Source: an optimization exercise on an open RTL-to-GDS flow (aim: small area, a short achievable clock period and few clock cycles per item). Production flows keep margins and buffers that such runs may drop.
Function was checked by simulation only, so behaviour that the tests miss may differ from the original.
Not every run is shown, and edits may drop behaviour that the tests do not exercise.

==> flow/design.v <==
`timescale 1ns/1ps
module not_gate (input logic a, output logic y); assign y = ~a; endmodule
module and_gate_2 (input logic a,b, output logic y); assign y = a & b; endmodule
module or_gate_2 (input logic a,b, output logic y); assign y = a | b; endmodule
module xor_gate_2 (input logic a,b, output logic y); assign y = a ^ b; endmodule
module and_gate_3 (input logic a,b,c, output logic y); assign y = a & b & c; endmodule
module or_gate_3 (input logic a,b,c, output logic y); assign y = a | b | c; endmodule
module mux2 #(parameter int N = 1) (
    input  logic [N-1:0] d0, d1,
    input  logic         sel,
    output logic [N-1:0] y
);
    assign y = sel ? d1 : d0; 
endmodule
module zero_detect #(parameter int N = 8) (input logic [N-1:0] a, output logic is_zero);
    assign is_zero = ~(|a);
endmodule
module or_reduction_8  (input logic [7:0] a, output logic y); assign y = |a; endmodule
module or_reduction_23 (input logic [22:0] a, output logic y); assign y = |a; endmodule
module and_reduction_8 (input logic [7:0] a, output logic y); assign y = &a; endmodule
module cla_4bit_super (
    input  logic [3:0] a, b,
    input  logic       cin,  
    output logic [3:0] sum,
    output logic       group_p, group_g
);
    logic [3:0] p, g, c;
    assign p = a ^ b; 
    assign g = a & b;
    assign c[0] = cin;
    assign c[1] = g[0] | (p[0] & c[0]);
    assign c[2] = g[1] | (p[1] & g[0]) | (p[1] & p[0] & c[0]);
    assign c[3] = g[2] | (p[2] & g[1]) | (p[2] & p[1] & g[0]) | (p[2] & p[1] & p[0] & c[0]);
    assign sum  = p ^ c;
    assign group_p = &p; 
    assign group_g = g[3] | (p[3] & g[2]) | (p[3] & p[2] & g[1]) | (p[3] & p[2] & p[1] & g[0]);
endmodule
module lcu_7group_adder (
    input  logic [6:0] P, G,
    input  logic       cin_global,
    output logic [6:0] C
);
    assign C[0] = cin_global;
    assign C[1] = G[0] | (P[0] & cin_global);
    assign C[2] = G[1] | (P[1] & G[0]) | (P[1] & P[0] & cin_global);
    assign C[3] = G[2] | (P[2] & G[1]) | (P[2] & P[1] & G[0]) | (P[2] & P[1] & P[0] & cin_global);
    assign C[4] = G[3] | (P[3] & C[3]); 
    assign C[5] = G[4] | (P[4] & G[3]) | (P[4] & P[3] & C[3]);
    assign C[6] = G[5] | (P[5] & C[5]);
endmodule
(* flatten *)
module cla_adder_28bit_core (
    input  logic [27:0] a, b,
    input  logic        cin,  
    output logic [27:0] sum,
    output logic        cout
);
    logic [6:0] P_grp, G_grp, C_grp;
    lcu_7group_adder u_lcu (.P(P_grp), .G(G_grp), .cin_global(cin), .C(C_grp));
    cla_4bit_super u0 (a[3:0],   b[3:0],   C_grp[0], sum[3:0],   P_grp[0], G_grp[0]);
    cla_4bit_super u1 (a[7:4],   b[7:4],   C_grp[1], sum[7:4],   P_grp[1], G_grp[1]);
    cla_4bit_super u2 (a[11:8],  b[11:8],  C_grp[2], sum[11:8],  P_grp[2], G_grp[2]);
    cla_4bit_super u3 (a[15:12], b[15:12], C_grp[3], sum[15:12], P_grp[3], G_grp[3]);
    cla_4bit_super u4 (a[19:16], b[19:16], C_grp[4], sum[19:16], P_grp[4], G_grp[4]);
    cla_4bit_super u5 (a[23:20], b[23:20], C_grp[5], sum[23:20], P_grp[5], G_grp[5]);
    cla_4bit_super u6 (a[27:24], b[27:24], C_grp[6], sum[27:24], P_grp[6], G_grp[6]);
    assign cout = G_grp[6] | (P_grp[6] & C_grp[6]);
endmodule
module cla_4bit_manual (
    input  logic [3:0] a, b,
    input  logic       cin,  
    output logic [3:0] sum,
    output logic       cout
);
    logic gp, gg;
    cla_4bit_super u_core (.a(a), .b(b), .cin(cin), .sum(sum), .group_p(gp), .group_g(gg));
    assign cout = gg | (gp & cin);
endmodule
module adder_8bit_manual (
    input  logic [7:0] a, b,
    input  logic       cin,  
    output logic [7:0] sum,
    output logic       cout
);
    logic c_mid;
    logic [3:0] g0, p0, g1, p1;
    assign p0 = a[3:0] ^ b[3:0]; assign g0 = a[3:0] & b[3:0];
    assign c_mid = g0[3] | (p0[3] & g0[2]) | (p0[3] & p0[2] & g0[1]) | 
                   (p0[3] & p0[2] & p0[1] & g0[0]) | (p0[3] & p0[2] & p0[1] & p0[0] & cin);
    cla_4bit_super u0 (.a(a[3:0]), .b(b[3:0]), .cin(cin),   .sum(sum[3:0]), .group_p(), .group_g());
    cla_4bit_super u1 (.a(a[7:4]), .b(b[7:4]), .cin(c_mid), .sum(sum[7:4]), .group_p(), .group_g());
    assign p1 = a[7:4] ^ b[7:4]; assign g1 = a[7:4] & b[7:4];
    assign cout = g1[3] | 
                  (p1[3] & g1[2]) | (p1[3] & p1[2] & g1[1]) | (p1[3] & p1[2] & p1[1] & g1[0]) | 
                  (p1[3] & p1[2] & p1[1] & p1[0] & c_mid);
endmodule
module cla_adder_28bit_manual (
    input  logic [27:0] a, b,
    input  logic        cin,  
    output logic [27:0] sum,
    output logic        cout
);
    cla_adder_28bit_core u_core (.a(a), .b(b), .cin(cin), .sum(sum), .cout(cout));
endmodule
module ripple_adder_27bit (
    input  logic [26:0] a, b,
    input  logic        cin,
    output logic [26:0] s,
    output logic        cout
);
    logic [27:0] s_full;
    logic        cout_unused;
    cla_adder_28bit_core u_core (
        .a({1'b0, a}), .b({1'b0, b}), .cin(cin), 
        .sum(s_full), .cout(cout_unused)
    );
    assign s = s_full[26:0];
    assign cout = s_full[27];
endmodule
module ripple_sub_8bit (
    input  logic [7:0] a, b,
    output logic [7:0] diff,
    output logic       cout
);
    adder_8bit_manual u_core (.a(a), .b(~b), .cin(1'b1), .sum(diff), .cout(cout));
endmodule
module cmp_ge_24bit (
    input  logic [23:0] a, b,
    output logic        ge
);
    logic [27:0] s_full;
    logic        cout_full;
    cla_adder_28bit_core u_cmp (
        .a({4'd0, a}), .b({4'd0, ~b}), .cin(1'b1),
        .sum(s_full), .cout(cout_full) 
    );
    assign ge = s_full[24]; 
endmodule
(* flatten *)
module barrel_shifter_right_27 (
    input  logic [26:0] in_data,
    input  logic [4:0]  shift_amt,
    output logic [54:0] out_data
);
    logic [26:0] s0, s1, s2, s3, s4;
    assign s0 = shift_amt[0] ? {1'b0, in_data[26:1]} : in_data;
    assign s1 = shift_amt[1] ? {2'b00, s0[26:2]}     : s0;
    assign s2 = shift_amt[2] ? {4'h0, s1[26:4]}      : s1;
    assign s3 = shift_amt[3] ? {8'h00, s2[26:8]}     : s2;
    assign s4 = shift_amt[4] ? {16'h0000, s3[26:16]} : s3;
    assign out_data = {s4, 28'd0};
endmodule
(* flatten *)
module barrel_shifter_left_manual (
    input  logic [26:0] in_data,
    input  logic [4:0]  shift_amt,
    output logic [26:0] out_data
);
    logic [26:0] s0, s1, s2, s3, s4;
    assign s0 = shift_amt[0] ? {in_data[25:0], 1'b0} : in_data;
    assign s1 = shift_amt[1] ? {s0[24:0], 2'b00}     : s0;
    assign s2 = shift_amt[2] ? {s1[22:0], 4'h0}      : s1;
    assign s3 = shift_amt[3] ? {s2[18:0], 8'h00}     : s2;
    assign s4 = shift_amt[4] ? {s3[10:0], 16'h0000}  : s3;
    assign out_data = s4;
endmodule
module lzc_cell_2 (input logic [1:0] in, output logic v, p);
    assign v = in[1] | in[0]; assign p = in[1];
endmodule
module lzc_cell_4 (input logic [3:0] in, output logic v, output logic [1:0] p);
    logic v_hi, v_lo, p_hi, p_lo;
    lzc_cell_2 u_hi (.in(in[3:2]), .v(v_hi), .p(p_hi));
    lzc_cell_2 u_lo (.in(in[1:0]), .v(v_lo), .p(p_lo));
    assign v = v_hi | v_lo; assign p[1] = v_hi; assign p[0] = v_hi ? p_hi : p_lo; 
endmodule
module lzc_cell_8 (input logic [7:0] in, output logic v, output logic [2:0] p);
    logic v_hi, v_lo; logic [1:0] p_hi, p_lo;
    lzc_cell_4 u_hi (.in(in[7:4]), .v(v_hi), .p(p_hi));
    lzc_cell_4 u_lo (.in(in[3:0]), .v(v_lo), .p(p_lo));
    assign v = v_hi | v_lo; assign p[2] = v_hi; assign p[1:0] = v_hi ? p_hi : p_lo;
endmodule
module lzc_cell_16 (input logic [15:0] in, output logic v, output logic [3:0] p);
    logic v_hi, v_lo; logic [2:0] p_hi, p_lo;
    lzc_cell_8 u_hi (.in(in[15:8]), .v(v_hi), .p(p_hi));
    lzc_cell_8 u_lo (.in(in[7:0]),  .v(v_lo), .p(p_lo));
    assign v = v_hi | v_lo; assign p[3] = v_hi; assign p[2:0] = v_hi ? p_hi : p_lo;
endmodule
(* flatten *)
module lzc_32_tree (input logic [31:0] in, output logic [4:0] count);
    logic v_hi, v_lo, v_total; logic [3:0] p_hi, p_lo;
    logic [4:0] pos;
    lzc_cell_16 u_hi (.in(in[31:16]), .v(v_hi), .p(p_hi));
    lzc_cell_16 u_lo (.in(in[15:0]),  .v(v_lo), .p(p_lo));
    assign v_total = v_hi | v_lo;
    assign pos[4] = v_hi; assign pos[3:0] = v_hi ? p_hi : p_lo;
    assign count = v_total ? (~pos) : 5'b11000;
endmodule
(* flatten *)
module lzc_manual (
    input  logic [31:0] in_data,
    output logic [4:0]  count
);
    lzc_32_tree u_core (.in(in_data), .count(count));
endmodule
module incrementer_8bit (input [7:0] A, output [7:0] S, output Cout);
    assign S[0] = ~A[0];
    assign S[1] = A[1] ^ A[0];
    assign S[2] = A[2] ^ (A[1] & A[0]);
    assign S[3] = A[3] ^ (A[2] & A[1] & A[0]);
    assign S[4] = A[4] ^ (A[3] & A[2] & A[1] & A[0]);
    assign S[5] = A[5] ^ (A[4] & A[3] & A[2] & A[1] & A[0]);
    assign S[6] = A[6] ^ (A[5] & A[4] & A[3] & A[2] & A[1] & A[0]);
    assign S[7] = A[7] ^ (A[6] & A[5] & A[4] & A[3] & A[2] & A[1] & A[0]);
    assign Cout = &A;
endmodule
module incrementer_23bit (input [22:0] A, output [22:0] S);
    logic [23:0] c;
    assign c[0] = 1'b1;
    assign S[0] = A[0] ^ c[0];   assign c[1] = A[0] & c[0];
    assign S[1] = A[1] ^ c[1];   assign c[2] = A[1] & c[1];
    assign S[2] = A[2] ^ c[2];   assign c[3] = A[2] & c[2];
    assign S[3] = A[3] ^ c[3];   assign c[4] = A[3] & c[3];
    assign S[4] = A[4] ^ c[4];   assign c[5] = A[4] & c[4];
    assign S[5] = A[5] ^ c[5];   assign c[6] = A[5] & c[5];
    assign S[6] = A[6] ^ c[6];   assign c[7] = A[6] & c[6];
    assign S[7] = A[7] ^ c[7];   assign c[8] = A[7] & c[7];
    assign S[8] = A[8] ^ c[8];   assign c[9] = A[8] & c[8];
    assign S[9] = A[9] ^ c[9];   assign c[10] = A[9] & c[9];
    assign S[10] = A[10] ^ c[10]; assign c[11] = A[10] & c[10];
    assign S[11] = A[11] ^ c[11]; assign c[12] = A[11] & c[11];
    assign S[12] = A[12] ^ c[12]; assign c[13] = A[12] & c[12];
    assign S[13] = A[13] ^ c[13]; assign c[14] = A[13] & c[13];
    assign S[14] = A[14] ^ c[14]; assign c[15] = A[14] & c[14];
    assign S[15] = A[15] ^ c[15]; assign c[16] = A[15] & c[15];
    assign S[16] = A[16] ^ c[16]; assign c[17] = A[16] & c[16];
    assign S[17] = A[17] ^ c[17]; assign c[18] = A[17] & c[17];
    assign S[18] = A[18] ^ c[18]; assign c[19] = A[18] & c[18];
    assign S[19] = A[19] ^ c[19]; assign c[20] = A[19] & c[19];
    assign S[20] = A[20] ^ c[20]; assign c[21] = A[20] & c[20];
    assign S[21] = A[21] ^ c[21]; assign c[22] = A[21] & c[21];
    assign S[22] = A[22] ^ c[22]; 
endmodule
`timescale 1ns/1ps
module fpu_unpack_pretest (
    input  logic [31:0] raw_a, raw_b,
    output logic        sign_a, sign_b,
    output logic [7:0]  exp_a,  exp_b,
    output logic [22:0] frac_a, frac_b,
    output logic        is_zero_a, is_zero_b,
    output logic        is_inf_a,  is_inf_b,
    output logic        is_nan_a,  is_nan_b,
    output logic        is_subn_a, is_subn_b
);
    assign sign_a = raw_a[31];
    assign sign_b = raw_b[31];
    assign exp_a  = raw_a[30:23];
    assign exp_b  = raw_b[30:23];
    assign frac_a = raw_a[22:0];
    assign frac_b = raw_b[22:0];
    logic or_E_a, or_E_b;
    logic or_M_a, or_M_b;
    logic and_E_a, and_E_b;
    logic not_or_E_a, not_or_E_b;
    logic not_or_M_a, not_or_M_b;
    or_reduction_8  u_or_E_a (.a(exp_a),  .y(or_E_a));
    or_reduction_8  u_or_E_b (.a(exp_b),  .y(or_E_b));
    or_reduction_23 u_or_M_a (.a(frac_a), .y(or_M_a));
    or_reduction_23 u_or_M_b (.a(frac_b), .y(or_M_b));
    and_reduction_8 u_and_E_a (.a(exp_a), .y(and_E_a));
    and_reduction_8 u_and_E_b (.a(exp_b), .y(and_E_b));
    not_gate u_not_or_E_a (.a(or_E_a), .y(not_or_E_a));
    not_gate u_not_or_E_b (.a(or_E_b), .y(not_or_E_b));
    not_gate u_not_or_M_a (.a(or_M_a), .y(not_or_M_a));
    not_gate u_not_or_M_b (.a(or_M_b), .y(not_or_M_b));
    and_gate_2 u_is_zero_a (.a(not_or_E_a), .b(not_or_M_a), .y(is_zero_a));
    and_gate_2 u_is_zero_b (.a(not_or_E_b), .b(not_or_M_b), .y(is_zero_b));
    and_gate_2 u_is_subn_a (.a(not_or_E_a), .b(or_M_a), .y(is_subn_a));
    and_gate_2 u_is_subn_b (.a(not_or_E_b), .b(or_M_b), .y(is_subn_b));
    and_gate_2 u_is_inf_a (.a(and_E_a), .b(not_or_M_a), .y(is_inf_a));
    and_gate_2 u_is_inf_b (.a(and_E_b), .b(not_or_M_b), .y(is_inf_b));
    and_gate_2 u_is_nan_a (.a(and_E_a), .b(or_M_a), .y(is_nan_a));
    and_gate_2 u_is_nan_b (.a(and_E_b), .b(or_M_b), .y(is_nan_b));
endmodule
`timescale 1ns/1ps
module fpu_exponent_subtractor (
    input  logic [7:0] exp_a,
    input  logic [7:0] exp_b,
    output logic [7:0] exp_max,
    output logic [7:0] exp_min,
    output logic [4:0] exp_diff,   
    output logic       a_ge_b,
    output logic       ex_eq
);
    logic [7:0] diff_ab, diff_ba;
    logic       cout_ab, cout_ba;
    ripple_sub_8bit u_sub_ab (.a(exp_a), .b(exp_b), .diff(diff_ab), .cout(cout_ab));
    ripple_sub_8bit u_sub_ba (.a(exp_b), .b(exp_a), .diff(diff_ba), .cout(cout_ba));
    assign a_ge_b = cout_ab;
    mux2 #(.N(8)) u_mux_max (.d0(exp_b), .d1(exp_a), .sel(a_ge_b), .y(exp_max));
    mux2 #(.N(8)) u_mux_min (.d0(exp_a), .d1(exp_b), .sel(a_ge_b), .y(exp_min));
    logic [7:0] diff_abs;
    mux2 #(.N(8)) u_mux_diff (.d0(diff_ba), .d1(diff_ab), .sel(a_ge_b), .y(diff_abs));
    logic high_bits_nonzero;
    or_gate_3 u_check (.a(diff_abs[7]), .b(diff_abs[6]), .c(diff_abs[5]), .y(high_bits_nonzero));
    mux2 #(.N(5)) u_mux_sat (
        .d0 (diff_abs[4:0]),
        .d1 (5'd31),
        .sel(high_bits_nonzero),
        .y  (exp_diff)
    );
    logic diff_is_zero;
    zero_detect #(.N(8)) u_zdet (.a(diff_ab), .is_zero(diff_is_zero));
    assign ex_eq = diff_is_zero;
endmodule
`timescale 1ns/1ps
module fpu_swap_operands #(
    parameter int unsigned SIG_W = 24
) (
    input  logic [7:0]       exp_a, exp_b,
    input  logic [SIG_W-1:0] sig_a, sig_b,
    input  logic             a_ge_b_exp,
    input  logic             ex_eq,
    output logic [7:0]       exp_big, exp_small,
    output logic [SIG_W-1:0] sig_big, sig_small,
    output logic             a_is_big_mag
);
    logic sig_a_ge_b;
    cmp_ge_24bit u_cmp_sig (
        .a  (sig_a),
        .b  (sig_b),
        .ge (sig_a_ge_b)
    );
    logic a_big_final;
    mux2 #(.N(1)) u_mux_decision (
        .d0 (a_ge_b_exp),
        .d1 (sig_a_ge_b),
        .sel(ex_eq),
        .y  (a_big_final)
    );
    assign a_is_big_mag = a_big_final;
    mux2 #(.N(8))     u_mux_exp_big   (.d0(exp_b), .d1(exp_a), .sel(a_big_final), .y(exp_big));
    mux2 #(.N(8))     u_mux_exp_small (.d0(exp_a), .d1(exp_b), .sel(a_big_final), .y(exp_small));
    mux2 #(.N(SIG_W)) u_mux_sig_big   (.d0(sig_b), .d1(sig_a), .sel(a_big_final), .y(sig_big));
    mux2 #(.N(SIG_W)) u_mux_sig_small (.d0(sig_a), .d1(sig_b), .sel(a_big_final), .y(sig_small));
endmodule
`timescale 1ns/1ps
module fpu_sign_computation (
    input  logic sign_a,
    input  logic sign_b_eff, 
    input  logic a_is_big,   
    output logic sign_big,   
    output logic sign_small,   
    output logic add_path     
);
    mux2 #(.N(1)) u_mux_big (
        .d0 (sign_b_eff),
        .d1 (sign_a),
        .sel(a_is_big),
        .y  (sign_big)
    );
    mux2 #(.N(1)) u_mux_small (
        .d0 (sign_a),
        .d1 (sign_b_eff),
        .sel(a_is_big),
        .y  (sign_small)
    );
    logic xor_signs;
    xor_gate_2 u_xor (.a(sign_a), .b(sign_b_eff), .y(xor_signs));
    not_gate   u_not (.a(xor_signs), .y(add_path));
endmodule
`timescale 1ns/1ps
module fpu_align_shift_right #(
    parameter int SIG_W = 24
) (
    input  logic [SIG_W-1:0] sig_small_in,
    input  logic [4:0]       shift_amt,
    output logic [SIG_W+2:0] sig_small_out,
    output logic             guard,
    output logic             round,
    output logic             sticky
);
    logic [26:0] in_padded;
    logic [54:0] out_shifted_full;
    assign in_padded = {sig_small_in, 3'b000};
    barrel_shifter_right_27 u_shifter (
        .in_data   (in_padded),
        .shift_amt (shift_amt),
        .out_data  (out_shifted_full)
    );
    assign sig_small_out = out_shifted_full[54:28];
    assign guard = sig_small_out[2];
    assign round = sig_small_out[1];
    logic bits_shifted_out;
    or_reduction_23 u_or_sticky (.a(out_shifted_full[22:0]), .y(bits_shifted_out));
    assign sticky = sig_small_out[0] | (|out_shifted_full[27:0]);
endmodule
`timescale 1ns/1ps
module fpu_sig_add_sub (
    input  logic [26:0] mant_big,
    input  logic [26:0] mant_small,
    input  logic        add_path,  
    output logic [26:0] mant_res,
    output logic        carry_out
);
    logic [26:0] sum_add, diff_sub;
    logic        cout_add, cout_sub;
    ripple_adder_27bit u_add (
        .a   (mant_big),
        .b   (mant_small),
        .cin (1'b0),
        .s   (sum_add),
        .cout(cout_add)
    );
    ripple_adder_27bit u_sub (
        .a   (mant_big),
        .b   (~mant_small),  
        .cin (1'b1),         
        .s   (diff_sub),
        .cout(cout_sub) 
    );
    mux2 #(.N(27)) u_mux_res (
        .d0 (diff_sub),
        .d1 (sum_add),
        .sel(add_path),
        .y  (mant_res)
    );
    mux2 #(.N(1)) u_mux_cout (
        .d0 (cout_sub),
        .d1 (cout_add),
        .sel(add_path),
        .y  (carry_out)
    );
endmodule
`timescale 1ns/1ps
module fpu_normalization (
    input  logic        is_add_path,
    input  logic        carry_in,
    input  logic [26:0] mant_in,
    input  logic [7:0]  exp_in,
    output logic [7:0]  exp_out,
    output logic [22:0] frac_out,
    output logic        overflow,
    output logic        underflow,
    output logic        is_zero
);
    logic is_overflow_add;
    assign is_overflow_add = is_add_path & carry_in;
    logic [22:0] mant_right_res;
    logic [7:0]  exp_right;
    logic        ovf_right;
    logic r_guard, r_round, r_sticky, r_lsb, need_round_right;
    assign r_guard = mant_in[3]; assign r_round = mant_in[2];
    assign r_sticky = mant_in[1] | mant_in[0]; assign r_lsb = mant_in[4]; 
    assign need_round_right = r_guard & (r_round | r_sticky | r_lsb);
    logic [22:0] mant_right_rounded;
    incrementer_23bit u_round_r (.A(mant_in[26:4]), .S(mant_right_rounded));
    logic [7:0] exp_inc; logic exp_inc_ovf;
    incrementer_8bit u_exp_inc (.A(exp_in), .S(exp_inc), .Cout(exp_inc_ovf));
    logic exp_is_254; assign exp_is_254 = (exp_in == 8'hFE);
    assign ovf_right = exp_inc_ovf | (exp_inc == 8'hFF) | exp_is_254;
    assign exp_right = ovf_right ? 8'hFF : exp_inc;
    logic [22:0] mant_right_temp;
    assign mant_right_temp = need_round_right ? mant_right_rounded : mant_in[26:4];
    assign mant_right_res = ovf_right ? 23'd0 : mant_right_temp;
    logic [22:0] mant_left_res;
    logic [7:0]  exp_left;
    logic        unf_left;
    logic [23:0] mant_24_raw;
    assign mant_24_raw = mant_in[26:3];
    logic [4:0] shift_amt;
    lzc_manual u_lzc (.in_data({mant_24_raw, 8'h00}), .count(shift_amt));
    logic [26:0] shift_out_full;
    barrel_shifter_left_manual u_shifter_l (.in_data(mant_in), .shift_amt(shift_amt), .out_data(shift_out_full));
    assign mant_left_res = shift_out_full[25:3];
    logic [7:0] exp_sub_res; logic exp_sub_cout; 
    adder_8bit_manual u_exp_sub (.a(exp_in), .b(~{3'b000, shift_amt}), .cin(1'b1), .sum(exp_sub_res), .cout(exp_sub_cout));
    logic mant_is_zero_raw;
    zero_detect #(.N(24)) u_zd (.a(mant_24_raw), .is_zero(mant_is_zero_raw));
    assign unf_left = (~exp_sub_cout) & (~mant_is_zero_raw);
    assign exp_left = (exp_sub_cout) ? exp_sub_res : 8'b00;
    logic use_right_path; assign use_right_path = is_overflow_add;
    logic [7:0]  exp_pre_final; logic [22:0] frac_pre_final;
    logic        ovf_final, unf_final;
    assign exp_pre_final  = use_right_path ? exp_right : exp_left;
    assign frac_pre_final = use_right_path ? mant_right_res : mant_left_res;
    assign ovf_final      = use_right_path ? ovf_right : 1'b0;
    assign unf_final      = (!use_right_path) ? unf_left : 1'b0;
    logic frac_zero, exp_zero, result_cancellation;
    assign frac_zero = ~(|frac_pre_final);
    assign exp_zero  = ~(|exp_pre_final);
    assign result_cancellation = (!use_right_path) & mant_is_zero_raw;
    assign is_zero = (frac_zero & exp_zero) | result_cancellation;
    logic real_underflow;
    assign real_underflow = (unf_final | (exp_pre_final == 8'd0)) & (~is_zero);
    logic result_is_inf;
    assign result_is_inf = (exp_pre_final == 8'hFF);
    logic [22:0] frac_clean;
    assign frac_clean = result_is_inf ? 23'd0 : frac_pre_final;
    assign exp_out   = (is_zero | real_underflow) ? 8'b0 : exp_pre_final;
    assign frac_out  = (is_zero | real_underflow) ? 23'b0 : frac_clean;
    assign overflow  = (ovf_final | result_is_inf) & (~is_zero);
    assign underflow = real_underflow;
endmodule
`timescale 1ns/1ps
module fpu_special_case (
    input  logic        sign_a,
    input  logic        sign_b_eff,
    input  logic [7:0]  exp_a, exp_b,
    input  logic [22:0] frac_a, frac_b,
    input  logic        is_zero_a, is_zero_b,
    input  logic        is_inf_a,  is_inf_b,
    input  logic        is_nan_a,  is_nan_b,
    output logic        special_valid,
    output logic [31:0] special_res
);
    logic any_nan, inf_any, both_inf, xor_inf_sign, zero_zero;
    logic not_is_zero_a, not_is_zero_b;
    logic not_both_inf, not_xor_inf_sign, not_inf_any;
    logic a_zero_only_pre, b_zero_only_pre;
    or_gate_2  u_any_nan  (.a(is_nan_a), .b(is_nan_b), .y(any_nan));
    or_gate_2  u_inf_any  (.a(is_inf_a), .b(is_inf_b), .y(inf_any));
    and_gate_2 u_both_inf (.a(is_inf_a), .b(is_inf_b), .y(both_inf));
    xor_gate_2 u_xor_sign (.a(sign_a),   .b(sign_b_eff), .y(xor_inf_sign));
    and_gate_2 u_zero_zero(.a(is_zero_a), .b(is_zero_b),  .y(zero_zero));
    not_gate u_not_is_zero_a (.a(is_zero_a), .y(not_is_zero_a));
    not_gate u_not_is_zero_b (.a(is_zero_b), .y(not_is_zero_b));
    not_gate u_not_both_inf  (.a(both_inf),  .y(not_both_inf));
    not_gate u_not_xor_sign  (.a(xor_inf_sign), .y(not_xor_inf_sign));
    not_gate u_not_inf_any   (.a(inf_any),   .y(not_inf_any));
    and_gate_2 u_a_zero_only_pre (.a(is_zero_a),     .b(not_is_zero_b), .y(a_zero_only_pre));
    and_gate_2 u_b_zero_only_pre (.a(not_is_zero_a), .b(is_zero_b),     .y(b_zero_only_pre));
    logic cond_nan;
    logic cond_inf_pair_conflict, cond_inf_pair_same;
    logic cond_inf_a_only, cond_inf_b_only;
    logic cond_zero_zero_final, cond_a_zero_only, cond_b_zero_only;
    logic not_cond_nan;
    assign cond_nan = any_nan;
    not_gate u_not_cond_nan (.a(cond_nan), .y(not_cond_nan));
    and_gate_3 u_cond_inf_pair_conflict (
        .a(not_cond_nan), .b(both_inf),     .c(xor_inf_sign),
        .y(cond_inf_pair_conflict)
    );
    and_gate_3 u_cond_inf_pair_same (
        .a(not_cond_nan), .b(both_inf),     .c(not_xor_inf_sign),
        .y(cond_inf_pair_same)
    );
    and_gate_3 u_cond_inf_a_only (
        .a(not_cond_nan), .b(not_both_inf), .c(is_inf_a),
        .y(cond_inf_a_only)
    );
    and_gate_3 u_cond_inf_b_only (
        .a(not_cond_nan), .b(not_both_inf), .c(is_inf_b),
        .y(cond_inf_b_only)
    );
    and_gate_3 u_cond_zero_zero_final (
        .a(not_cond_nan), .b(not_inf_any), .c(zero_zero),
        .y(cond_zero_zero_final)
    );
    and_gate_3 u_cond_a_zero_only (
        .a(not_cond_nan), .b(not_inf_any), .c(a_zero_only_pre),
        .y(cond_a_zero_only)
    );
    and_gate_3 u_cond_b_zero_only (
        .a(not_cond_nan), .b(not_inf_any), .c(b_zero_only_pre),
        .y(cond_b_zero_only)
    );
    logic or1, or2, or3, or4, or5, or6;
    or_gate_2 u_or1 (.a(cond_nan),              .b(cond_inf_pair_conflict), .y(or1));
    or_gate_2 u_or2 (.a(or1),                   .b(cond_inf_pair_same),     .y(or2));
    or_gate_2 u_or3 (.a(or2),                   .b(cond_inf_a_only),        .y(or3));
    or_gate_2 u_or4 (.a(or3),                   .b(cond_inf_b_only),        .y(or4));
    or_gate_2 u_or5 (.a(or4),                   .b(cond_zero_zero_final),   .y(or5));
    or_gate_2 u_or6 (.a(or5),                   .b(cond_a_zero_only),       .y(or6));
    or_gate_2 u_or7 (.a(or6),                   .b(cond_b_zero_only),       .y(special_valid));
    logic [31:0] res_qnan, res_inf_a, res_inf_b_eff;
    logic [31:0] res_zero, res_from_b, res_from_a;
    assign res_qnan      = {1'b0, 8'hFF, 1'b1, 22'd0};    
    assign res_inf_a     = {sign_a,     8'hFF, 23'd0};
    assign res_inf_b_eff = {sign_b_eff, 8'hFF, 23'd0};
    assign res_zero      = 32'd0;
    assign res_from_b    = {sign_b_eff, exp_b, frac_b};
    assign res_from_a    = {sign_a,     exp_a, frac_a};
    assign special_res =
          ({32{cond_nan | cond_inf_pair_conflict}}   & res_qnan)
        | ({32{cond_inf_pair_same | cond_inf_a_only}} & res_inf_a)
        | ({32{cond_inf_b_only}}                      & res_inf_b_eff)
        | ({32{cond_zero_zero_final}}                 & res_zero)
        | ({32{cond_a_zero_only}}                     & res_from_b)
        | ({32{cond_b_zero_only}}                     & res_from_a);
endmodule
`timescale 1ns/1ps
module fpu_add_sub_top (
    input  logic [31:0] i_a,
    input  logic [31:0] i_b,
    input  logic        i_add_sub,    
    output logic [31:0] o_z,
    output logic        o_overflow,
    output logic        o_underflow,
    output logic        o_zero
);
    logic        sign_a, sign_b;
    logic [7:0]  exp_a_raw, exp_b_raw;
    logic [22:0] frac_a, frac_b;
    logic        is_zero_a, is_zero_b;
    logic        is_inf_a,  is_inf_b;
    logic        is_nan_a,  is_nan_b;
    logic        is_subn_a, is_subn_b;
    fpu_unpack_pretest u_unpack (
        .raw_a      (i_a),
        .raw_b      (i_b),
        .sign_a     (sign_a),
        .sign_b     (sign_b),
        .exp_a      (exp_a_raw),
        .exp_b      (exp_b_raw),
        .frac_a     (frac_a),
        .frac_b     (frac_b),
        .is_zero_a  (is_zero_a),
        .is_zero_b  (is_zero_b),
        .is_inf_a   (is_inf_a),
        .is_inf_b   (is_inf_b),
        .is_nan_a   (is_nan_a),
        .is_nan_b   (is_nan_b),
        .is_subn_a  (is_subn_a),
        .is_subn_b  (is_subn_b)
    );
    logic sign_b_eff;
    xor_gate_2 u_xor_b (
        .a (sign_b),
        .b (i_add_sub),
        .y (sign_b_eff)
    );
    logic        special_valid;
    logic [31:0] special_res;
    fpu_special_case u_special (
        .sign_a       (sign_a),
        .sign_b_eff   (sign_b_eff),
        .exp_a        (exp_a_raw),
        .exp_b        (exp_b_raw),
        .frac_a       (frac_a),
        .frac_b       (frac_b),
        .is_zero_a    (is_zero_a),
        .is_zero_b    (is_zero_b),
        .is_inf_a     (is_inf_a),
        .is_inf_b     (is_inf_b),
        .is_nan_a     (is_nan_a),
        .is_nan_b     (is_nan_b),
        .special_valid(special_valid),
        .special_res  (special_res)
    );
    logic [7:0]  exp_a_eff, exp_b_eff;
    logic [23:0] sig_a,     sig_b;        
    assign sig_a = {(~is_subn_a), frac_a};
    assign sig_b = {(~is_subn_b), frac_b};
    assign exp_a_eff = is_subn_a ? 8'd1 : exp_a_raw;
    assign exp_b_eff = is_subn_b ? 8'd1 : exp_b_raw;
    logic [7:0] exp_max, exp_min;
    logic [4:0] exp_diff;
    logic       a_ge_b_exp;
    logic       ex_eq;
    fpu_exponent_subtractor u_exp_sub (
        .exp_a   (exp_a_eff),
        .exp_b   (exp_b_eff),
        .exp_max (exp_max),
        .exp_min (exp_min),
        .exp_diff(exp_diff),
        .a_ge_b  (a_ge_b_exp),
        .ex_eq   (ex_eq)
    );
    logic [7:0]  exp_big, exp_small;
    logic [23:0] sig_big, sig_small;
    logic        a_is_big_mag;
    fpu_swap_operands #(.SIG_W(24)) u_swap (
        .exp_a       (exp_a_eff),
        .exp_b       (exp_b_eff),
        .sig_a       (sig_a),
        .sig_b       (sig_b),
        .a_ge_b_exp  (a_ge_b_exp),
        .ex_eq       (ex_eq),
        .exp_big     (exp_big),
        .exp_small   (exp_small),
        .sig_big     (sig_big),
        .sig_small   (sig_small),
        .a_is_big_mag(a_is_big_mag)
    );
    logic sign_big, sign_small;
    logic add_path;    
    fpu_sign_computation u_sign_comp (
        .sign_a     (sign_a),
        .sign_b_eff (sign_b_eff),
        .a_is_big   (a_is_big_mag),
        .sign_big   (sign_big),
        .sign_small (sign_small),
        .add_path   (add_path)
    );
    logic [26:0] sig_small_align;    
    logic        guard_bit, round_bit, sticky_bit;
    fpu_align_shift_right #(.SIG_W(24)) u_align (
        .sig_small_in (sig_small),
        .shift_amt    (exp_diff),
        .sig_small_out(sig_small_align),
        .guard        (guard_bit),
        .round        (round_bit),
        .sticky       (sticky_bit)
    );
    logic [26:0] mant_big, mant_small;
    logic [26:0] mant_res;
    logic        carry_addsub;
    assign mant_big   = {sig_big, 3'b000};
    assign mant_small = sig_small_align;
    fpu_sig_add_sub u_sig_addsub (
        .mant_big  (mant_big),
        .mant_small(mant_small),
        .add_path  (add_path),
        .mant_res  (mant_res),
        .carry_out (carry_addsub)
    );
    logic [7:0]  exp_norm;
    logic [22:0] frac_norm;
    logic        ovf_norm, unf_norm;
    logic        is_zero_norm;
    fpu_normalization u_norm_final (
        .is_add_path (add_path),
        .carry_in    (carry_addsub),
        .mant_in     (mant_res),
        .exp_in      (exp_big),
        .exp_out     (exp_norm),
        .frac_out    (frac_norm),
        .overflow    (ovf_norm),
        .underflow   (unf_norm),
        .is_zero     (is_zero_norm)
    );
    logic sign_z_normal;
    logic [31:0] normal_res;
    mux2 #(.N(1)) u_mux_sign_zero (
        .d0 (sign_big),
        .d1 (1'b0),
        .sel(is_zero_norm),
        .y  (sign_z_normal)
    );
    assign normal_res = {sign_z_normal, exp_norm, frac_norm};
    mux2 #(.N(32)) u_mux_result (
        .d0 (normal_res),
        .d1 (special_res),
        .sel(special_valid),
        .y  (o_z)
    );
    assign o_overflow  = (~special_valid) & ovf_norm;
    assign o_underflow = (~special_valid) & unf_norm;
    logic zero_norm_total;
    logic zero_special_exp, zero_special_frac, zero_special;
    assign zero_norm_total = is_zero_norm;
    assign zero_special_exp  = ~(|special_res[30:23]);
    assign zero_special_frac = ~(|special_res[22:0]);
    assign zero_special      = zero_special_exp & zero_special_frac;
    mux2 #(.N(1)) u_mux_zero (
        .d0 (zero_norm_total),
        .d1 (zero_special),
        .sel(special_valid),
        .y  (o_zero)
    );
endmodule
`timescale 1ns/1ps
module fpu_mult (
    input  logic        clk,
    input  logic        rst_n,
    input  logic        valid_in,
    input  logic [31:0] i_op_a,
    input  logic [31:0] i_op_b,
    output logic        valid_out,
    output logic [31:0] o_res,
    output logic        o_overflow,
    output logic        o_underflow,
    output logic        o_invalid
);
    logic        s1_valid;
    logic        s1_sign_res;
    logic [9:0]  s1_exp_temp;
    logic [47:0] s1_prod_raw;
    logic        s1_is_special;
    logic [31:0] s1_res_special;
    logic s_a, s_b;
    logic [7:0] e_a, e_b;
    logic [22:0] f_a, f_b;
    logic a_is_zero, b_is_zero, a_is_inf, b_is_inf, a_is_nan, b_is_nan;
    logic [23:0] m_a, m_b;
    always_ff @(posedge clk or negedge rst_n) begin
        if (!rst_n) begin
            s1_valid       <= 1'b0;
            s1_sign_res    <= 1'b0;
            s1_exp_temp    <= 10'd0;
            s1_prod_raw    <= 48'd0;
            s1_is_special  <= 1'b0;
            s1_res_special <= 32'd0;
        end else begin
            s1_valid <= valid_in;
            s_a = i_op_a[31]; e_a = i_op_a[30:23]; f_a = i_op_a[22:0];
            s_b = i_op_b[31]; e_b = i_op_b[30:23]; f_b = i_op_b[22:0];
            a_is_zero = (e_a == 8'd0); 
            b_is_zero = (e_b == 8'd0);
            a_is_inf  = (e_a == 8'hFF) && (f_a == 0); 
            b_is_inf  = (e_b == 8'hFF) && (f_b == 0);
            a_is_nan  = (e_a == 8'hFF) && (f_a != 0); 
            b_is_nan  = (e_b == 8'hFF) && (f_b != 0);
            s1_sign_res <= s_a ^ s_b;
            s1_exp_temp <= {2'b0, e_a} + {2'b0, e_b} - 10'd127;
            m_a = {~a_is_zero, f_a}; 
            m_b = {~b_is_zero, f_b};
            s1_prod_raw <= m_a * m_b;  
            s1_is_special <= 1'b0; 
            s1_res_special <= 32'd0;
            if (a_is_nan || b_is_nan) begin
                s1_is_special <= 1'b1; 
                s1_res_special <= {1'b0, 8'hFF, 1'b1, 22'd0}; 
            end else if ((a_is_inf && b_is_zero) || (a_is_zero && b_is_inf)) begin
                s1_is_special <= 1'b1; 
                s1_res_special <= {1'b1, 8'hFF, 1'b1, 22'd0}; 
            end else if (a_is_inf || b_is_inf) begin
                s1_is_special <= 1'b1; 
                s1_res_special <= {(s_a ^ s_b), 8'hFF, 23'd0}; 
            end else if (a_is_zero || b_is_zero) begin
                s1_is_special <= 1'b1; 
                s1_res_special <= {(s_a ^ s_b), 8'd0, 23'd0}; 
            end
        end
    end
    logic        norm_shift;
    logic [22:0] mant_norm;
    logic        guard, round, sticky, round_up;
    logic [23:0] mant_rounded;
    logic [9:0]  exp_final;
    logic        is_overflow, is_underflow;
    always_ff @(posedge clk or negedge rst_n) begin
        if (!rst_n) begin
            valid_out   <= 1'b0;
            o_res       <= 32'd0;
            o_overflow  <= 1'b0;
            o_underflow <= 1'b0;
            o_invalid   <= 1'b0;
        end else begin
            valid_out <= s1_valid;
            if (s1_is_special) begin
                o_res       <= s1_res_special;
                o_overflow  <= (s1_res_special[30:23] == 8'hFF) && (s1_res_special[22:0] == 0); 
                o_underflow <= 1'b0; 
                o_invalid   <= (s1_res_special[30:23] == 8'hFF) && (s1_res_special[22:0] != 0); 
            end else begin
                norm_shift = s1_prod_raw[47];
                if (norm_shift) begin
                    mant_norm = s1_prod_raw[46:24];
                    guard     = s1_prod_raw[23]; 
                    round     = s1_prod_raw[22]; 
                    sticky    = |s1_prod_raw[21:0];
                end else begin
                    mant_norm = s1_prod_raw[45:23];
                    guard     = s1_prod_raw[22]; 
                    round     = s1_prod_raw[21]; 
                    sticky    = |s1_prod_raw[20:0];
                end
                round_up = guard && (round || sticky || mant_norm[0]);
                mant_rounded = {1'b0, mant_norm} + {23'd0, round_up};
                exp_final = s1_exp_temp;
                if (norm_shift) exp_final = exp_final + 1;
                if (mant_rounded[23]) exp_final = exp_final + 1;
                is_overflow  = (exp_final[9] == 0) && (exp_final >= 10'd255);
                is_underflow = (exp_final[9] == 1) || (exp_final == 0);
                if (is_overflow) begin
                    o_res <= {s1_sign_res, 8'hFF, 23'd0};
                    o_overflow <= 1'b1; o_underflow <= 0;
                end else if (is_underflow) begin
                    o_res <= {s1_sign_res, 8'd0, 23'd0};
                    o_overflow <= 0; o_underflow <= 1'b1;
                end else begin
                    o_res <= {s1_sign_res, exp_final[7:0], mant_rounded[22:0]};
                    o_overflow <= 0; o_underflow <= 0;
                end
                o_invalid <= 0;
            end
        end
    end
endmodule
`timescale 1ns/1ps
module fpu_add_sub_pipe #(
    parameter int L_ADD = 2
)(
    input  logic        clk, rst_n,
    input  logic        valid_in,
    input  logic [31:0] i_a, i_b,
    input  logic        i_add_sub,  
    output logic        valid_out,
    output logic [31:0] o_z,
    output logic        o_overflow, o_underflow, o_zero
);
    logic [31:0] z_c; logic ovf_c, unf_c, zero_c;
    fpu_add_sub_top u_core(.i_a(i_a), .i_b(i_b), .i_add_sub(i_add_sub),
                           .o_z(z_c), .o_overflow(ovf_c),
                           .o_underflow(unf_c), .o_zero(zero_c));
    logic [L_ADD-1:0] v, ovf, unf, zf;
    logic [31:0] zr [L_ADD-1:0];
    integer i;
    always_ff @(posedge clk or negedge rst_n) begin
        if (!rst_n) begin
            v <= '0; ovf <= '0; unf <= '0; zf <= '0;
            for (i=0;i<L_ADD;i++) zr[i] <= 32'd0;
        end else begin
            v[0]   <= valid_in;
            ovf[0] <= ovf_c; unf[0] <= unf_c; zf[0] <= zero_c; zr[0] <= z_c;
            for (i=1;i<L_ADD;i++) begin
                v[i]   <= v[i-1];
                ovf[i] <= ovf[i-1];
                unf[i] <= unf[i-1];
                zf[i]  <= zf[i-1];
                zr[i]  <= zr[i-1];
            end
        end
    end
    assign valid_out   = v[L_ADD-1];
    assign o_z         = zr[L_ADD-1];
    assign o_overflow  = ovf[L_ADD-1];
    assign o_underflow = unf[L_ADD-1];
    assign o_zero      = zf[L_ADD-1];
endmodule
`timescale 1ns/1ps
module complex_mult_pipe #(
    parameter int L_MUL = 2,  
    parameter int L_ADD = 2   
)(
    input  logic        clk, rst_n,
    input  logic        valid_in,
    input  logic [31:0] a_re, a_im,
    input  logic [31:0] b_re, b_im,
    output logic        valid_out,
    output logic [31:0] p_re, p_im,
    output logic        o_overflow, o_underflow, o_invalid
);
    logic vm1, vm2, vm3, vm4;
    logic [31:0] ac, bd, ad, bc;
    logic [3:0] ovf_m, unf_m, inv_m;
    fpu_mult m1 (
        .clk(clk), .rst_n(rst_n), .valid_in(valid_in),
        .i_op_a(a_re), .i_op_b(b_re),
        .valid_out(vm1), .o_res(ac),
        .o_overflow(ovf_m[0]), .o_underflow(unf_m[0]), .o_invalid(inv_m[0])
    );
    fpu_mult m2 (
        .clk(clk), .rst_n(rst_n), .valid_in(valid_in),
        .i_op_a(a_im), .i_op_b(b_im),
        .valid_out(vm2), .o_res(bd),
        .o_overflow(ovf_m[1]), .o_underflow(unf_m[1]), .o_invalid(inv_m[1])
    );
    fpu_mult m3 (
        .clk(clk), .rst_n(rst_n), .valid_in(valid_in),
        .i_op_a(a_re), .i_op_b(b_im),
        .valid_out(vm3), .o_res(ad),
        .o_overflow(ovf_m[2]), .o_underflow(unf_m[2]), .o_invalid(inv_m[2])
    );
    fpu_mult m4 (
        .clk(clk), .rst_n(rst_n), .valid_in(valid_in),
        .i_op_a(a_im), .i_op_b(b_re),
        .valid_out(vm4), .o_res(bc),
        .o_overflow(ovf_m[3]), .o_underflow(unf_m[3]), .o_invalid(inv_m[3])
    );
    logic vm_all; 
    assign vm_all = vm1;  
    logic mul_ovf_comb, mul_unf_comb, mul_inv_comb;
    assign mul_ovf_comb = |ovf_m;
    assign mul_unf_comb = |unf_m;
    assign mul_inv_comb = |inv_m;
    logic va1, va2;
    logic ovf_a1, unf_a1, inv_a1;  
    logic ovf_a2, unf_a2, inv_a2;  
    fpu_add_sub_pipe #(.L_ADD(L_ADD)) sub_re (
        .clk(clk), .rst_n(rst_n), .valid_in(vm_all),
        .i_a(ac), .i_b(bd), .i_add_sub(1'b1),  
        .valid_out(va1), .o_z(p_re),
        .o_overflow(ovf_a1), .o_underflow(unf_a1), .o_zero()
    );
    fpu_add_sub_pipe #(.L_ADD(L_ADD)) add_im (
        .clk(clk), .rst_n(rst_n), .valid_in(vm_all),
        .i_a(ad), .i_b(bc), .i_add_sub(1'b0),  
        .valid_out(va2), .o_z(p_im),
        .o_overflow(ovf_a2), .o_underflow(unf_a2), .o_zero()
    );
    logic [L_ADD-1:0] dly_ovf, dly_unf, dly_inv;
    integer i;
    always_ff @(posedge clk or negedge rst_n) begin
        if (!rst_n) begin
            dly_ovf <= '0;
            dly_unf <= '0;
            dly_inv <= '0;
        end else begin
            dly_ovf[0] <= mul_ovf_comb;
            for (i=1; i<L_ADD; i++) dly_ovf[i] <= dly_ovf[i-1];
            dly_unf[0] <= mul_unf_comb;
            for (i=1; i<L_ADD; i++) dly_unf[i] <= dly_unf[i-1];
            dly_inv[0] <= mul_inv_comb;
            for (i=1; i<L_ADD; i++) dly_inv[i] <= dly_inv[i-1];
        end
    end
    assign valid_out   = va1;  
    assign o_overflow  = dly_ovf[L_ADD-1] | ovf_a1 | ovf_a2;
    assign o_underflow = dly_unf[L_ADD-1] | unf_a1 | unf_a2;
    assign o_invalid   = dly_inv[L_ADD-1];  
endmodule
`timescale 1ns/1ps
module rom_twiddle (
    input  logic [1:0] i_addr,
    output logic [31:0] o_wr, o_wi,
    output logic        o_is_mj  
);
    always_comb begin
        case (i_addr)
            2'd0: begin o_wr=32'h3f800000; o_wi=32'h00000000; o_is_mj=1'b0; end  
            2'd1: begin o_wr=32'h3f3504f3; o_wi=32'hbf3504f3; o_is_mj=1'b0; end  
            2'd2: begin o_wr=32'h00000000; o_wi=32'hbf800000; o_is_mj=1'b1;  end  
            2'd3: begin o_wr=32'hbf3504f3; o_wi=32'hbf3504f3; o_is_mj=1'b0; end  
            default: begin o_wr=32'h3f800000; o_wi=32'h00000000; o_is_mj=1'b0; end
        endcase
    end
endmodule
`timescale 1ns/1ps
module fft_control #(
    parameter int LAT = 6  
)(
    input  logic       i_clk,
    input  logic       i_rst_n,
    input  logic       i_start,
    input  logic       i_valid_in,
    output logic       o_load_en,
    output logic [2:0] o_load_addr,
    output logic [1:0] o_stage_sel,
    output logic [1:0] o_k_idx,
    output logic [1:0] o_twiddle_addr,
    output logic       o_issue,
    output logic       o_latch,  
    output logic       o_output_en,
    output logic [2:0] o_output_addr,
    output logic       o_done
);
    typedef enum logic [2:0] {
        IDLE,
        LOAD,
        CALC_ISSUE,  
        CALC_WAIT,   
        DONE
    } state_t;
    state_t cur, nxt;
    logic [2:0] load_cnt;
    logic [1:0] stage_cnt;   
    logic [2:0] group_cnt;   
    logic [7:0] lat_cnt;     
    always_ff @(posedge i_clk or negedge i_rst_n) begin
        if (!i_rst_n) cur <= IDLE;
        else          cur <= nxt;
    end
    always_comb begin
        nxt = cur;
        case (cur)
            IDLE: begin
                if (i_start) nxt = LOAD;
            end
            LOAD: begin
                if (i_valid_in && load_cnt == 3'd7) 
                    nxt = CALC_ISSUE;
            end
            CALC_ISSUE: begin
                if (group_cnt == 3'd7) begin
                    nxt = CALC_WAIT;
                end
            end
            CALC_WAIT: begin
                if (lat_cnt >= LAT - 1) begin  
                    if (stage_cnt == 2'd2) nxt = DONE;        
                    else                   nxt = CALC_ISSUE;  
                end
            end
            DONE: begin
                if (group_cnt == 3'd7) nxt = IDLE;
            end
        endcase
    end
    always_ff @(posedge i_clk or negedge i_rst_n) begin
        if (!i_rst_n) begin
            load_cnt <= 0; stage_cnt <= 0; group_cnt <= 0; lat_cnt <= 0;
            o_done <= 0;
        end else begin
            if (cur != DONE) o_done <= 0;
            case (cur)
                IDLE: begin
                    load_cnt <= 0;
                    stage_cnt <= 0;
                    group_cnt <= 0;
                    lat_cnt <= 0;
                end
                LOAD: begin
                    if (i_valid_in) load_cnt <= load_cnt + 1;
                end
                CALC_ISSUE: begin
                    lat_cnt <= 0;  
                    group_cnt <= group_cnt + 1;
                end
                CALC_WAIT: begin
                    lat_cnt <= lat_cnt + 1;
                    if (lat_cnt >= LAT - 1) begin
                        group_cnt <= 0;  
                        if (stage_cnt < 2) stage_cnt <= stage_cnt + 1;
                    end
                end
                DONE: begin
                    group_cnt <= group_cnt + 1;
                    if (group_cnt == 3'd7) o_done <= 1;  
                end
            endcase
        end
    end
    assign o_load_en   = (cur == LOAD) && i_valid_in;
    assign o_load_addr = load_cnt;
    assign o_issue     = (cur == CALC_ISSUE);
    assign o_stage_sel = stage_cnt;
    assign o_k_idx     = group_cnt[1:0];  
    always_comb begin
        o_twiddle_addr = 0;
        if (cur == CALC_ISSUE) begin
            unique case (stage_cnt)
                2'd0: o_twiddle_addr = 2'd0;
                2'd1: o_twiddle_addr = (group_cnt[0]) ? 2'd2 : 2'd0;
                2'd2: o_twiddle_addr = group_cnt[1:0];
                default: o_twiddle_addr = 0;
            endcase
        end
    end
    assign o_output_en   = (cur == DONE);
    assign o_output_addr = group_cnt;  
    assign o_latch = 0;  
endmodule
`timescale 1ns/1ps
module buf_bank (
    input  logic        clk,
    input  logic        rst_n,
    input  logic        load_en,
    input  logic [2:0]  load_addr,
    input  logic [31:0] load_re,
    input  logic [31:0] load_im,
    input  logic        wb_en_a,
    input  logic [2:0]  wb_addr_a,
    input  logic [31:0] wb_re_a,
    input  logic [31:0] wb_im_a,
    input  logic        wb_en_b,
    input  logic [2:0]  wb_addr_b,
    input  logic [31:0] wb_re_b,
    input  logic [31:0] wb_im_b,
    input  logic [2:0]  rd_addr_a,
    input  logic [2:0]  rd_addr_b,
    input  logic [2:0]  rd_addr_out,
    output logic [31:0] rd_re_a,
    output logic [31:0] rd_im_a,
    output logic [31:0] rd_re_b,
    output logic [31:0] rd_im_b,
    output logic [31:0] rd_re_out,
    output logic [31:0] rd_im_out
);
    logic [31:0] mem_re[0:7], mem_im[0:7];
    integer i;
    always_ff @(posedge clk or negedge rst_n) begin
        if (!rst_n) begin
            for (i=0;i<8;i++) begin mem_re[i] <= 32'd0; mem_im[i] <= 32'd0; end
        end else begin
            if (load_en) begin
                mem_re[load_addr] <= load_re;
                mem_im[load_addr] <= load_im;
            end
            if (wb_en_a) begin
                mem_re[wb_addr_a] <= wb_re_a;
                mem_im[wb_addr_a] <= wb_im_a;
            end
            if (wb_en_b) begin
                mem_re[wb_addr_b] <= wb_re_b;
                mem_im[wb_addr_b] <= wb_im_b;
            end
        end
    end
    assign rd_re_a   = mem_re[rd_addr_a];
    assign rd_im_a   = mem_im[rd_addr_a];
    assign rd_re_b   = mem_re[rd_addr_b];
    assign rd_im_b   = mem_im[rd_addr_b];
    assign rd_re_out = mem_re[rd_addr_out];
    assign rd_im_out = mem_im[rd_addr_out];
endmodule
`timescale 1ns/1ps
module bf_input_latch (
    input  logic        clk, rst_n, issue,
    input  logic [31:0] in_ar, in_ai, in_br, in_bi,
    input  logic [31:0] in_w_re, in_w_im,
    input  logic        in_is_mj,
    input  logic [2:0]  in_a_now, in_b_now,
    output logic [31:0] out_ar, out_ai, out_br, out_bi,
    output logic [31:0] out_w_re, out_w_im,
    output logic        out_is_mj,
    output logic [2:0]  out_a_now, out_b_now,
    output logic        out_valid
);
    always_ff @(posedge clk or negedge rst_n) begin
        if (!rst_n) begin
            out_valid <= 1'b0;
            out_ar <= '0; out_ai <= '0; out_br <= '0; out_bi <= '0;
            out_w_re <= '0; out_w_im <= '0; out_is_mj <= '0;
            out_a_now <= '0; out_b_now <= '0;
        end else begin
            out_valid <= issue;
            if (issue) begin
                out_ar <= in_ar; out_ai <= in_ai; 
                out_br <= in_br; out_bi <= in_bi;
                out_w_re <= in_w_re; out_w_im <= in_w_im;
                out_is_mj <= in_is_mj;
                out_a_now <= in_a_now; out_b_now <= in_b_now;
            end
        end
    end
endmodule
`timescale 1ns/1ps
module bf_compute #(
    parameter int L_MUL = 2,
    parameter int L_ADD = 2
)(
    input  logic        clk, rst_n,
    input  logic        valid_in,
    input  logic [31:0] ar, ai, br, bi,  
    input  logic [31:0] w_re, w_im,      
    input  logic        is_mj,           
    output logic        valid_out,
    output logic [31:0] xr, xi, yr, yi   
);
    logic v1;
    logic [31:0] bw_r, bw_i;  
    complex_mult_pipe #(.L_MUL(L_MUL), .L_ADD(L_ADD)) u_cmul (
        .clk(clk), .rst_n(rst_n),
        .valid_in(valid_in),
        .a_re(br), .a_im(bi),      
        .b_re(w_re), .b_im(w_im),  
        .valid_out(v1),
        .p_re(bw_r), .p_im(bw_i),
        .o_overflow(), .o_underflow(), .o_invalid()
    );
    localparam int MUL_LAT = L_MUL + L_ADD;
    logic [31:0] dly_ar[MUL_LAT-1:0];
    logic [31:0] dly_ai[MUL_LAT-1:0];
    always_ff @(posedge clk) begin
        dly_ar[0] <= ar;
        dly_ai[0] <= ai;
        for (int k=1; k<MUL_LAT; k++) begin
            dly_ar[k] <= dly_ar[k-1];
            dly_ai[k] <= dly_ai[k-1];
        end
    end
    logic [31:0] ar_delayed, ai_delayed;
    assign ar_delayed = dly_ar[MUL_LAT-1];
    assign ai_delayed = dly_ai[MUL_LAT-1];
    logic v2_x, v2_y;
    fpu_add_sub_pipe #(.L_ADD(L_ADD)) u_add_xr (
        .clk(clk), .rst_n(rst_n), .valid_in(v1),
        .i_a(ar_delayed), .i_b(bw_r), .i_add_sub(1'b0),  
        .valid_out(v2_x), .o_z(xr), 
        .o_overflow(), .o_underflow(), .o_zero()
    );
    fpu_add_sub_pipe #(.L_ADD(L_ADD)) u_add_xi (
        .clk(clk), .rst_n(rst_n), .valid_in(v1),
        .i_a(ai_delayed), .i_b(bw_i), .i_add_sub(1'b0),  
        .valid_out(), .o_z(xi), 
        .o_overflow(), .o_underflow(), .o_zero()
    );
    fpu_add_sub_pipe #(.L_ADD(L_ADD)) u_sub_yr (
        .clk(clk), .rst_n(rst_n), .valid_in(v1),
        .i_a(ar_delayed), .i_b(bw_r), .i_add_sub(1'b1),  
        .valid_out(v2_y), .o_z(yr), 
        .o_overflow(), .o_underflow(), .o_zero()
    );
    fpu_add_sub_pipe #(.L_ADD(L_ADD)) u_sub_yi (
        .clk(clk), .rst_n(rst_n), .valid_in(v1),
        .i_a(ai_delayed), .i_b(bw_i), .i_add_sub(1'b1),  
        .valid_out(), .o_z(yi), 
        .o_overflow(), .o_underflow(), .o_zero()
    );
    assign valid_out = v2_x;
endmodule
`timescale 1ns/1ps
module addr_pipe #(
    parameter int LAT = 7
)(
    input  logic       clk,
    input  logic       rst_n,
    input  logic       v_in,
    input  logic [2:0] a_in,
    input  logic [2:0] b_in,
    output logic       v_out,
    output logic [2:0] a_out,
    output logic [2:0] b_out
);
    logic [LAT-1:0] v;
    logic [2:0] a[LAT-1:0], b[LAT-1:0];
    genvar i;
    generate
        for (i=0; i<LAT; i++) begin : G_AP
            if (i==0) begin
                dffr #(.W(1))  dv (.clk(clk), .rst_n(rst_n), .d(v_in),   .q(v[i]));
                dffr #(.W(3))  da (.clk(clk), .rst_n(rst_n), .d(a_in),   .q(a[i]));
                dffr #(.W(3))  db (.clk(clk), .rst_n(rst_n), .d(b_in),   .q(b[i]));
            end else begin
                dffr #(.W(1))  dv (.clk(clk), .rst_n(rst_n), .d(v[i-1]), .q(v[i]));
                dffr #(.W(3))  da (.clk(clk), .rst_n(rst_n), .d(a[i-1]), .q(a[i]));
                dffr #(.W(3))  db (.clk(clk), .rst_n(rst_n), .d(b[i-1]), .q(b[i]));
            end
        end
    endgenerate
    assign v_out = v[LAT-1];
    assign a_out = a[LAT-1];
    assign b_out = b[LAT-1];
endmodule
`timescale 1ns/1ps
module bf_top_single #(
    parameter int L_MUL = 3,
    parameter int L_ADD = 2
)(
    input  logic        clk,
    input  logic        rst_n,
    input  logic        issue,
    input  logic [2:0]  a_now,
    input  logic [2:0]  b_now,
    input  logic [31:0] in_ar, in_ai, in_br, in_bi,
    input  logic [31:0] w_re, w_im,
    input  logic        is_mj,
    output logic        wb_valid,
    output logic [2:0]  wb_addr_a,
    output logic [2:0]  wb_addr_b,
    output logic [31:0] wb_re_a, wb_im_a,
    output logic [31:0] wb_re_b, wb_im_b
);
    logic li_valid;
    logic [31:0] li_ar, li_ai, li_br, li_bi;
    logic [31:0] li_w_re, li_w_im;
    logic        li_is_mj;
    logic [2:0]  li_a_now, li_b_now;
    bf_input_latch u_il (
        .clk(clk), .rst_n(rst_n), .issue(issue),
        .in_ar(in_ar), .in_ai(in_ai), .in_br(in_br), .in_bi(in_bi),
        .out_ar(li_ar), .out_ai(li_ai), .out_br(li_br), .out_bi(li_bi),
        .in_w_re(w_re), .in_w_im(w_im), .in_is_mj(is_mj),
        .out_w_re(li_w_re), .out_w_im(li_w_im), .out_is_mj(li_is_mj),
        .in_a_now(a_now), .in_b_now(b_now),
        .out_a_now(li_a_now), .out_b_now(li_b_now),
        .out_valid(li_valid)
    );
    logic v_cmp; logic [31:0] xr, xi, yr, yi;
    bf_compute #(.L_MUL(L_MUL), .L_ADD(L_ADD)) u_cmp (
        .clk(clk), .rst_n(rst_n), .valid_in(li_valid),
        .ar(li_ar), .ai(li_ai), .br(li_br), .bi(li_bi),
        .w_re(li_w_re), .w_im(li_w_im), .is_mj(li_is_mj),
        .valid_out(v_cmp), .xr(xr), .xi(xi), .yr(yr), .yi(yi)
    );
    localparam int PIPE_LAT = L_MUL + 2*L_ADD;
    logic v_addr; logic [2:0] a_wb, b_wb;
    addr_pipe #(.LAT(PIPE_LAT)) u_ap (
        .clk(clk), .rst_n(rst_n), 
        .v_in(li_valid),  
        .a_in(li_a_now),  
        .b_in(li_b_now),
        .v_out(v_addr), 
        .a_out(a_wb), 
        .b_out(b_wb)
    );
    assign wb_valid = v_cmp;  
    assign wb_addr_a = a_wb;
    assign wb_addr_b = b_wb;
    assign wb_re_a   = xr;
    assign wb_im_a   = xi;
    assign wb_re_b   = yr;
    assign wb_im_b   = yi;
endmodule
`timescale 1ns/1ps
module dffr #(parameter W=1) (
    input  logic         clk,
    input  logic         rst_n,
    input  logic [W-1:0] d,
    output logic [W-1:0] q
);
    always_ff @(posedge clk or negedge rst_n) begin
        if (!rst_n) q <= '0; else q <= d;
    end
endmodule
module idx_gen_8pt (
    input  logic [1:0] stage_sel,
    input  logic [1:0] k_idx,
    output logic [2:0] a_now,
    output logic [2:0] b_now
);
    always_comb begin
        unique case (stage_sel)
            2'd0: begin 
                a_now = {k_idx, 1'b0}; 
                b_now = {k_idx, 1'b0} + 3'd1; 
            end
            2'd1: begin 
                a_now = {k_idx[1], 1'b0, k_idx[0]}; 
                b_now = {k_idx[1], 1'b0, k_idx[0]} + 3'd2; 
            end
            default: begin 
                a_now = {1'b0, k_idx}; 
                b_now = {1'b0, k_idx} + 3'd4; 
            end
        endcase
    end
endmodule
module fft_8point_top #(
    parameter int L_MUL = 2,
    parameter int L_ADD = 2
)(
    input  logic        i_clk,
    input  logic        i_rst_n,
    input  logic        i_start,
    input  logic        i_valid,
    input  logic [31:0] i_re,
    input  logic [31:0] i_im,
    output logic        o_valid,
    output logic [31:0] o_re,
    output logic [31:0] o_im,
    output logic        o_done
);
    localparam int LAT = 1 + L_MUL + 2*L_ADD;
    logic load_en, issue, latch_unused, output_en;
    logic [2:0] load_addr, output_addr;
    logic [1:0] stage_sel, k_idx, tw_addr;
    fft_control #(.LAT(LAT)) u_ctrl (
        .i_clk(i_clk), .i_rst_n(i_rst_n), .i_start(i_start), .i_valid_in(i_valid),
        .o_load_en(load_en), .o_load_addr(load_addr),
        .o_stage_sel(stage_sel), .o_k_idx(k_idx), .o_twiddle_addr(tw_addr),
        .o_issue(issue), .o_latch(latch_unused),
        .o_output_en(output_en), .o_output_addr(output_addr),
        .o_done(o_done)
    );
    logic [31:0] W_re, W_im; logic is_mj;
    rom_twiddle u_tw(.i_addr(tw_addr), .o_wr(W_re), .o_wi(W_im), .o_is_mj(is_mj));
    logic [2:0] a_now, b_now;
    idx_gen_8pt u_idx (.stage_sel(stage_sel), .k_idx(k_idx), .a_now(a_now), .b_now(b_now));
    logic [31:0] rd_ar, rd_ai, rd_br, rd_bi;
    logic [31:0] rd_re_out, rd_im_out;
    logic        wb_valid;
    logic [2:0]  wb_addr_a, wb_addr_b;
    logic [31:0] wb_re_a, wb_im_a, wb_re_b, wb_im_b;
    function automatic [2:0] bitrev3(input [2:0] x);
        bitrev3 = {x[0], x[1], x[2]};
    endfunction
    buf_bank u_bank (
        .clk(i_clk), .rst_n(i_rst_n),
        .load_en(load_en), .load_addr(bitrev3(load_addr)), 
        .load_re(i_re), .load_im(i_im),
        .wb_en_a(wb_valid), .wb_addr_a(wb_addr_a), .wb_re_a(wb_re_a), .wb_im_a(wb_im_a),
        .wb_en_b(wb_valid && (wb_addr_b != wb_addr_a)), 
        .wb_addr_b(wb_addr_b), .wb_re_b(wb_re_b), .wb_im_b(wb_im_b),
        .rd_addr_a(a_now), .rd_addr_b(b_now),
        .rd_addr_out(output_addr),
        .rd_re_a(rd_ar), .rd_im_a(rd_ai),
        .rd_re_b(rd_br), .rd_im_b(rd_bi),
        .rd_re_out(rd_re_out), .rd_im_out(rd_im_out)
    );
    bf_top_single #(.L_MUL(L_MUL), .L_ADD(L_ADD)) u_bf (
        .clk(i_clk), .rst_n(i_rst_n), .issue(issue),
        .a_now(a_now), .b_now(b_now),
        .in_ar(rd_ar), .in_ai(rd_ai), .in_br(rd_br), .in_bi(rd_bi),
        .w_re(W_re), .w_im(W_im), .is_mj(is_mj),
        .wb_valid(wb_valid),
        .wb_addr_a(wb_addr_a), .wb_addr_b(wb_addr_b),
        .wb_re_a(wb_re_a), .wb_im_a(wb_im_a),
        .wb_re_b(wb_re_b), .wb_im_b(wb_im_b)
    );
    assign o_valid = output_en;
    assign o_re    = rd_re_out;
    assign o_im    = rd_im_out;
endmodule
==> flow/run.sh <==
#!/bin/bash
# synth_recipe.tcl (not shown) runs the flow's synth.tcl, then flattens the netlist and writes it again
# the make line also repeats each setting of config.mk as NAME=value (left out here)
make -C /OpenROAD-flow-scripts/flow DESIGN_CONFIG=/design/flow/config.mk WORK_HOME=/design/flow/orfs CLKGATE_MAP_FILE= SYNTH_SCRIPT=/design/flow/synth_recipe.tcl finish
==> flow/config.mk <==
export PLATFORM = sky130hd
export DESIGN_NAME = fft_8point_top
export DESIGN_NICKNAME = fft_8point_top
export VERILOG_FILES = /design/flow/design.v
export SDC_FILE = /design/flow/constraint.sdc
export NUM_CORES = 4
export LEC_CHECK = 0
export CAP_MARGIN = 20
export CORE_MARGIN = 2
export CORE_UTILIZATION = 40
export SLEW_MARGIN = 20
==> flow/constraint.sdc <==
create_clock -name core_clock -period 14.0 [get_ports {i_clk}]
set_input_delay 2.8000 -clock core_clock [delete_from_list [all_inputs] [get_ports {i_clk}]]
set_output_delay 2.8000 -clock core_clock [all_outputs]
set_load 0.01 [all_outputs]
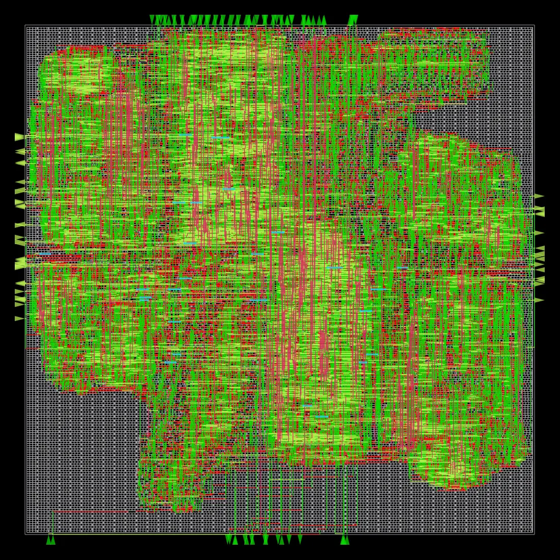
(run_1/routing.png)
final wirelength: 650000 um
GRT Util Overall: 30.8%
Routed met3 length: 65300 um
met2 wire len: 279000 um
vias: 150000

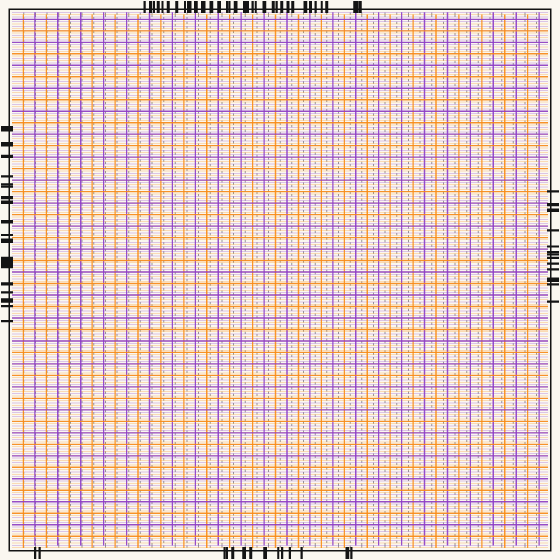
(run_1/power_grid.png)
Pins as bars on the die edge. Tap cells in grey.
[orange] VSS
[purple] VDD
met5 straps: 46
met1 rails: 234
tap cells: 5287
met4 straps: 46
signal pins: 134

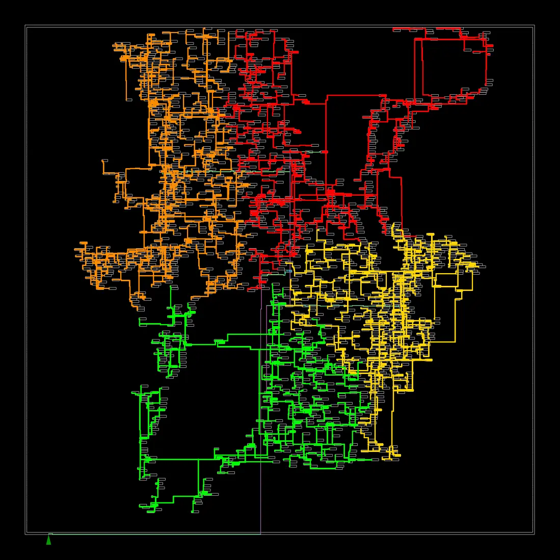
(run_1/clock_tree.png)
CTS sink count: 1729
CTS root buffer: clkbuf_16
num sequential: 1729
TritonCTS Buffers: 191
depth of the CTS H-tree: 4

==> qor.yml, run 1 <==
use_met1_pct: 41.0
fmaxAchievable_ghz: 0.0740
period_share_pct: 96.5
syn_area_per_cell_um2: 8.57
drt_iter0_drc: 18200
synth_top_family_by_area: "adder cells"
clk_pin_slew_ns: 0.08
die_y_um: 639
max_cap_violations: 0
synth_cells: 18800
path_common_cell: "buf_4"
max-slew-margin-rel_pct: 12.8
reg2reg_from: "u_bf.u_cmp.u_cmul.sub_re.zr[1][21]$_DFF_PN0_"
critical_path.max_fanout: 4
ios: 134
hold_class: "reg2reg"
min_period_ns: 13.50
fill_cells: 39200
syn-num-nets: 21200
path_depth: 58
grt_overflow_total: 0
cts_resized: 42
hold_viol: 0
layout_common_cells: "nand2_1, inv_1, ha_1"
yosys.area_share.adder_pct: 21.6
worst_clock_skew_ns: 0.0788
post-route-cell-area_um2: 185000
cts_hold_buf: 0
yosys.area_share.xor_xnor_pct: 2.87
critical_path_class: "reg2reg"
insertion_delay_ns: 0.93
vias_per_cell: 6.05
multi_input_area_um2: 111000
dr.pass1.iters: 14
synth_top_cell_by_area: "dfrtp_1"
antenna_found_initial: 76
yosys.area_share.simple_pct: 14.2
seq_area_frac_synth_pct: 26.0
synth-seq-cells: 1729
yosysMostFrequentCell: "nand2_1"
synth_top_area_share_pct: 22.8
cp.arrival_ns: 14.26
ys.flop_type: "dfrtp_1"
synth-edff-count: 0
hold_slack_ns: 0.311
ys_warn_count: 20
crit_path_start: "u_bf.u_cmp.u_cmul.sub_re.zr[1][21]$_DFF_PN0_"
worstHoldEndpoint: "u_bf.u_cmp.dly_ai[1][17]$_DFF_P_"
r2r_slack_ns: 0.50
cts_setup_buffers: 12
start_kind: "flop"
cp-endpoint: "u_bf.u_cmp.u_add_xr.zr[0][31]$_DFF_PN0_"
outcome: "complete, no violations"
io_buffers: 133
final_common_cell: "nand2_1"
critPathMaxStageDelay_ns: 0.62
grt_pass1_vias: 144000
critical_path_buf_inv_count: 9
use_met3_pct: 7.14
grt_pass1_wl_um: 955000
grt_max_degree: 158
setup_ws_ns: 0.496
rows: 233
regToRegEndpoint: "u_bf.u_cmp.u_add_xr.zr[0][31]$_DFF_PN0_"
required_ns: 14.76
drive_above_1_share_pct: 12.8
critPathTopFamily: "simple AND/OR/NAND/NOR gates"
rsz0062_at_grt: "yes"
async_flop_share_pct: 85.2
seq_area_um2: 42000
use_met2_pct: 46.8
cts_tree: "yes"
top_usage_layer: "met2"
ant_nets: 0
hpwl_um: 475000
highest_layer: "met5"
fin_nets: 21700
ys_types: 126
drcViolationCount: 0
slew_violations: 0
r2r_cells: 58
gp_congestion: 1.01
place_area_um2: 176000
synth_mux_area_share_pct: 7.67
synth-compound-area-share_pct: 20.8
critical_path.slowest_cell: "or4_1"
tightest_slew_ns: 1.29
dieWidth_um: 639
place_ws_ns: -0.807
core_um2: 402000
drt-met1-wl_um: 266000
synth_area_leaders: "dfrtp_1, ha_1, fa_1"
dieArea_um2: 409000
setup_violations: 0
Testbench counts for the RTL of run 1, summed over its fixed seeds: cycles 15,880, items 256.
## run 1: state kept, by name, indices dropped and copies added, names as in the netlist, 64 cells and up
name                         count
u_bank.mem_im                  256
u_bf.u_cmp.u_sub_yr.zr          64
u_bf.u_cmp.dly_ai              128
u_bf.u_cmp.u_sub_yi.zr          64
u_bank.mem_re                  256
u_bf.u_cmp.u_cmul.sub_re.zr     64
u_bf.u_cmp.u_add_xi.zr          64
u_bf.u_cmp.dly_ar              128
u_bf.u_cmp.u_add_xr.zr          64
u_bf.u_cmp.u_cmul.add_im.zr     64
## run 1: layout make-up
type	count	share of cell area [%]
inverters	1669	3.40
clock inverters	99	0.675
diodes	49	0.0664
multi-input cells	14200	60.0
flip-flops and latches	1729	22.8
well taps	5287	3.58
repair buffers	1536	6.58
clock buffers	258	2.97
## run 1: through the flow
| step | utilization (%) | TNS [ns] | std cells |
|---|---|---|---|
| global placement | 43.6 | -0.751 | 24400 |
| CTS | 45.4 | -0.00348 | 24700 |
| detailed placement | 43.6 | -1.04 | 24400 |
| floorplan | - | -0.0170 | 18800 |
| global route | 45.9 | -0.282 | 24800 |
| finish | 45.9 | 0 | 24900 |
==> run_1/placement_by_type.png <==
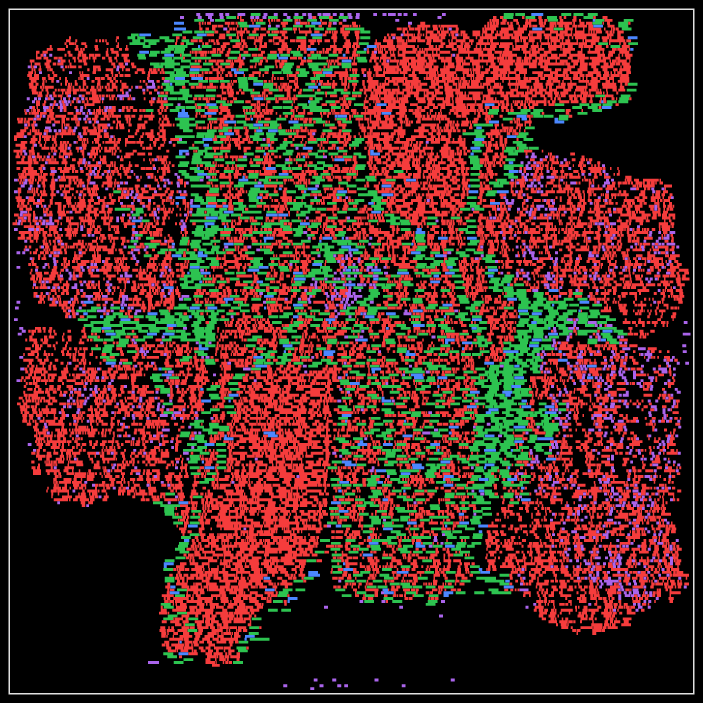

## Run 2: files that changed since run 1, shown whole
==> flow/design.v <==
`timescale 1ns/1ps
`timescale 1ns/1ps
`timescale 1ns/1ps
`timescale 1ns/1ps
`timescale 1ns/1ps
`timescale 1ns/1ps
`timescale 1ns/1ps
`timescale 1ns/1ps
`timescale 1ns/1ps
`timescale 1ns/1ps
module fpd_s1 (
    input  logic [31:0] a,
    input  logic [31:0] b,
    output logic [67:0] q
);
    logic        sa, sb;
    logic [7:0]  ea, eb;
    logic        za, zb, ia, ib, na, nb;
    assign sa = a[31];
    assign sb = b[31];
    assign ea = a[30:23];
    assign eb = b[30:23];
    assign za = (a[30:0] == 31'd0);
    assign zb = (b[30:0] == 31'd0);
    assign ia = (ea == 8'hff) && (a[22:0] == 23'd0);
    assign ib = (eb == 8'hff) && (b[22:0] == 23'd0);
    assign na = (ea == 8'hff) && (a[22:0] != 23'd0);
    assign nb = (eb == 8'hff) && (b[22:0] != 23'd0);
    logic        a_big;
    logic [30:0] big, sml;
    assign a_big = a[30:0] >= b[30:0];
    assign big   = a_big ? a[30:0] : b[30:0];
    assign sml   = a_big ? b[30:0] : a[30:0];
    logic [7:0] xa, xb;
    logic [8:0] dab, dba;
    logic [7:0] d;
    assign xa  = (ea == 8'd0) ? 8'd1 : ea;
    assign xb  = (eb == 8'd0) ? 8'd1 : eb;
    assign dab = {1'b0, xa} - {1'b0, xb};
    assign dba = {1'b0, xb} - {1'b0, xa};
    assign d   = a_big ? dab[7:0] : dba[7:0];
    logic [4:0] dsat;
    assign dsat = (d[7:5] != 3'd0) ? 5'd31 : d[4:0];
    logic nan_p, nan_m, subn_pass;
    assign nan_p = na | nb | (ia & ib & (sa ^ sb));
    assign nan_m = na | nb | (ia & ib & ~(sa ^ sb));
    assign subn_pass = (za ^ zb) & (big[30:23] == 8'd0);
    assign q = {nan_p, nan_m, ia | ib, subn_pass, sa, sb, a_big, dsat,
                (big[30:23] == 8'd0) ? 8'd1 : big[30:23],
                (big[30:23] != 8'd0), big[22:0],
                (sml[30:23] != 8'd0), sml[22:0]};
endmodule
module fpd_s2 (
    input  logic [67:0] q,
    output logic [69:0] r
);
    logic [4:0]  dsat;
    logic [7:0]  ebig;
    logic [23:0] sigb, sigs;
    assign dsat = q[60:56];
    assign ebig = q[55:48];
    assign sigb = q[47:24];
    assign sigs = q[23:0];
    logic [26:0] mbig, msml;
    logic [27:0] sum;
    logic [26:0] dif;
    assign mbig = {sigb, 3'b000};
    assign msml = {sigs, 3'b000} >> dsat;
    assign sum  = {1'b0, mbig} + {1'b0, msml};
    assign dif  = mbig - msml;
    assign r = {q[67:61], ebig, sum, dif};
endmodule
module fpd_s3 (
    input  logic [69:0] r,
    output logic [31:0] zp,
    output logic [31:0] zm
);
    logic        nan_p, nan_m, inf, subn_pass, sa, sb, a_big;
    logic [7:0]  ebig;
    logic [27:0] sum;
    logic [26:0] dif;
    assign {nan_p, nan_m, inf, subn_pass, sa, sb, a_big} = r[69:63];
    assign ebig = r[62:55];
    assign sum  = r[54:27];
    assign dif  = r[26:0];
    logic [31:0] add_r;    
    logic        add_pz;   
    logic        need, ovf;
    logic [22:0] frac_r;
    assign need   = sum[3] & (sum[2] | sum[1] | sum[0] | sum[4]);
    assign ovf    = (ebig >= 8'd254);
    assign frac_r = sum[26:4] + {22'd0, need};
    logic [22:0] lowb;
    logic        one_or_none;
    assign lowb = sum[25:3];
    assign one_or_none = ((lowb & (lowb - 23'd1)) == 23'd0);
    always_comb begin
        add_pz = 1'b0;
        if (sum[27]) begin
            add_r = ovf ? {1'b0, 8'hff, 23'd0} : {1'b0, ebig + 8'd1, frac_r};
        end else if (sum[26]) begin
            add_r = {1'b0, ebig, sum[25:3]};
        end else begin
            add_r  = 32'd0;
            add_pz = one_or_none;
        end
    end
    logic [26:0] m;
    assign m = dif;
    logic [4:0]  cnt;
    always_comb begin
        cnt = 5'd24;
        for (int i = 0; i < 24; i++)
            if (m[3 + i]) cnt = 5'(23 - i);
    end
    logic        mzero;
    assign mzero = (m[26:3] == 24'd0);
    logic [26:0] shl;
    logic [22:0] frac_l;
    logic [8:0]  esub;
    logic [7:0]  exp_l;
    assign shl    = m << cnt;
    assign frac_l = shl[25:3];
    assign esub   = {1'b0, ebig} - {4'd0, cnt};
    assign exp_l  = esub[8] ? 8'd0 : esub[7:0];
    logic sub_zero, sub_unf;
    assign sub_zero = ((frac_l == 23'd0) && (exp_l == 8'd0)) || mzero;
    assign sub_unf  = (esub[8] || (exp_l == 8'd0)) && !sub_zero;
    logic [31:0] sub_r;
    logic        sub_pz;
    assign sub_r  = (sub_zero || sub_unf) ? 32'd0 : {1'b0, exp_l, frac_l};
    assign sub_pz = sub_zero;
    logic addp;
    logic sgn_p, sgn_m;
    assign addp  = ~(sa ^ sb);
    assign sgn_p = a_big ? sa : sb;
    assign sgn_m = a_big ? sa : ~sb;
    logic [31:0] np, nm;
    logic        pzp, pzm;
    assign np  = addp ? add_r : sub_r;
    assign pzp = addp ? add_pz : sub_pz;
    assign nm  = addp ? sub_r : add_r;
    assign pzm = addp ? sub_pz : add_pz;
    always_comb begin
        if (nan_p)          zp = 32'h7fc00000;
        else if (inf)       zp = {sgn_p, 8'hff, 23'd0};
        else if (subn_pass) zp = {sgn_p, 8'd0, sum[25:3]};
        else                zp = {sgn_p & ~pzp, np[30:0]};
        if (nan_m)          zm = 32'h7fc00000;
        else if (inf)       zm = {sgn_m, 8'hff, 23'd0};
        else if (subn_pass) zm = {sgn_m, 8'd0, sum[25:3]};
        else                zm = {sgn_m & ~pzm, nm[30:0]};
    end
endmodule
`timescale 1ns/1ps
module fmc_s1 (
    input  logic [31:0] x,
    output logic [40:0] q
);
    logic [7:0]  ex;
    logic [22:0] fx;
    assign ex = x[30:23];
    assign fx = x[22:0];
    logic [47:0] p;
    assign p = {24'd0, 1'b1, fx} * 48'hB504F3;
    assign q = {x[31], (ex == 8'hff) && (fx != 23'd0), (ex == 8'hff) && (fx == 23'd0),
                (ex == 8'd0), ex, p[47:21], (fx[21:0] != 22'd0), (fx[20:0] != 21'd0)};
endmodule
module fmc_s2 (
    input  logic [40:0] q,
    output logic [31:0] z
);
    logic        sx, nan, inf, zero, st22, st21;
    logic [7:0]  ex;
    logic [26:0] p;    
    assign {sx, nan, inf, zero, ex, p, st22, st21} = q;
    logic        norm, g, r, s, up;
    logic [22:0] mant;
    assign norm = p[26];
    assign mant = norm ? p[25:3] : p[24:2];
    assign g    = norm ? p[2] : p[1];
    assign r    = norm ? p[1] : p[0];
    assign s    = norm ? st22 : st21;
    assign up   = g & (r | s | mant[0]);
    logic [23:0] mr;
    logic [8:0]  ef;
    assign mr = {1'b0, mant} + {23'd0, up};
    assign ef = {1'b0, ex} - 9'd1 + {8'd0, norm} + {8'd0, mr[23]};
    always_comb begin
        if (nan)                         z = 32'h7fc00000;
        else if (inf)                    z = {sx, 8'hff, 23'd0};
        else if (zero || ef[8] || (ef[7:0] == 8'd0)) z = {sx, 31'd0};
        else                             z = {sx, ef[7:0], mr[22:0]};
    end
endmodule
`timescale 1ns/1ps
`timescale 1ns/1ps
`timescale 1ns/1ps
`timescale 1ns/1ps
`timescale 1ns/1ps
`timescale 1ns/1ps
`timescale 1ns/1ps
`timescale 1ns/1ps
`timescale 1ns/1ps
`timescale 1ns/1ps
module fft_8point_top (
    input  logic        i_clk,
    input  logic        i_rst_n,
    input  logic        i_start,
    input  logic        i_valid,
    input  logic [31:0] i_re,
    input  logic [31:0] i_im,
    output logic        o_valid,
    output logic [31:0] o_re,
    output logic [31:0] o_im,
    output logic        o_done
);
    localparam logic [31:0] QNAN = 32'h7fc00000;
    logic       busy;       
    logic [3:0] ld;         
    logic       s0_go;      
    logic       run;        
    logic [4:0] tc;         
    logic       ov, od;     
    logic [2:0] oent;       
    logic       iss_bf, iss_top, top_w3;
    logic [2:0] ra, rb;     
    logic [1:0] twm;        
    logic [2:0] wa, wb;     
    logic [1:0] mul_sel;    
    logic start_acc, load_en;
    assign start_acc = i_start & (~busy | od);
    assign load_en   = busy & ~od & i_valid & ~ld[3];
    logic       n_bf, n_top, n_w3;
    logic [2:0] n_ra, n_rb, n_wa, n_wb;
    logic [1:0] n_twm, n_ms;
    logic       run_n;
    logic [4:0] tc_n;
    always_comb begin
        run_n = run;
        tc_n  = tc;
        if (run) tc_n = tc + 5'd1;
        if (s0_go && ra[1:0] == 2'd3) begin
            run_n = 1'b1;
            tc_n  = 5'd1;
        end
        if (od || start_acc) run_n = 1'b0;
        n_bf  = 1'b0;
        n_top = 1'b0;
        n_w3  = 1'b0;
        n_ra  = 3'd0;
        n_rb  = 3'd4;
        n_wa  = 3'd0;
        n_wb  = 3'd4;
        n_twm = 2'd0;
        n_ms  = 2'(tc_n - 5'd6);
        if (load_en && ld[2]) begin
            n_bf = 1'b1;
            n_ra = {1'b0, ld[1:0]};
            n_rb = {1'b1, ld[1:0]};
            n_wa = {1'b0, ld[1:0]};
            n_wb = {1'b1, ld[1:0]};
        end
        if (run_n) begin
            case (tc_n)
                5'd2:  begin n_bf = 1'b1; n_ra = 3'd0; n_rb = 3'd2; n_twm = 2'd0; n_wa = 3'd0; n_wb = 3'd2; end
                5'd3:  begin n_bf = 1'b1; n_ra = 3'd5; n_rb = 3'd7; n_twm = 2'd1; n_wa = 3'd5; n_wb = 3'd7; end
                5'd4:  begin n_bf = 1'b1; n_ra = 3'd4; n_rb = 3'd6; n_twm = 2'd1; n_wa = 3'd4; n_wb = 3'd1; end
                5'd5:  begin n_bf = 1'b1; n_ra = 3'd1; n_rb = 3'd3; n_twm = 2'd0; n_wa = 3'd3; n_wb = 3'd6; end
                5'd9:  begin n_top = 1'b1; n_wa = 3'd5; end
                5'd10: begin n_bf = 1'b1; n_ra = 3'd0; n_rb = 3'd3; n_twm = 2'd0; n_wa = 3'd0; n_wb = 3'd3; end
                5'd11: begin n_top = 1'b1; n_w3 = 1'b1; n_wb = 3'd7; end
                5'd12: begin n_bf = 1'b1; n_ra = 3'd4; n_rb = 3'd5; n_twm = 2'd2; n_wa = 3'd4; n_wb = 3'd5; end
                5'd13: begin n_bf = 1'b1; n_ra = 3'd2; n_rb = 3'd6; n_twm = 2'd1; n_wa = 3'd2; n_wb = 3'd6; end
                5'd14: begin n_bf = 1'b1; n_ra = 3'd1; n_rb = 3'd7; n_twm = 2'd2; n_wa = 3'd1; n_wb = 3'd7; end
                default: ;
            endcase
        end
    end
    function automatic logic [2:0] out_entry(input logic [4:0] t);
        case (3'(t - 5'd14))
            3'd0: out_entry = 3'd0;
            3'd1: out_entry = 3'd4;
            3'd2: out_entry = 3'd2;
            3'd3: out_entry = 3'd1;
            3'd4: out_entry = 3'd3;
            3'd5: out_entry = 3'd5;
            3'd6: out_entry = 3'd6;
            default: out_entry = 3'd7;
        endcase
    endfunction
    always_ff @(posedge i_clk or negedge i_rst_n) begin
        if (!i_rst_n) begin
            busy    <= 1'b0;
            ld      <= 4'd0;
            s0_go   <= 1'b0;
            run     <= 1'b0;
            tc      <= 5'd0;
            ov      <= 1'b0;
            od      <= 1'b0;
            oent    <= 3'd0;
            iss_bf  <= 1'b0;
            iss_top <= 1'b0;
            top_w3  <= 1'b0;
            ra      <= 3'd0;
            rb      <= 3'd4;
            wa      <= 3'd0;
            wb      <= 3'd4;
            twm     <= 2'd0;
            mul_sel <= 2'd0;
        end else begin
            s0_go <= load_en & ld[2];
            if (load_en) ld <= ld + 4'd1;
            run <= run_n;
            tc  <= tc_n;
            ov   <= run_n && (tc_n >= 5'd14) && (tc_n <= 5'd21);
            od   <= run_n && (tc_n == 5'd21);
            oent <= out_entry(tc_n);
            iss_bf  <= n_bf;
            iss_top <= n_top;
            top_w3  <= n_w3;
            ra      <= n_ra;
            rb      <= n_rb;
            wa      <= n_wa;
            wb      <= n_wb;
            twm     <= n_twm;
            mul_sel <= n_ms;
            if (od) busy <= 1'b0;
            if (start_acc) begin
                busy  <= 1'b1;
                ld    <= 4'd0;
                s0_go <= 1'b0;
            end
        end
    end
    assign o_valid = ov;
    assign o_done  = od;
    logic [31:0] fre [0:7];
    logic [31:0] fim [0:7];
    logic [31:0] ar, ai, br, bi;
    always_comb begin
        case (ra)
            3'd0: begin ar = fre[0]; ai = fim[0]; end
            3'd1: begin ar = fre[1]; ai = fim[1]; end
            3'd2: begin ar = fre[2]; ai = fim[2]; end
            3'd3: begin ar = fre[3]; ai = fim[3]; end
            3'd4: begin ar = fre[4]; ai = fim[4]; end
            default: begin ar = fre[5]; ai = fim[5]; end
        endcase
        case (rb)
            3'd2: begin br = fre[2]; bi = fim[2]; end
            3'd3: begin br = fre[3]; bi = fim[3]; end
            3'd4: begin br = fre[4]; bi = fim[4]; end
            3'd5: begin br = fre[5]; bi = fim[5]; end
            3'd6: begin br = fre[6]; bi = fim[6]; end
            default: begin br = fre[7]; bi = fim[7]; end
        endcase
    end
    logic nanr, nani, infr, infi, zr_, zi_;
    assign nanr = (br[30:23] == 8'hff) && (br[22:0] != 23'd0);
    assign nani = (bi[30:23] == 8'hff) && (bi[22:0] != 23'd0);
    assign infr = (br[30:23] == 8'hff) && (br[22:0] == 23'd0);
    assign infi = (bi[30:23] == 8'hff) && (bi[22:0] == 23'd0);
    assign zr_  = (br[30:23] == 8'd0);
    assign zi_  = (bi[30:23] == 8'd0);
    logic nA, nB;
    assign nA = nanr | nani | infi;
    assign nB = nanr | infr | nani;
    logic [31:0] tr, ti;
    always_comb begin
        case (twm)
            2'd0: begin    
                tr = nA ? QNAN : (zr_ ? 32'd0 : br);
                ti = nB ? QNAN : (zi_ ? 32'd0 : bi);
            end
            2'd1: begin    
                tr = nB ? QNAN : (zi_ ? 32'd0 : bi);
                ti = nA ? QNAN : (zr_ ? 32'd0 : {~br[31], br[30:0]});
            end
            default: begin
                tr = br;
                ti = bi;
            end
        endcase
    end
    logic [31:0] q0, q1;    
    logic [31:0] mx;
    always_comb begin
        case (mul_sel)
            2'd0: mx = fre[5];
            2'd1: mx = fim[5];
            2'd2: mx = fre[7];
            default: mx = fim[7];
        endcase
    end
    logic [40:0] mq_d, mq;
    logic [31:0] mz;
    fmc_s1 u_m1 (.x(mx), .q(mq_d));
    fmc_s2 u_m2 (.q(mq), .z(mz));
    always_ff @(posedge i_clk) begin
        mq <= mq_d;
        q0 <= mz;
        q1 <= q0;
    end
    logic [31:0] ra_in, rb_in, ia_in, ib_in;
    assign ra_in = iss_top ? q0 : ar;
    assign rb_in = iss_top ? q1 : tr;
    assign ia_in = iss_top ? {~q0[31], q0[30:0]} : ai;
    assign ib_in = iss_top ? q1 : ti;
    logic [67:0] rq_d, iq_d, rq, iq;
    logic [69:0] rr_d, ir_d, rr, ir;
    logic [31:0] rzp, rzm, izp, izm;
    fpd_s1 u_r1 (.a(ra_in), .b(rb_in), .q(rq_d));
    fpd_s1 u_i1 (.a(ia_in), .b(ib_in), .q(iq_d));
    fpd_s2 u_r2 (.q(rq), .r(rr_d));
    fpd_s2 u_i2 (.q(iq), .r(ir_d));
    fpd_s3 u_r3 (.r(rr), .zp(rzp), .zm(rzm));
    fpd_s3 u_i3 (.r(ir), .zp(izp), .zm(izm));
    always_ff @(posedge i_clk) begin
        rq <= rq_d;
        iq <= iq_d;
        rr <= rr_d;
        ir <= ir_d;
    end
    logic       wa1, wb1, sw1, wa2, wb2, sw2;
    logic [2:0] aa1, ab1, aa2, ab2;
    always_ff @(posedge i_clk or negedge i_rst_n) begin
        if (!i_rst_n) begin
            wa1 <= 1'b0; wb1 <= 1'b0; sw1 <= 1'b0;
            wa2 <= 1'b0; wb2 <= 1'b0; sw2 <= 1'b0;
            aa1 <= 3'd0; ab1 <= 3'd0; aa2 <= 3'd0; ab2 <= 3'd0;
        end else begin
            wa1 <= iss_bf | (iss_top & ~top_w3);
            wb1 <= iss_bf | (iss_top & top_w3);
            sw1 <= iss_top;
            aa1 <= wa;
            ab1 <= wb;
            wa2 <= wa1; wb2 <= wb1; sw2 <= sw1;
            aa2 <= aa1; ab2 <= ab1;
        end
    end
    always_ff @(posedge i_clk) begin
        if (load_en) begin
            fre[ld[2:0]] <= i_re;
            fim[ld[2:0]] <= i_im;
        end
        if (wa2) begin
            fre[aa2] <= rzp;
            fim[aa2] <= sw2 ? rzm : izp;
        end
        if (wb2) begin
            fre[ab2] <= rzm;
            fim[ab2] <= izm;
        end
    end
    assign o_re = fre[oent];
    assign o_im = fim[oent];
endmodule
==> flow/config.mk <==
export PLATFORM = sky130hd
export DESIGN_NAME = fft_8point_top
export DESIGN_NICKNAME = fft_8point_top
export VERILOG_FILES = /design/flow/design.v
export SDC_FILE = /design/flow/constraint.sdc
export NUM_CORES = 4
export LEC_CHECK = 0
export CAP_MARGIN = 40
export CORE_MARGIN = 2
export CORE_UTILIZATION = 40
export SETUP_SLACK_MARGIN = 5
export SLEW_MARGIN = 20
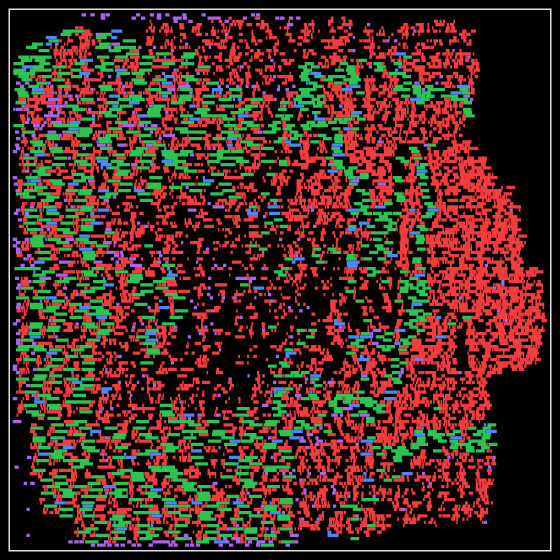
(run_2/placement_by_type.png)
[blue] clock drivers and dummy loads | cells: 203 | share of their area: 4.2%
[green] sequential cells | cells: 944 | share of their area: 28%
[red] combinational and other logic | cells: 7614 | share of their area: 62%
[purple] remaining buffers and delay cells | cells: 464 | share of their area: 5.0%

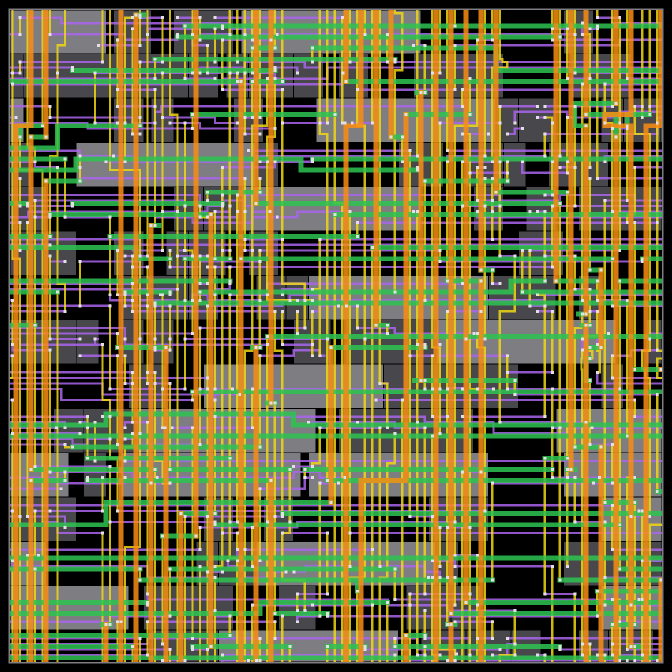
(run_2/detail.png)
Window x 93 to 133, y 319 to 359 um. Cells in grey, sequential cells in the stronger grey; small squares are vias.
[purple] metal 1
[yellow] metal 2
[orange] metal 4
[green] metal 3
most frequent: nor2_1 (16), edfxtp_1 (16), o21ai_0 (14)
netlist names of flops here include: `fim` (16)
cells with their middle in the window: 90
sequential cells in the window: 16

==> qor.yml, run 2 <==
ys_top_cells_by_count: "nand2_1, nor2_1, a21oi_1"
top_usage_layer: "met2"
grt_overflow_total: 0  # unchanged
period_share_pct: 61.2  # -35 points
vias_per_cell: 6.65  # +9.9%
start_kind: "flop"
clk_pin_slew_ns: 0.06  # -0.02 ns
required_ns: 14.65  # -0.11 ns
path_common_cell: "buf_4"
synth-edff-count: 512  # +512
grt_max_degree: 101  # -36%
slew_violations: 0  # unchanged
worst_clock_skew_ns: 0.0596  # -0.0192 ns
gr-usage-all-layers_pct: 39.1  # +8.3 points
die_y_um: 452  # -29%
setup_ws_ns: 5.43  # +4.94 ns
drt-met1-wl_um: 157000  # -41%
path_depth: 30  # -48%
wl_per_cell_um: 34.6
wl_met2_um: 167000  # -40%
critical_path.max_fanout: 59  # +55
worstHoldEndpoint: "ir[66]$_DFF_P_"
gp_congestion: 1.10  # +9.6%
ys_types: 109  # -13%
critical_path_class: "reg2reg"
worstHoldPathCells: 0
cts_hold_buf: 0  # unchanged
max-slew-margin-rel_pct: 21.4  # +8.6 points
mappedNetlistArea_um2: 80100
hpwl_um: 305000  # -36%
ys_warn_count: 3  # -85%
grt_pass1_vias: 73300  # -49%
cts.sinks: 944  # -45%
synth_mux_area_share_pct: 11.2  # +3.5 points
reg.largest.list: "fim (256), fre (256)"
highest_layer: "met5"
async_flop_share_pct: 5.61  # -80 points
dr_total_vias: 79200  # -47%
dieArea_um2: 204000  # -50%
cts_max_level: 3  # -1
regToRegEndpoint: "rq[60]$_SDFF_PP1_"
drt_iter0_drc: 12800  # -30%
ios: 134  # unchanged
antenna_found_initial: 39  # -49%
yosys.area_share.adder_pct: 12.5  # -9.1 points
place_ws_ns: 4.42  # +5.23 ns
wl_met3_um: 53600  # -18%
reg2reg_from: "rb[2]$_DFF_PN1_"
synth_area_leaders: "edfxtp_1, dfxtp_1, ha_1"
synth_cells: 9259  # -51%
setup_violations: 0  # unchanged
yosysMostFrequentCell: "nand2_1"
fin_setup_tns_ns: 0  # unchanged
max_cap_violations: 0  # unchanged
syn_area_per_cell_um2: 8.65  # +1.0%
ys.flop_type: "edfxtp_1"
hold_viol: 0  # unchanged
outcome: "complete, no violations"
dr.pass1.iters: 12  # -2
cts_tree: "yes"
r2r_cells: 30  # -48%
ant_nets: 0  # unchanged
rsz0062_at_grt: "yes"
layout_common_cells: "nand2_1, nor2_1, a21oi_1"
crit_path_start: "rb[2]$_DFF_PN1_"
insertion_delay_ns: 0.81  # -0.12 ns
postLayoutCoreUtil_pct: 44.8  # -1.1 points
fmaxAchievable_ghz: 0.117  # +58%
syn_to_final_growth_pct: 11.6
synth_top_area_share_pct: 19.2  # -3.6 points
io_buffers: 133  # unchanged
min_period_ns: 8.57  # -4.94 ns
use_met3_pct: 12.7  # +5.5 points
synth_top_family_by_area: "compound AO/OA/AOI/OAI gates"
placed_cells: 11600  # -52%
final_common_cell: "nand2_1"
cts_setup_buffers: 10  # -2
grt_pass1_wl_um: 569000  # -40%
critical_path_buf_inv_count: 6  # -3
drcViolationCount: 0  # unchanged
hp-start: "iq[64]$_DFF_P_"
yosys.area_share.simple_pct: 15.8  # +1.6 points
cp-endpoint: "rq[60]$_SDFF_PP1_"
dieWidth_um: 452  # -29%
end_kind: "flop"
fin_nets: 9874  # -55%
postRouteWirelength_um: 412000  # -37%
seq_area_frac_synth_pct: 30.3  # +4.3 points
synth-seq-cells: 944  # -45%
clockRootBuffer: "clkbuf_16"
cts_buffer_depth: 3
cp.arrival_ns: 9.21  # -5.05 ns
core_um2: 199000  # -50%
synth_top_cell_by_area: "edfxtp_1"
stdcell_count: 11900  # -52%
drive_above_1_share_pct: 11.8  # -1.0 points
cts_resized: 14  # -67%
critical_path.slowest_cell: "dfstp_4"
cts_made_buffers: 107  # -44%
use_met2_pct: 55.2  # +8.4 points
initial_core_util_pct: 40.2
rows: 164  # -30%
tightest_slew_ns: 1.18  # -0.112 ns
yosys.area_share.xor_xnor_pct: 2.19  # -0.69 points
synth-compound-area-share_pct: 21.6  # +0.77 points
use_met1_pct: 50.6  # +9.7 points
hold_class: "reg2reg"
r2r_slack_ns: 5.43  # +4.94 ns
critPathTopFamily: "compound AO/OA/AOI/OAI gates"
syn-num-nets: 10000  # -53%
critPathMaxStageDelay_ns: 0.77  # +0.15 ns
Testbench counts for the RTL of run 2, summed over its fixed seeds: cycles 7,688, items 256.
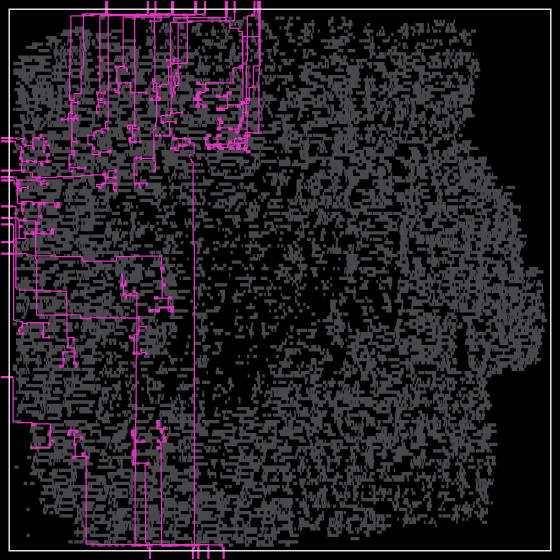
(run_2/io_fan.png)
[magenta] `i_im` | bits: 32 | direction: input | end cells: 249 | buffers: 32 | wire: 5330 um

==> run 2: cell count changes in the layout (fill, tap and decap cells not counted), sizes merged, moves of 698 or more <==
| cell | change |
|---|---|
| dfrtp | -1422 |
| o21ai | -798 |
| ha | -1007 |
| mux2i | -698 |
| buf | -1080 |
| nand2 | -1046 |
| inv | -1060 |
==> run 2: stage by stage <==
stage / hold WS (ns) / instance area, um^2
2_1_floorplan: 0.310 / 80100
3_3_place_gp: 0.311 / 84100
3_5_place_dp: 0.312 / 85000
4_1_cts: 0.326 / 88800
5_1_grt: 0.331 / 89300
6_report: 0.326 / 89400
==> run 2: final cells by class <==
type / instances / area, um^2
diodes: 40 / 100
clock buffers: 137 / 2980
clock inverters: 66 / 637
fillers: 19300 / 110000
inverters: 611 / 2290
multi-input cells: 7003 / 51400
flip-flops and latches: 944 / 24300
well taps: 2656 / 3320
repair buffers: 464 / 4300
==> run 2: kinds of logic after synthesis <==
group | count (synthesis)
compound gates | 2696
xor+xnor | 200
fa+ha+maj | 681
buf+inv | 1312
flops | 944
mux | 606
simple gates | 2820
==> run_2/power_grid.png <==
Pins as bars on the die edge. Tap cells in grey.
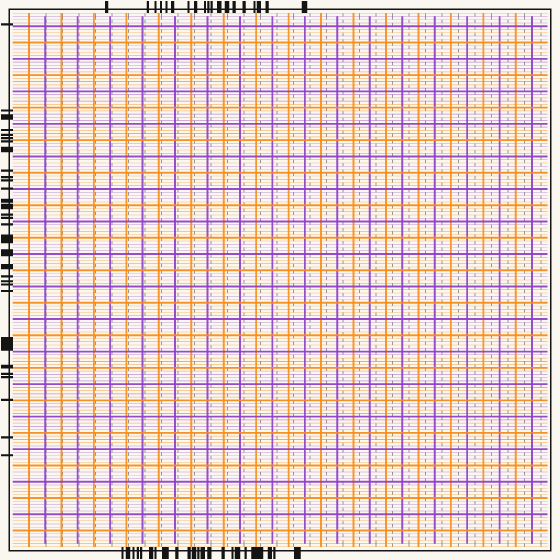

--- run 3 (diff from run 2) ---
--- a/flow/design.v
+++ b/flow/design.v
@@ -13,2 +13,3 @@
     input  logic [31:0] b,
+    input  logic        fn,     
     output logic [67:0] q
@@ -29,9 +30,5 @@
     logic        a_big;
-    logic [30:0] big, sml;
     assign a_big = a[30:0] >= b[30:0];
-    assign big   = a_big ? a[30:0] : b[30:0];
-    assign sml   = a_big ? b[30:0] : a[30:0];
     logic [7:0] xa, xb;
     logic [8:0] dab, dba;
-    logic [7:0] d;
     assign xa  = (ea == 8'd0) ? 8'd1 : ea;
@@ -40,13 +37,14 @@
     assign dba = {1'b0, xb} - {1'b0, xa};
-    assign d   = a_big ? dab[7:0] : dba[7:0];
-    logic [4:0] dsat;
-    assign dsat = (d[7:5] != 3'd0) ? 5'd31 : d[4:0];
+    logic [4:0] sab, sba, dsat;
+    assign sab  = (dab[7:5] != 3'd0) ? 5'd31 : dab[4:0];
+    assign sba  = (dba[7:5] != 3'd0) ? 5'd31 : dba[4:0];
+    assign dsat = a_big ? sab : sba;
     logic nan_p, nan_m, subn_pass;
-    assign nan_p = na | nb | (ia & ib & (sa ^ sb));
-    assign nan_m = na | nb | (ia & ib & ~(sa ^ sb));
-    assign subn_pass = (za ^ zb) & (big[30:23] == 8'd0);
+    assign nan_p = fn | na | nb | (ia & ib & (sa ^ sb));
+    assign nan_m = fn | na | nb | (ia & ib & ~(sa ^ sb));
+    assign subn_pass = a_big ? (zb & ~za & (ea == 8'd0)) : (za & ~zb & (eb == 8'd0));
     assign q = {nan_p, nan_m, ia | ib, subn_pass, sa, sb, a_big, dsat,
-                (big[30:23] == 8'd0) ? 8'd1 : big[30:23],
-                (big[30:23] != 8'd0), big[22:0],
-                (sml[30:23] != 8'd0), sml[22:0]};
+                a_big ? xa : xb,
+                (ea != 8'd0), a[22:0],
+                (eb != 8'd0), b[22:0]};
 endmodule
@@ -61,4 +59,4 @@
     assign ebig = q[55:48];
-    assign sigb = q[47:24];
-    assign sigs = q[23:0];
+    assign sigb = q[61] ? q[47:24] : q[23:0];
+    assign sigs = q[61] ? q[23:0] : q[47:24];
     logic [26:0] mbig, msml;
@@ -163,4 +161,6 @@
     assign fx = x[22:0];
-    logic [47:0] p;
-    assign p = {24'd0, 1'b1, fx} * 48'hB504F3;
+    logic [47:0] m, p;
+    assign m = {24'd0, 1'b1, fx};
+    assign p = (m << 24) - (m << 22) - (m << 20) + (m << 18) + (m << 16)
+             + (m << 10) + (m << 8) - (m << 4) + (m << 2) - m;
     assign q = {x[31], (ex == 8'hff) && (fx != 23'd0), (ex == 8'hff) && (fx == 23'd0),
@@ -227,2 +227,3 @@
     logic [2:0] ra, rb;     
+    logic [5:0] ra_oh, rb_oh;    
     logic [1:0] twm;        
@@ -255,3 +256,3 @@
         n_twm = 2'd0;
-        n_ms  = 2'(tc_n - 5'd6);
+        n_ms  = 2'(tc_n - 5'd5);
         if (load_en && ld[2]) begin
@@ -306,2 +307,4 @@
             rb      <= 3'd4;
+            ra_oh   <= 6'd1;
+            rb_oh   <= 6'd4;
             wa      <= 3'd0;
@@ -323,2 +326,4 @@
             rb      <= n_rb;
+            ra_oh   <= 6'd1 << n_ra;
+            rb_oh   <= 6'd1 << (n_rb - 3'd2);
             wa      <= n_wa;
@@ -337,2 +342,3 @@
     assign o_done  = od;
+    logic [31:0] rzp, rzm, izp, izm;    
     logic [31:0] fre [0:7];
@@ -341,18 +347,9 @@
     always_comb begin
-        case (ra)
-            3'd0: begin ar = fre[0]; ai = fim[0]; end
-            3'd1: begin ar = fre[1]; ai = fim[1]; end
-            3'd2: begin ar = fre[2]; ai = fim[2]; end
-            3'd3: begin ar = fre[3]; ai = fim[3]; end
-            3'd4: begin ar = fre[4]; ai = fim[4]; end
-            default: begin ar = fre[5]; ai = fim[5]; end
-        endcase
-        case (rb)
-            3'd2: begin br = fre[2]; bi = fim[2]; end
-            3'd3: begin br = fre[3]; bi = fim[3]; end
-            3'd4: begin br = fre[4]; bi = fim[4]; end
-            3'd5: begin br = fre[5]; bi = fim[5]; end
-            3'd6: begin br = fre[6]; bi = fim[6]; end
-            default: begin br = fre[7]; bi = fim[7]; end
-        endcase
+        ar = 32'd0; ai = 32'd0; br = 32'd0; bi = 32'd0;
+        for (int i = 0; i < 6; i++) begin
+            ar = ar | ({32{ra_oh[i]}} & fre[i]);
+            ai = ai | ({32{ra_oh[i]}} & fim[i]);
+            br = br | ({32{rb_oh[i]}} & fre[i + 2]);
+            bi = bi | ({32{rb_oh[i]}} & fim[i + 2]);
+        end
     end
@@ -369,2 +366,3 @@
     logic [31:0] tr, ti;
+    logic        fr, fi;
     always_comb begin
@@ -372,8 +370,12 @@
             2'd0: begin    
-                tr = nA ? QNAN : (zr_ ? 32'd0 : br);
-                ti = nB ? QNAN : (zi_ ? 32'd0 : bi);
+                tr = zr_ ? 32'd0 : br;
+                ti = zi_ ? 32'd0 : bi;
+                fr = nA;
+                fi = nB;
             end
             2'd1: begin    
-                tr = nB ? QNAN : (zi_ ? 32'd0 : bi);
-                ti = nA ? QNAN : (zr_ ? 32'd0 : {~br[31], br[30:0]});
+                tr = zi_ ? 32'd0 : bi;
+                ti = zr_ ? 32'd0 : {~br[31], br[30:0]};
+                fr = nB;
+                fi = nA;
             end
@@ -382,2 +384,4 @@
                 ti = bi;
+                fr = 1'b0;
+                fi = 1'b0;
             end
@@ -386,13 +390,13 @@
     logic [31:0] q0, q1;    
-    logic [31:0] mx;
+    logic [31:0] mx, mx_d;
+    logic [40:0] mq_d, mq;
+    logic [31:0] mz;
     always_comb begin
         case (mul_sel)
-            2'd0: mx = fre[5];
-            2'd1: mx = fim[5];
-            2'd2: mx = fre[7];
-            default: mx = fim[7];
+            2'd0: mx_d = rzp;
+            2'd1: mx_d = fim[5];
+            2'd2: mx_d = fre[7];
+            default: mx_d = fim[7];
         endcase
     end
-    logic [40:0] mq_d, mq;
-    logic [31:0] mz;
     fmc_s1 u_m1 (.x(mx), .q(mq_d));
@@ -400,2 +404,3 @@
     always_ff @(posedge i_clk) begin
+        mx <= mx_d;
         mq <= mq_d;
@@ -411,5 +416,4 @@
     logic [69:0] rr_d, ir_d, rr, ir;
-    logic [31:0] rzp, rzm, izp, izm;
-    fpd_s1 u_r1 (.a(ra_in), .b(rb_in), .q(rq_d));
-    fpd_s1 u_i1 (.a(ia_in), .b(ib_in), .q(iq_d));
+    fpd_s1 u_r1 (.a(ra_in), .b(rb_in), .fn(fr & ~iss_top), .q(rq_d));
+    fpd_s1 u_i1 (.a(ia_in), .b(ib_in), .fn(fi & ~iss_top), .q(iq_d));
     fpd_s2 u_r2 (.q(rq), .r(rr_d));
==> flow/flow/run.sh (new file) <==
#!/bin/bash
set -e
echo "export SETUP_SLACK_MARGIN = 8" >> config.mk
bash standard.sh > standard.log 2>&1
==> flow/standard.sh (new file) <==
#!/bin/bash
# synth_recipe.tcl (not shown) runs the flow's synth.tcl, then flattens the netlist and writes it again
# the make line also repeats each setting of config.mk as NAME=value (left out here)
make -C /OpenROAD-flow-scripts/flow DESIGN_CONFIG=/design/flow/config.mk WORK_HOME=/design/flow/orfs CLKGATE_MAP_FILE= SYNTH_SCRIPT=/design/flow/synth_recipe.tcl "${@:-finish}"
--- a/flow/config.mk
+++ b/flow/config.mk
@@ -9,4 +9,4 @@
 export CORE_MARGIN = 2
-export CORE_UTILIZATION = 40
-export SETUP_SLACK_MARGIN = 5
+export CORE_UTILIZATION = 50
 export SLEW_MARGIN = 20
+export SETUP_SLACK_MARGIN = 8
removed: flow/run.sh
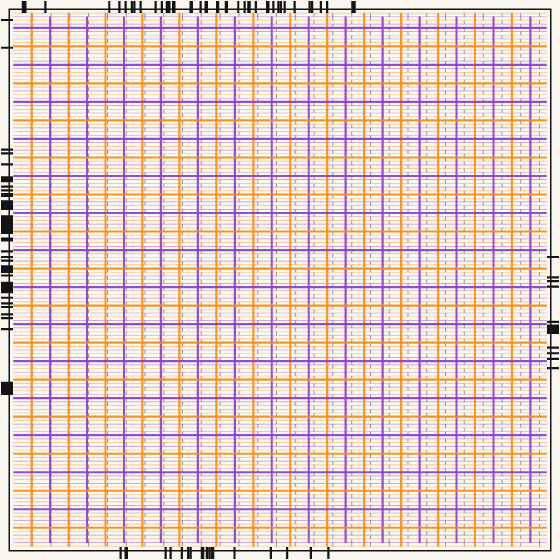
(run_3/power_grid.png)
Pins as bars on the die edge. Tap cells in grey.
Die Y: 397 um
CORE AREA: 154000 um^2
DIE WIDTH: 397 um

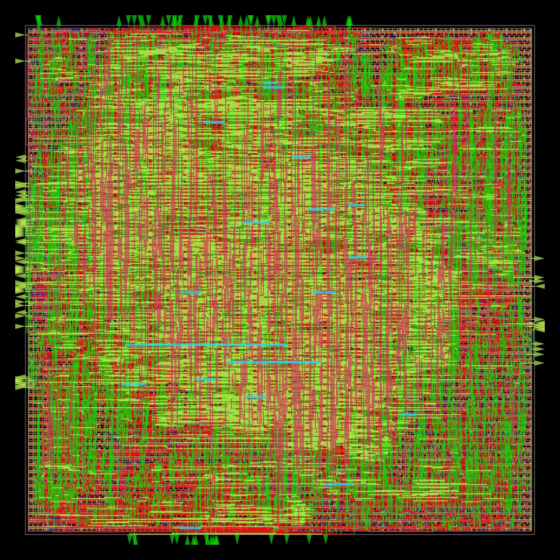
(run_3/routing.png)
Top Metal Used: met5
met2 wire len: 152000 um

==> qor.yml, run 3 <==
clockRootBuffer: "clkbuf_16"
ys.flop_type: "edfxtp_1"
mappedNetlistArea_um2: 77100  # -3.8%
hold_class: "reg2reg"
hold_slack_ns: 0.282  # -0.0437 ns
nonClkBufAreaFrac_pct: 6.94  # +2.1 points
path_common_cell: "o21a_1"
seq_share_pct: 28.5  # +1.2 points
synth_top_area_share_pct: 19.9  # +0.76 points
dr_total_vias: 79000  # -0.33%
cts_buffer_depth: 3  # unchanged
r2r_cells: 29  # -3.3%
yosys.area_share.adder_pct: 10.7  # -1.8 points
ys_top_cells_by_count: "nor2_1, nand2_1, o21ai_0"
synth-compound-area-share_pct: 22.5  # +0.91 points
yosys.area_share.xor_xnor_pct: 2.23  # +0.041 points
end_kind: "flop"
fin_setup_tns_ns: 0  # unchanged
grt_pass1_wl_um: 535000  # -6.0%
path_depth: 29  # -3.3%
hpwl_um: 264000  # -13%
regToRegEndpoint: "iq[58]$_DFF_P_"
slew_violations: 0  # unchanged
tightest_slew_ns: 1.12  # -0.0607 ns
syn_to_final_growth_pct: 15.4
synth_mux_area_share_pct: 10.6  # -0.64 points
critical_path_class: "reg2reg"
gr-usage-all-layers_pct: 47.4  # +8.2 points
fin_nets: 9418  # -4.6%
grt_overflow_total: 0  # unchanged
clock_tree_area_fraction_pct: 4.42  # +0.38 points
syn-num-nets: 9406  # -6.0%
critical_path.max_fanout: 8  # -86%
insertion_delay_ns: 0.82  # about the same
yosys.area_share.simple_pct: 15.2  # -0.60 points
fmaxAchievable_ghz: 0.165  # +41%
syn_area_per_cell_um2: 8.78  # +1.5%
critPathMaxStageDelay_ns: 0.59  # -0.18 ns
postRouteWirelength_um: 389000  # -5.6%
worstHoldEndpoint: "ir[68]$_DFF_P_"
synth-edff-count: 512  # unchanged
place_area_um2: 81000  # -4.7%
period_share_pct: 43.3  # -18 points
gp_congestion: 1.08  # -2.3%
worstHoldPathCells: 0  # unchanged
critPathTopFamily: "compound AO/OA/AOI/OAI gates"
initial_core_util_pct: 50.2  # +10 points
signal_buffers: 572  # +23%
drive_above_1_share_pct: 15.6  # +3.9 points
cp-endpoint: "iq[58]$_DFF_P_"
crit_path_start: "rb_oh[3]$_DFF_PN0_"
grt_max_degree: 81  # -20%
reg.largest.list: "fim (256), fre (256)"
max-slew-margin-rel_pct: 25.1  # +3.8 points
r2r_slack_ns: 7.94  # +2.50 ns
place_ws_ns: 6.84  # +2.41 ns
clk_pin_slew_ns: 0.06  # about the same
seq_area_frac_synth_pct: 32.6  # +2.3 points
rows: 144  # -12%
worst_clock_skew_ns: 0.0829  # +0.0234 ns
reg2reg_from: "rb_oh[3]$_DFF_PN0_"
vias_per_cell: 7.20  # +8.3%
hp-start: "iq[66]$_DFF_P_"
inv_count: 556  # -9.0%
grt_pass1_vias: 71100  # -3.0%
tap_cells: 2044  # -23%
async_flop_share_pct: 6.29  # +0.68 points
fill_cells: 13600  # -30%
wl_per_cell_um: 35.5  # +2.6%
ys_types: 108  # -0.92%
multi_input_comb_cells: 6560  # -6.3%
synth_cells: 8776  # -5.2%
synth_top_family_by_area: "compound AO/OA/AOI/OAI gates"
critical_path_buf_inv_count: 7  # +1
setup_violations: 0  # unchanged
start_kind: "flop"
seq_area_um2: 25300  # +4.0%
multi_input_area_share_pct: 54.8  # -2.8 points
critical_path.slowest_cell: "dfrtp_4"
cts_tree: "yes"
drt_iter0_drc: 13800  # +7.7%
synth_area_leaders: "edfxtp_1, dfxtp_1, mux4_2"
cts_hold_buf: 0  # unchanged
setup_ws_ns: 7.94  # +2.50 ns
layout_common_cells: "nand2_1, nor2_1, o21ai_0"
synth-seq-cells: 985  # +4.3%
yosysMostFrequentCell: "nor2_1"
ys_warn_count: 3  # unchanged
min_period_ns: 6.06  # -2.50 ns
dr.pass1.iters: 12  # unchanged
outcome: "complete, no violations"
drcViolationCount: 0  # unchanged
seq_cell_count: 985  # +4.3%
postLayoutCoreUtil_pct: 57.9  # +13 points
clockBufferCount: 153  # +12%
multi_input_area_um2: 48700  # -5.3%
dieArea_um2: 157000  # -23%
rsz0062_at_grt: "yes"
ant_nets: 0  # unchanged
antenna_found_initial: 46  # +18%
hold_viol: 0  # unchanged
synth_top_cell_by_area: "edfxtp_1"
required_ns: 14.65  # about the same
ios: 134  # unchanged
diodes: 37  # -7.5%
post-route-cell-area_um2: 88900  # -0.51%
max_cap_violations: 0  # unchanged
cp.arrival_ns: 6.72  # -2.49 ns
dominant-cell-class: "multi-input gates"
Testbench counts for the RTL of run 3, summed over its fixed seeds: cycles 7,688, items 256.
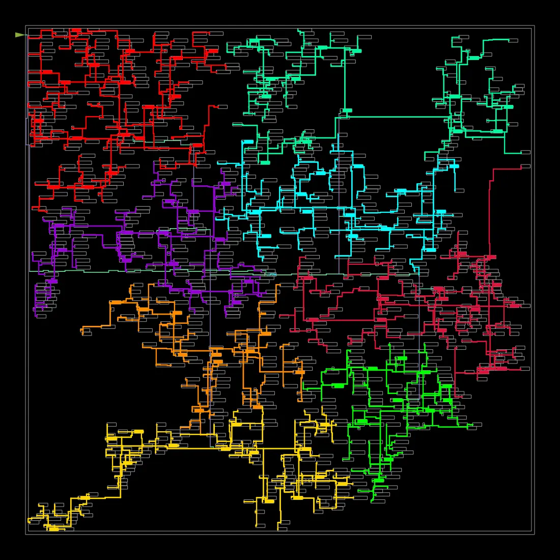
(run_3/clock_tree.png)
depth of the CTS H-tree: 3
CTS sink count: 985
TritonCTS Buffers: 113

-- run 3: routing by layer --
layer	vias to the layer above	GRT usage [%]	wire, um
met5	-	0.0308	416
met4	36	31.3	33900
met3	1796	19.8	64400
met2	7015	64.6	152000
met1	37700	60.9	138000
li1	32400	-	-
-- run 3: repair_timing --
action | 4_1_cts | 5_1_grt
endpoints found under the setup margin | 698 | 586
resized for setup | 154 | 249
cloned | 10 | 19
pin swaps | 7 | 57
buffers inserted | 55 | 92
-- run 3: per-stage QoR --
stage	std cells
finish	11000
floorplan	8776
global placement	10400
global route	10900
detailed placement	10500
CTS	10800
==> run_3/detail.png <==
Window x 79 to 119, y 277 to 317 um. Cells in grey, sequential cells in the stronger grey; small squares are vias.
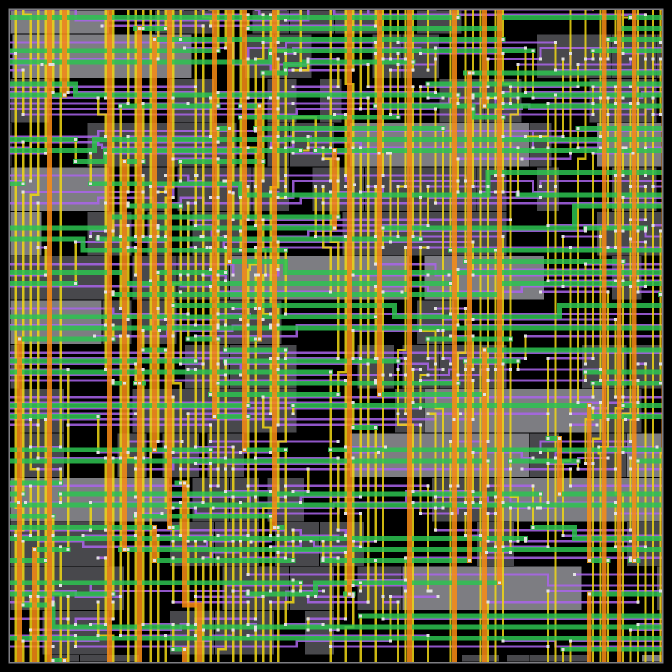

--- run 4 (diff from run 3) ---
==> flow/run.sh (new file) <==
#!/bin/bash
# synth_recipe.tcl (not shown) runs the flow's synth.tcl, then flattens the netlist and writes it again
# the make line also repeats each setting of config.mk as NAME=value (left out here)
make -C /OpenROAD-flow-scripts/flow DESIGN_CONFIG=/design/flow/config.mk WORK_HOME=/design/flow/orfs CLKGATE_MAP_FILE= SYNTH_SCRIPT=/design/flow/synth_recipe.tcl finish
--- a/flow/config.mk
+++ b/flow/config.mk
@@ -10,3 +10,3 @@
 export CORE_UTILIZATION = 50
+export SETUP_SLACK_MARGIN = 5
 export SLEW_MARGIN = 20
-export SETUP_SLACK_MARGIN = 8
removed: flow/flow/run.sh
removed: flow/standard.sh
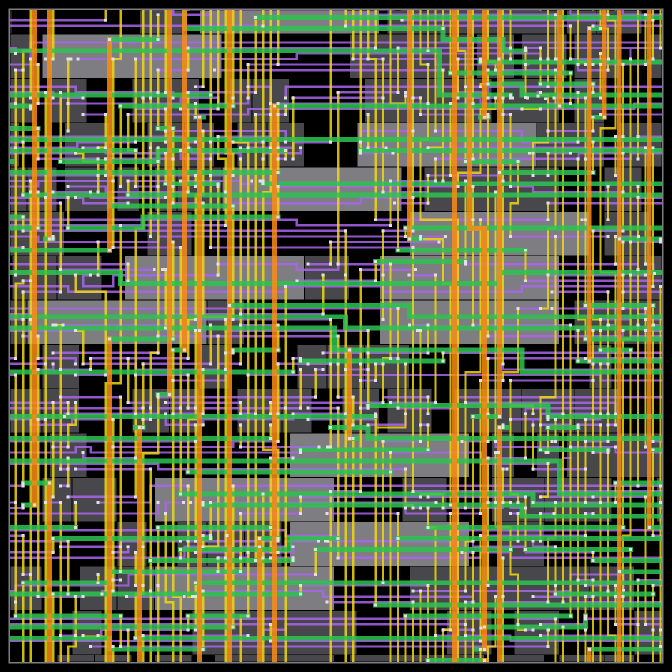
(run_4/detail.png)
Window x 79 to 119, y 277 to 317 um. Cells in grey, sequential cells in the stronger grey; small squares are vias.
[yellow] metal 2
[green] metal 3
[orange] metal 4
[purple] metal 1
sequential cells in the window: 13
cells with their middle in the window: 98
netlist names of flops here include: `fre` (12), `fim` (1)
most frequent: a31oi_1 (13), edfxtp_1 (13), o21ai_0 (12)

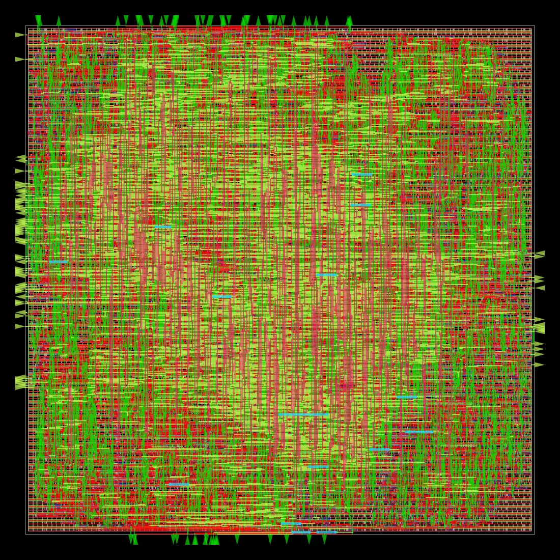
(run_4/routing.png)
met2 wire len: 147000 um
WL/cell: 34.3 um

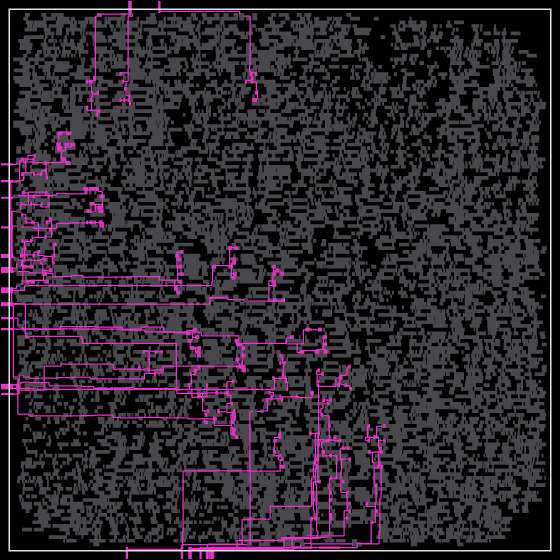
(run_4/io_fan.png)
Boundary Pins: 134
port bufs: 133

==> qor.yml, run 4 <==
outcome: "complete, no violations"
hold_viol: 0  # unchanged
seq_area_frac_synth_pct: 32.6  # unchanged
max_cap_violations: 0  # unchanged
end_kind: "flop"
critical_path_class: "reg2reg"
antenna_found_initial: 35  # -24%
dr.pass1.iters: 11  # -1
fin_setup_tns_ns: 0  # unchanged
drt_iter0_drc: 13100  # -5.3%
grt_pass1_wl_um: 522000  # -2.4%
vias_per_cell: 7.14  # -0.85%
hp-start: "rq[64]$_DFF_P_"
rsz0062_at_grt: "no"
dieArea_um2: 157000  # unchanged
dieWidth_um: 397  # unchanged
rows: 144  # unchanged
use_met1_pct: 58.8  # -2.0 points
place_area_um2: 80900  # -0.20%
syn_area_per_cell_um2: 8.78  # unchanged
cts_resized: 0  # -100%
layout_common_cells: "nor2_1, nand2_1, o21ai_0"
insertion_delay_ns: 0.80  # -0.02 ns
drive_above_1_share_pct: 11.6  # -4.0 points
grt_overflow_total: 0  # unchanged
cp.arrival_ns: 7.98  # +1.26 ns
hold_slack_ns: 0.324  # +0.0421 ns
syn-num-nets: 9406  # unchanged
tightest_slew_ns: 1.08  # -0.0423 ns
required_ns: 14.56  # -0.09 ns
async_flop_share_pct: 6.29  # unchanged
use_met3_pct: 18.4  # -1.4 points
hpwl_um: 262000  # -0.77%
cts_max_level: 3  # unchanged
crit_path_start: "rr[14]$_DFF_P_"
die_y_um: 397  # unchanged
path_depth: 22  # -24%
place_ws_ns: 6.83  # -0.00682 ns
regToRegEndpoint: "fim[6][31]$_DFFE_PP_"
clockRootBuffer: "clkbuf_16"
grt_max_degree: 107  # +32%
synth-edff-count: 512  # unchanged
synth_cells: 8776  # unchanged
cts_hold_buf: 0  # unchanged
worstHoldEndpoint: "rr[66]$_DFF_P_"
use_met2_pct: 63.6  # -1.0 points
synth_top_area_share_pct: 19.9  # unchanged
grt_pass1_vias: 71000  # -0.14%
critical_path_buf_inv_count: 2  # -5
critPathMaxStageDelay_ns: 0.65  # +0.06 ns
stdcell_count: 10800  # -1.8%
setup_ws_ns: 6.57  # -1.36 ns
start_kind: "flop"
drcViolationCount: 0  # unchanged
synth-seq-cells: 985  # unchanged
cts_setup_buffers: 0  # -100%
post-route-cell-area_um2: 85400  # -3.9%
cts_tree: "yes"
yosysMostFrequentCell: "nor2_1"
fin_nets: 9240  # -1.9%
cts_buffer_depth: 3  # unchanged
critical_path.max_fanout: 30  # +22
gp_congestion: 1.07  # -1.0%
worst_clock_skew_ns: 0.0631  # -0.0198 ns
synth_area_leaders: "edfxtp_1, dfxtp_1, mux4_2"
max-slew-margin-rel_pct: 28.2  # +3.1 points
r2r_slack_ns: 6.57  # -1.36 ns
r2r_cells: 22  # -24%
top_usage_layer: "met2"
critPathTopFamily: "simple AND/OR/NAND/NOR gates"
mappedNetlistArea_um2: 77100  # unchanged
syn_to_final_growth_pct: 10.8
postRouteWirelength_um: 370000  # -5.1%
reg2reg_from: "rr[14]$_DFF_P_"
initial_core_util_pct: 50.2  # unchanged
clk_pin_slew_ns: 0.07  # about the same
ys.flop_type: "edfxtp_1"
core_um2: 154000  # unchanged
critical_path.slowest_cell: "a221o_1"
min_period_ns: 7.43  # +1.36 ns
cts_made_buffers: 113  # unchanged
run 4: final cells by class:
class                      count  area [um^2]
multi-input combinational   6556        47700
antenna                       16         40.0
sequential                   985        25200
fill                       13800        68100
tap                         2044         2560
clock buffer                 162         3420
inverter                     554         2080
timing repair buffer         400         3720
clock inverter                52          709
run 4: metal layers:
layer / part of all wire [%] / vias up / wire [um]
met5: 0.062 / - / 230
met4: 8.2 / 30 / 30100
met3: 16 / 1642 / 57300
met2: 40 / 6334 / 147000
met1: 37 / 36900 / 135000
li1: - / 32000 / -
run 4: kinds of logic (layout without fill, tap and decap cells):
| family | count (synthesis) | in the layout | share of synthesized area, % |
|---|---|---|---|
| fa+ha+maj | 570 | 570 | 10.7 |
| compound gates | 2658 | 2658 | 22.5 |
| flops | 985 | 985 | 32.6 |
| xor+xnor | 196 | 196 | 2.23 |
| simple gates | 2645 | 2645 | 15.2 |
| buf+inv | 1235 | 1168 | 6.11 |
| mux | 487 | 487 | 10.6 |
| other cells | 0 | 16 | 0 |

[afterwards: timing with drivers on the ports]
The results above use ideal ports. As a check the final layouts listed here were re-extracted and re-timed, cells and wires unchanged.
Step 1 (the two cells are an assumption about what drives the block):
set clk [get_ports {i_clk}]
set_driving_cell -lib_cell sky130_fd_sc_hd__clkbuf_16 $clk
set_driving_cell -lib_cell sky130_fd_sc_hd__buf_2 [delete_from_list [all_inputs] $clk]
Step 2 times the ports against the registers' clock, not the clock port: input delays grow and output delays shrink by t, the midpoint of the rising clock arrivals with the driver on.
Three values: ideal ports, drivers, drivers and shift; two values: the first two.
run	t (ns)	setup WS [ns]	worst setup path at the end	worst slew at a driven data input, ns
run 1	0.989	0.496 / 0.496 / 0.496	register to register	0.45
run 2	0.883	5.434 / 5.434 / 5.434	register to register	0.32
run 3	0.865	7.935 / 7.881 / 7.272	input to register	0.35
run 4	0.867	6.572 / 6.572 / 6.572	register to register	0.32
After both steps setup and hold are still met in every run listed. The setup slack of run 3, which loses most, moves by -0.054 ns with the drivers and by -0.663 ns with both steps.
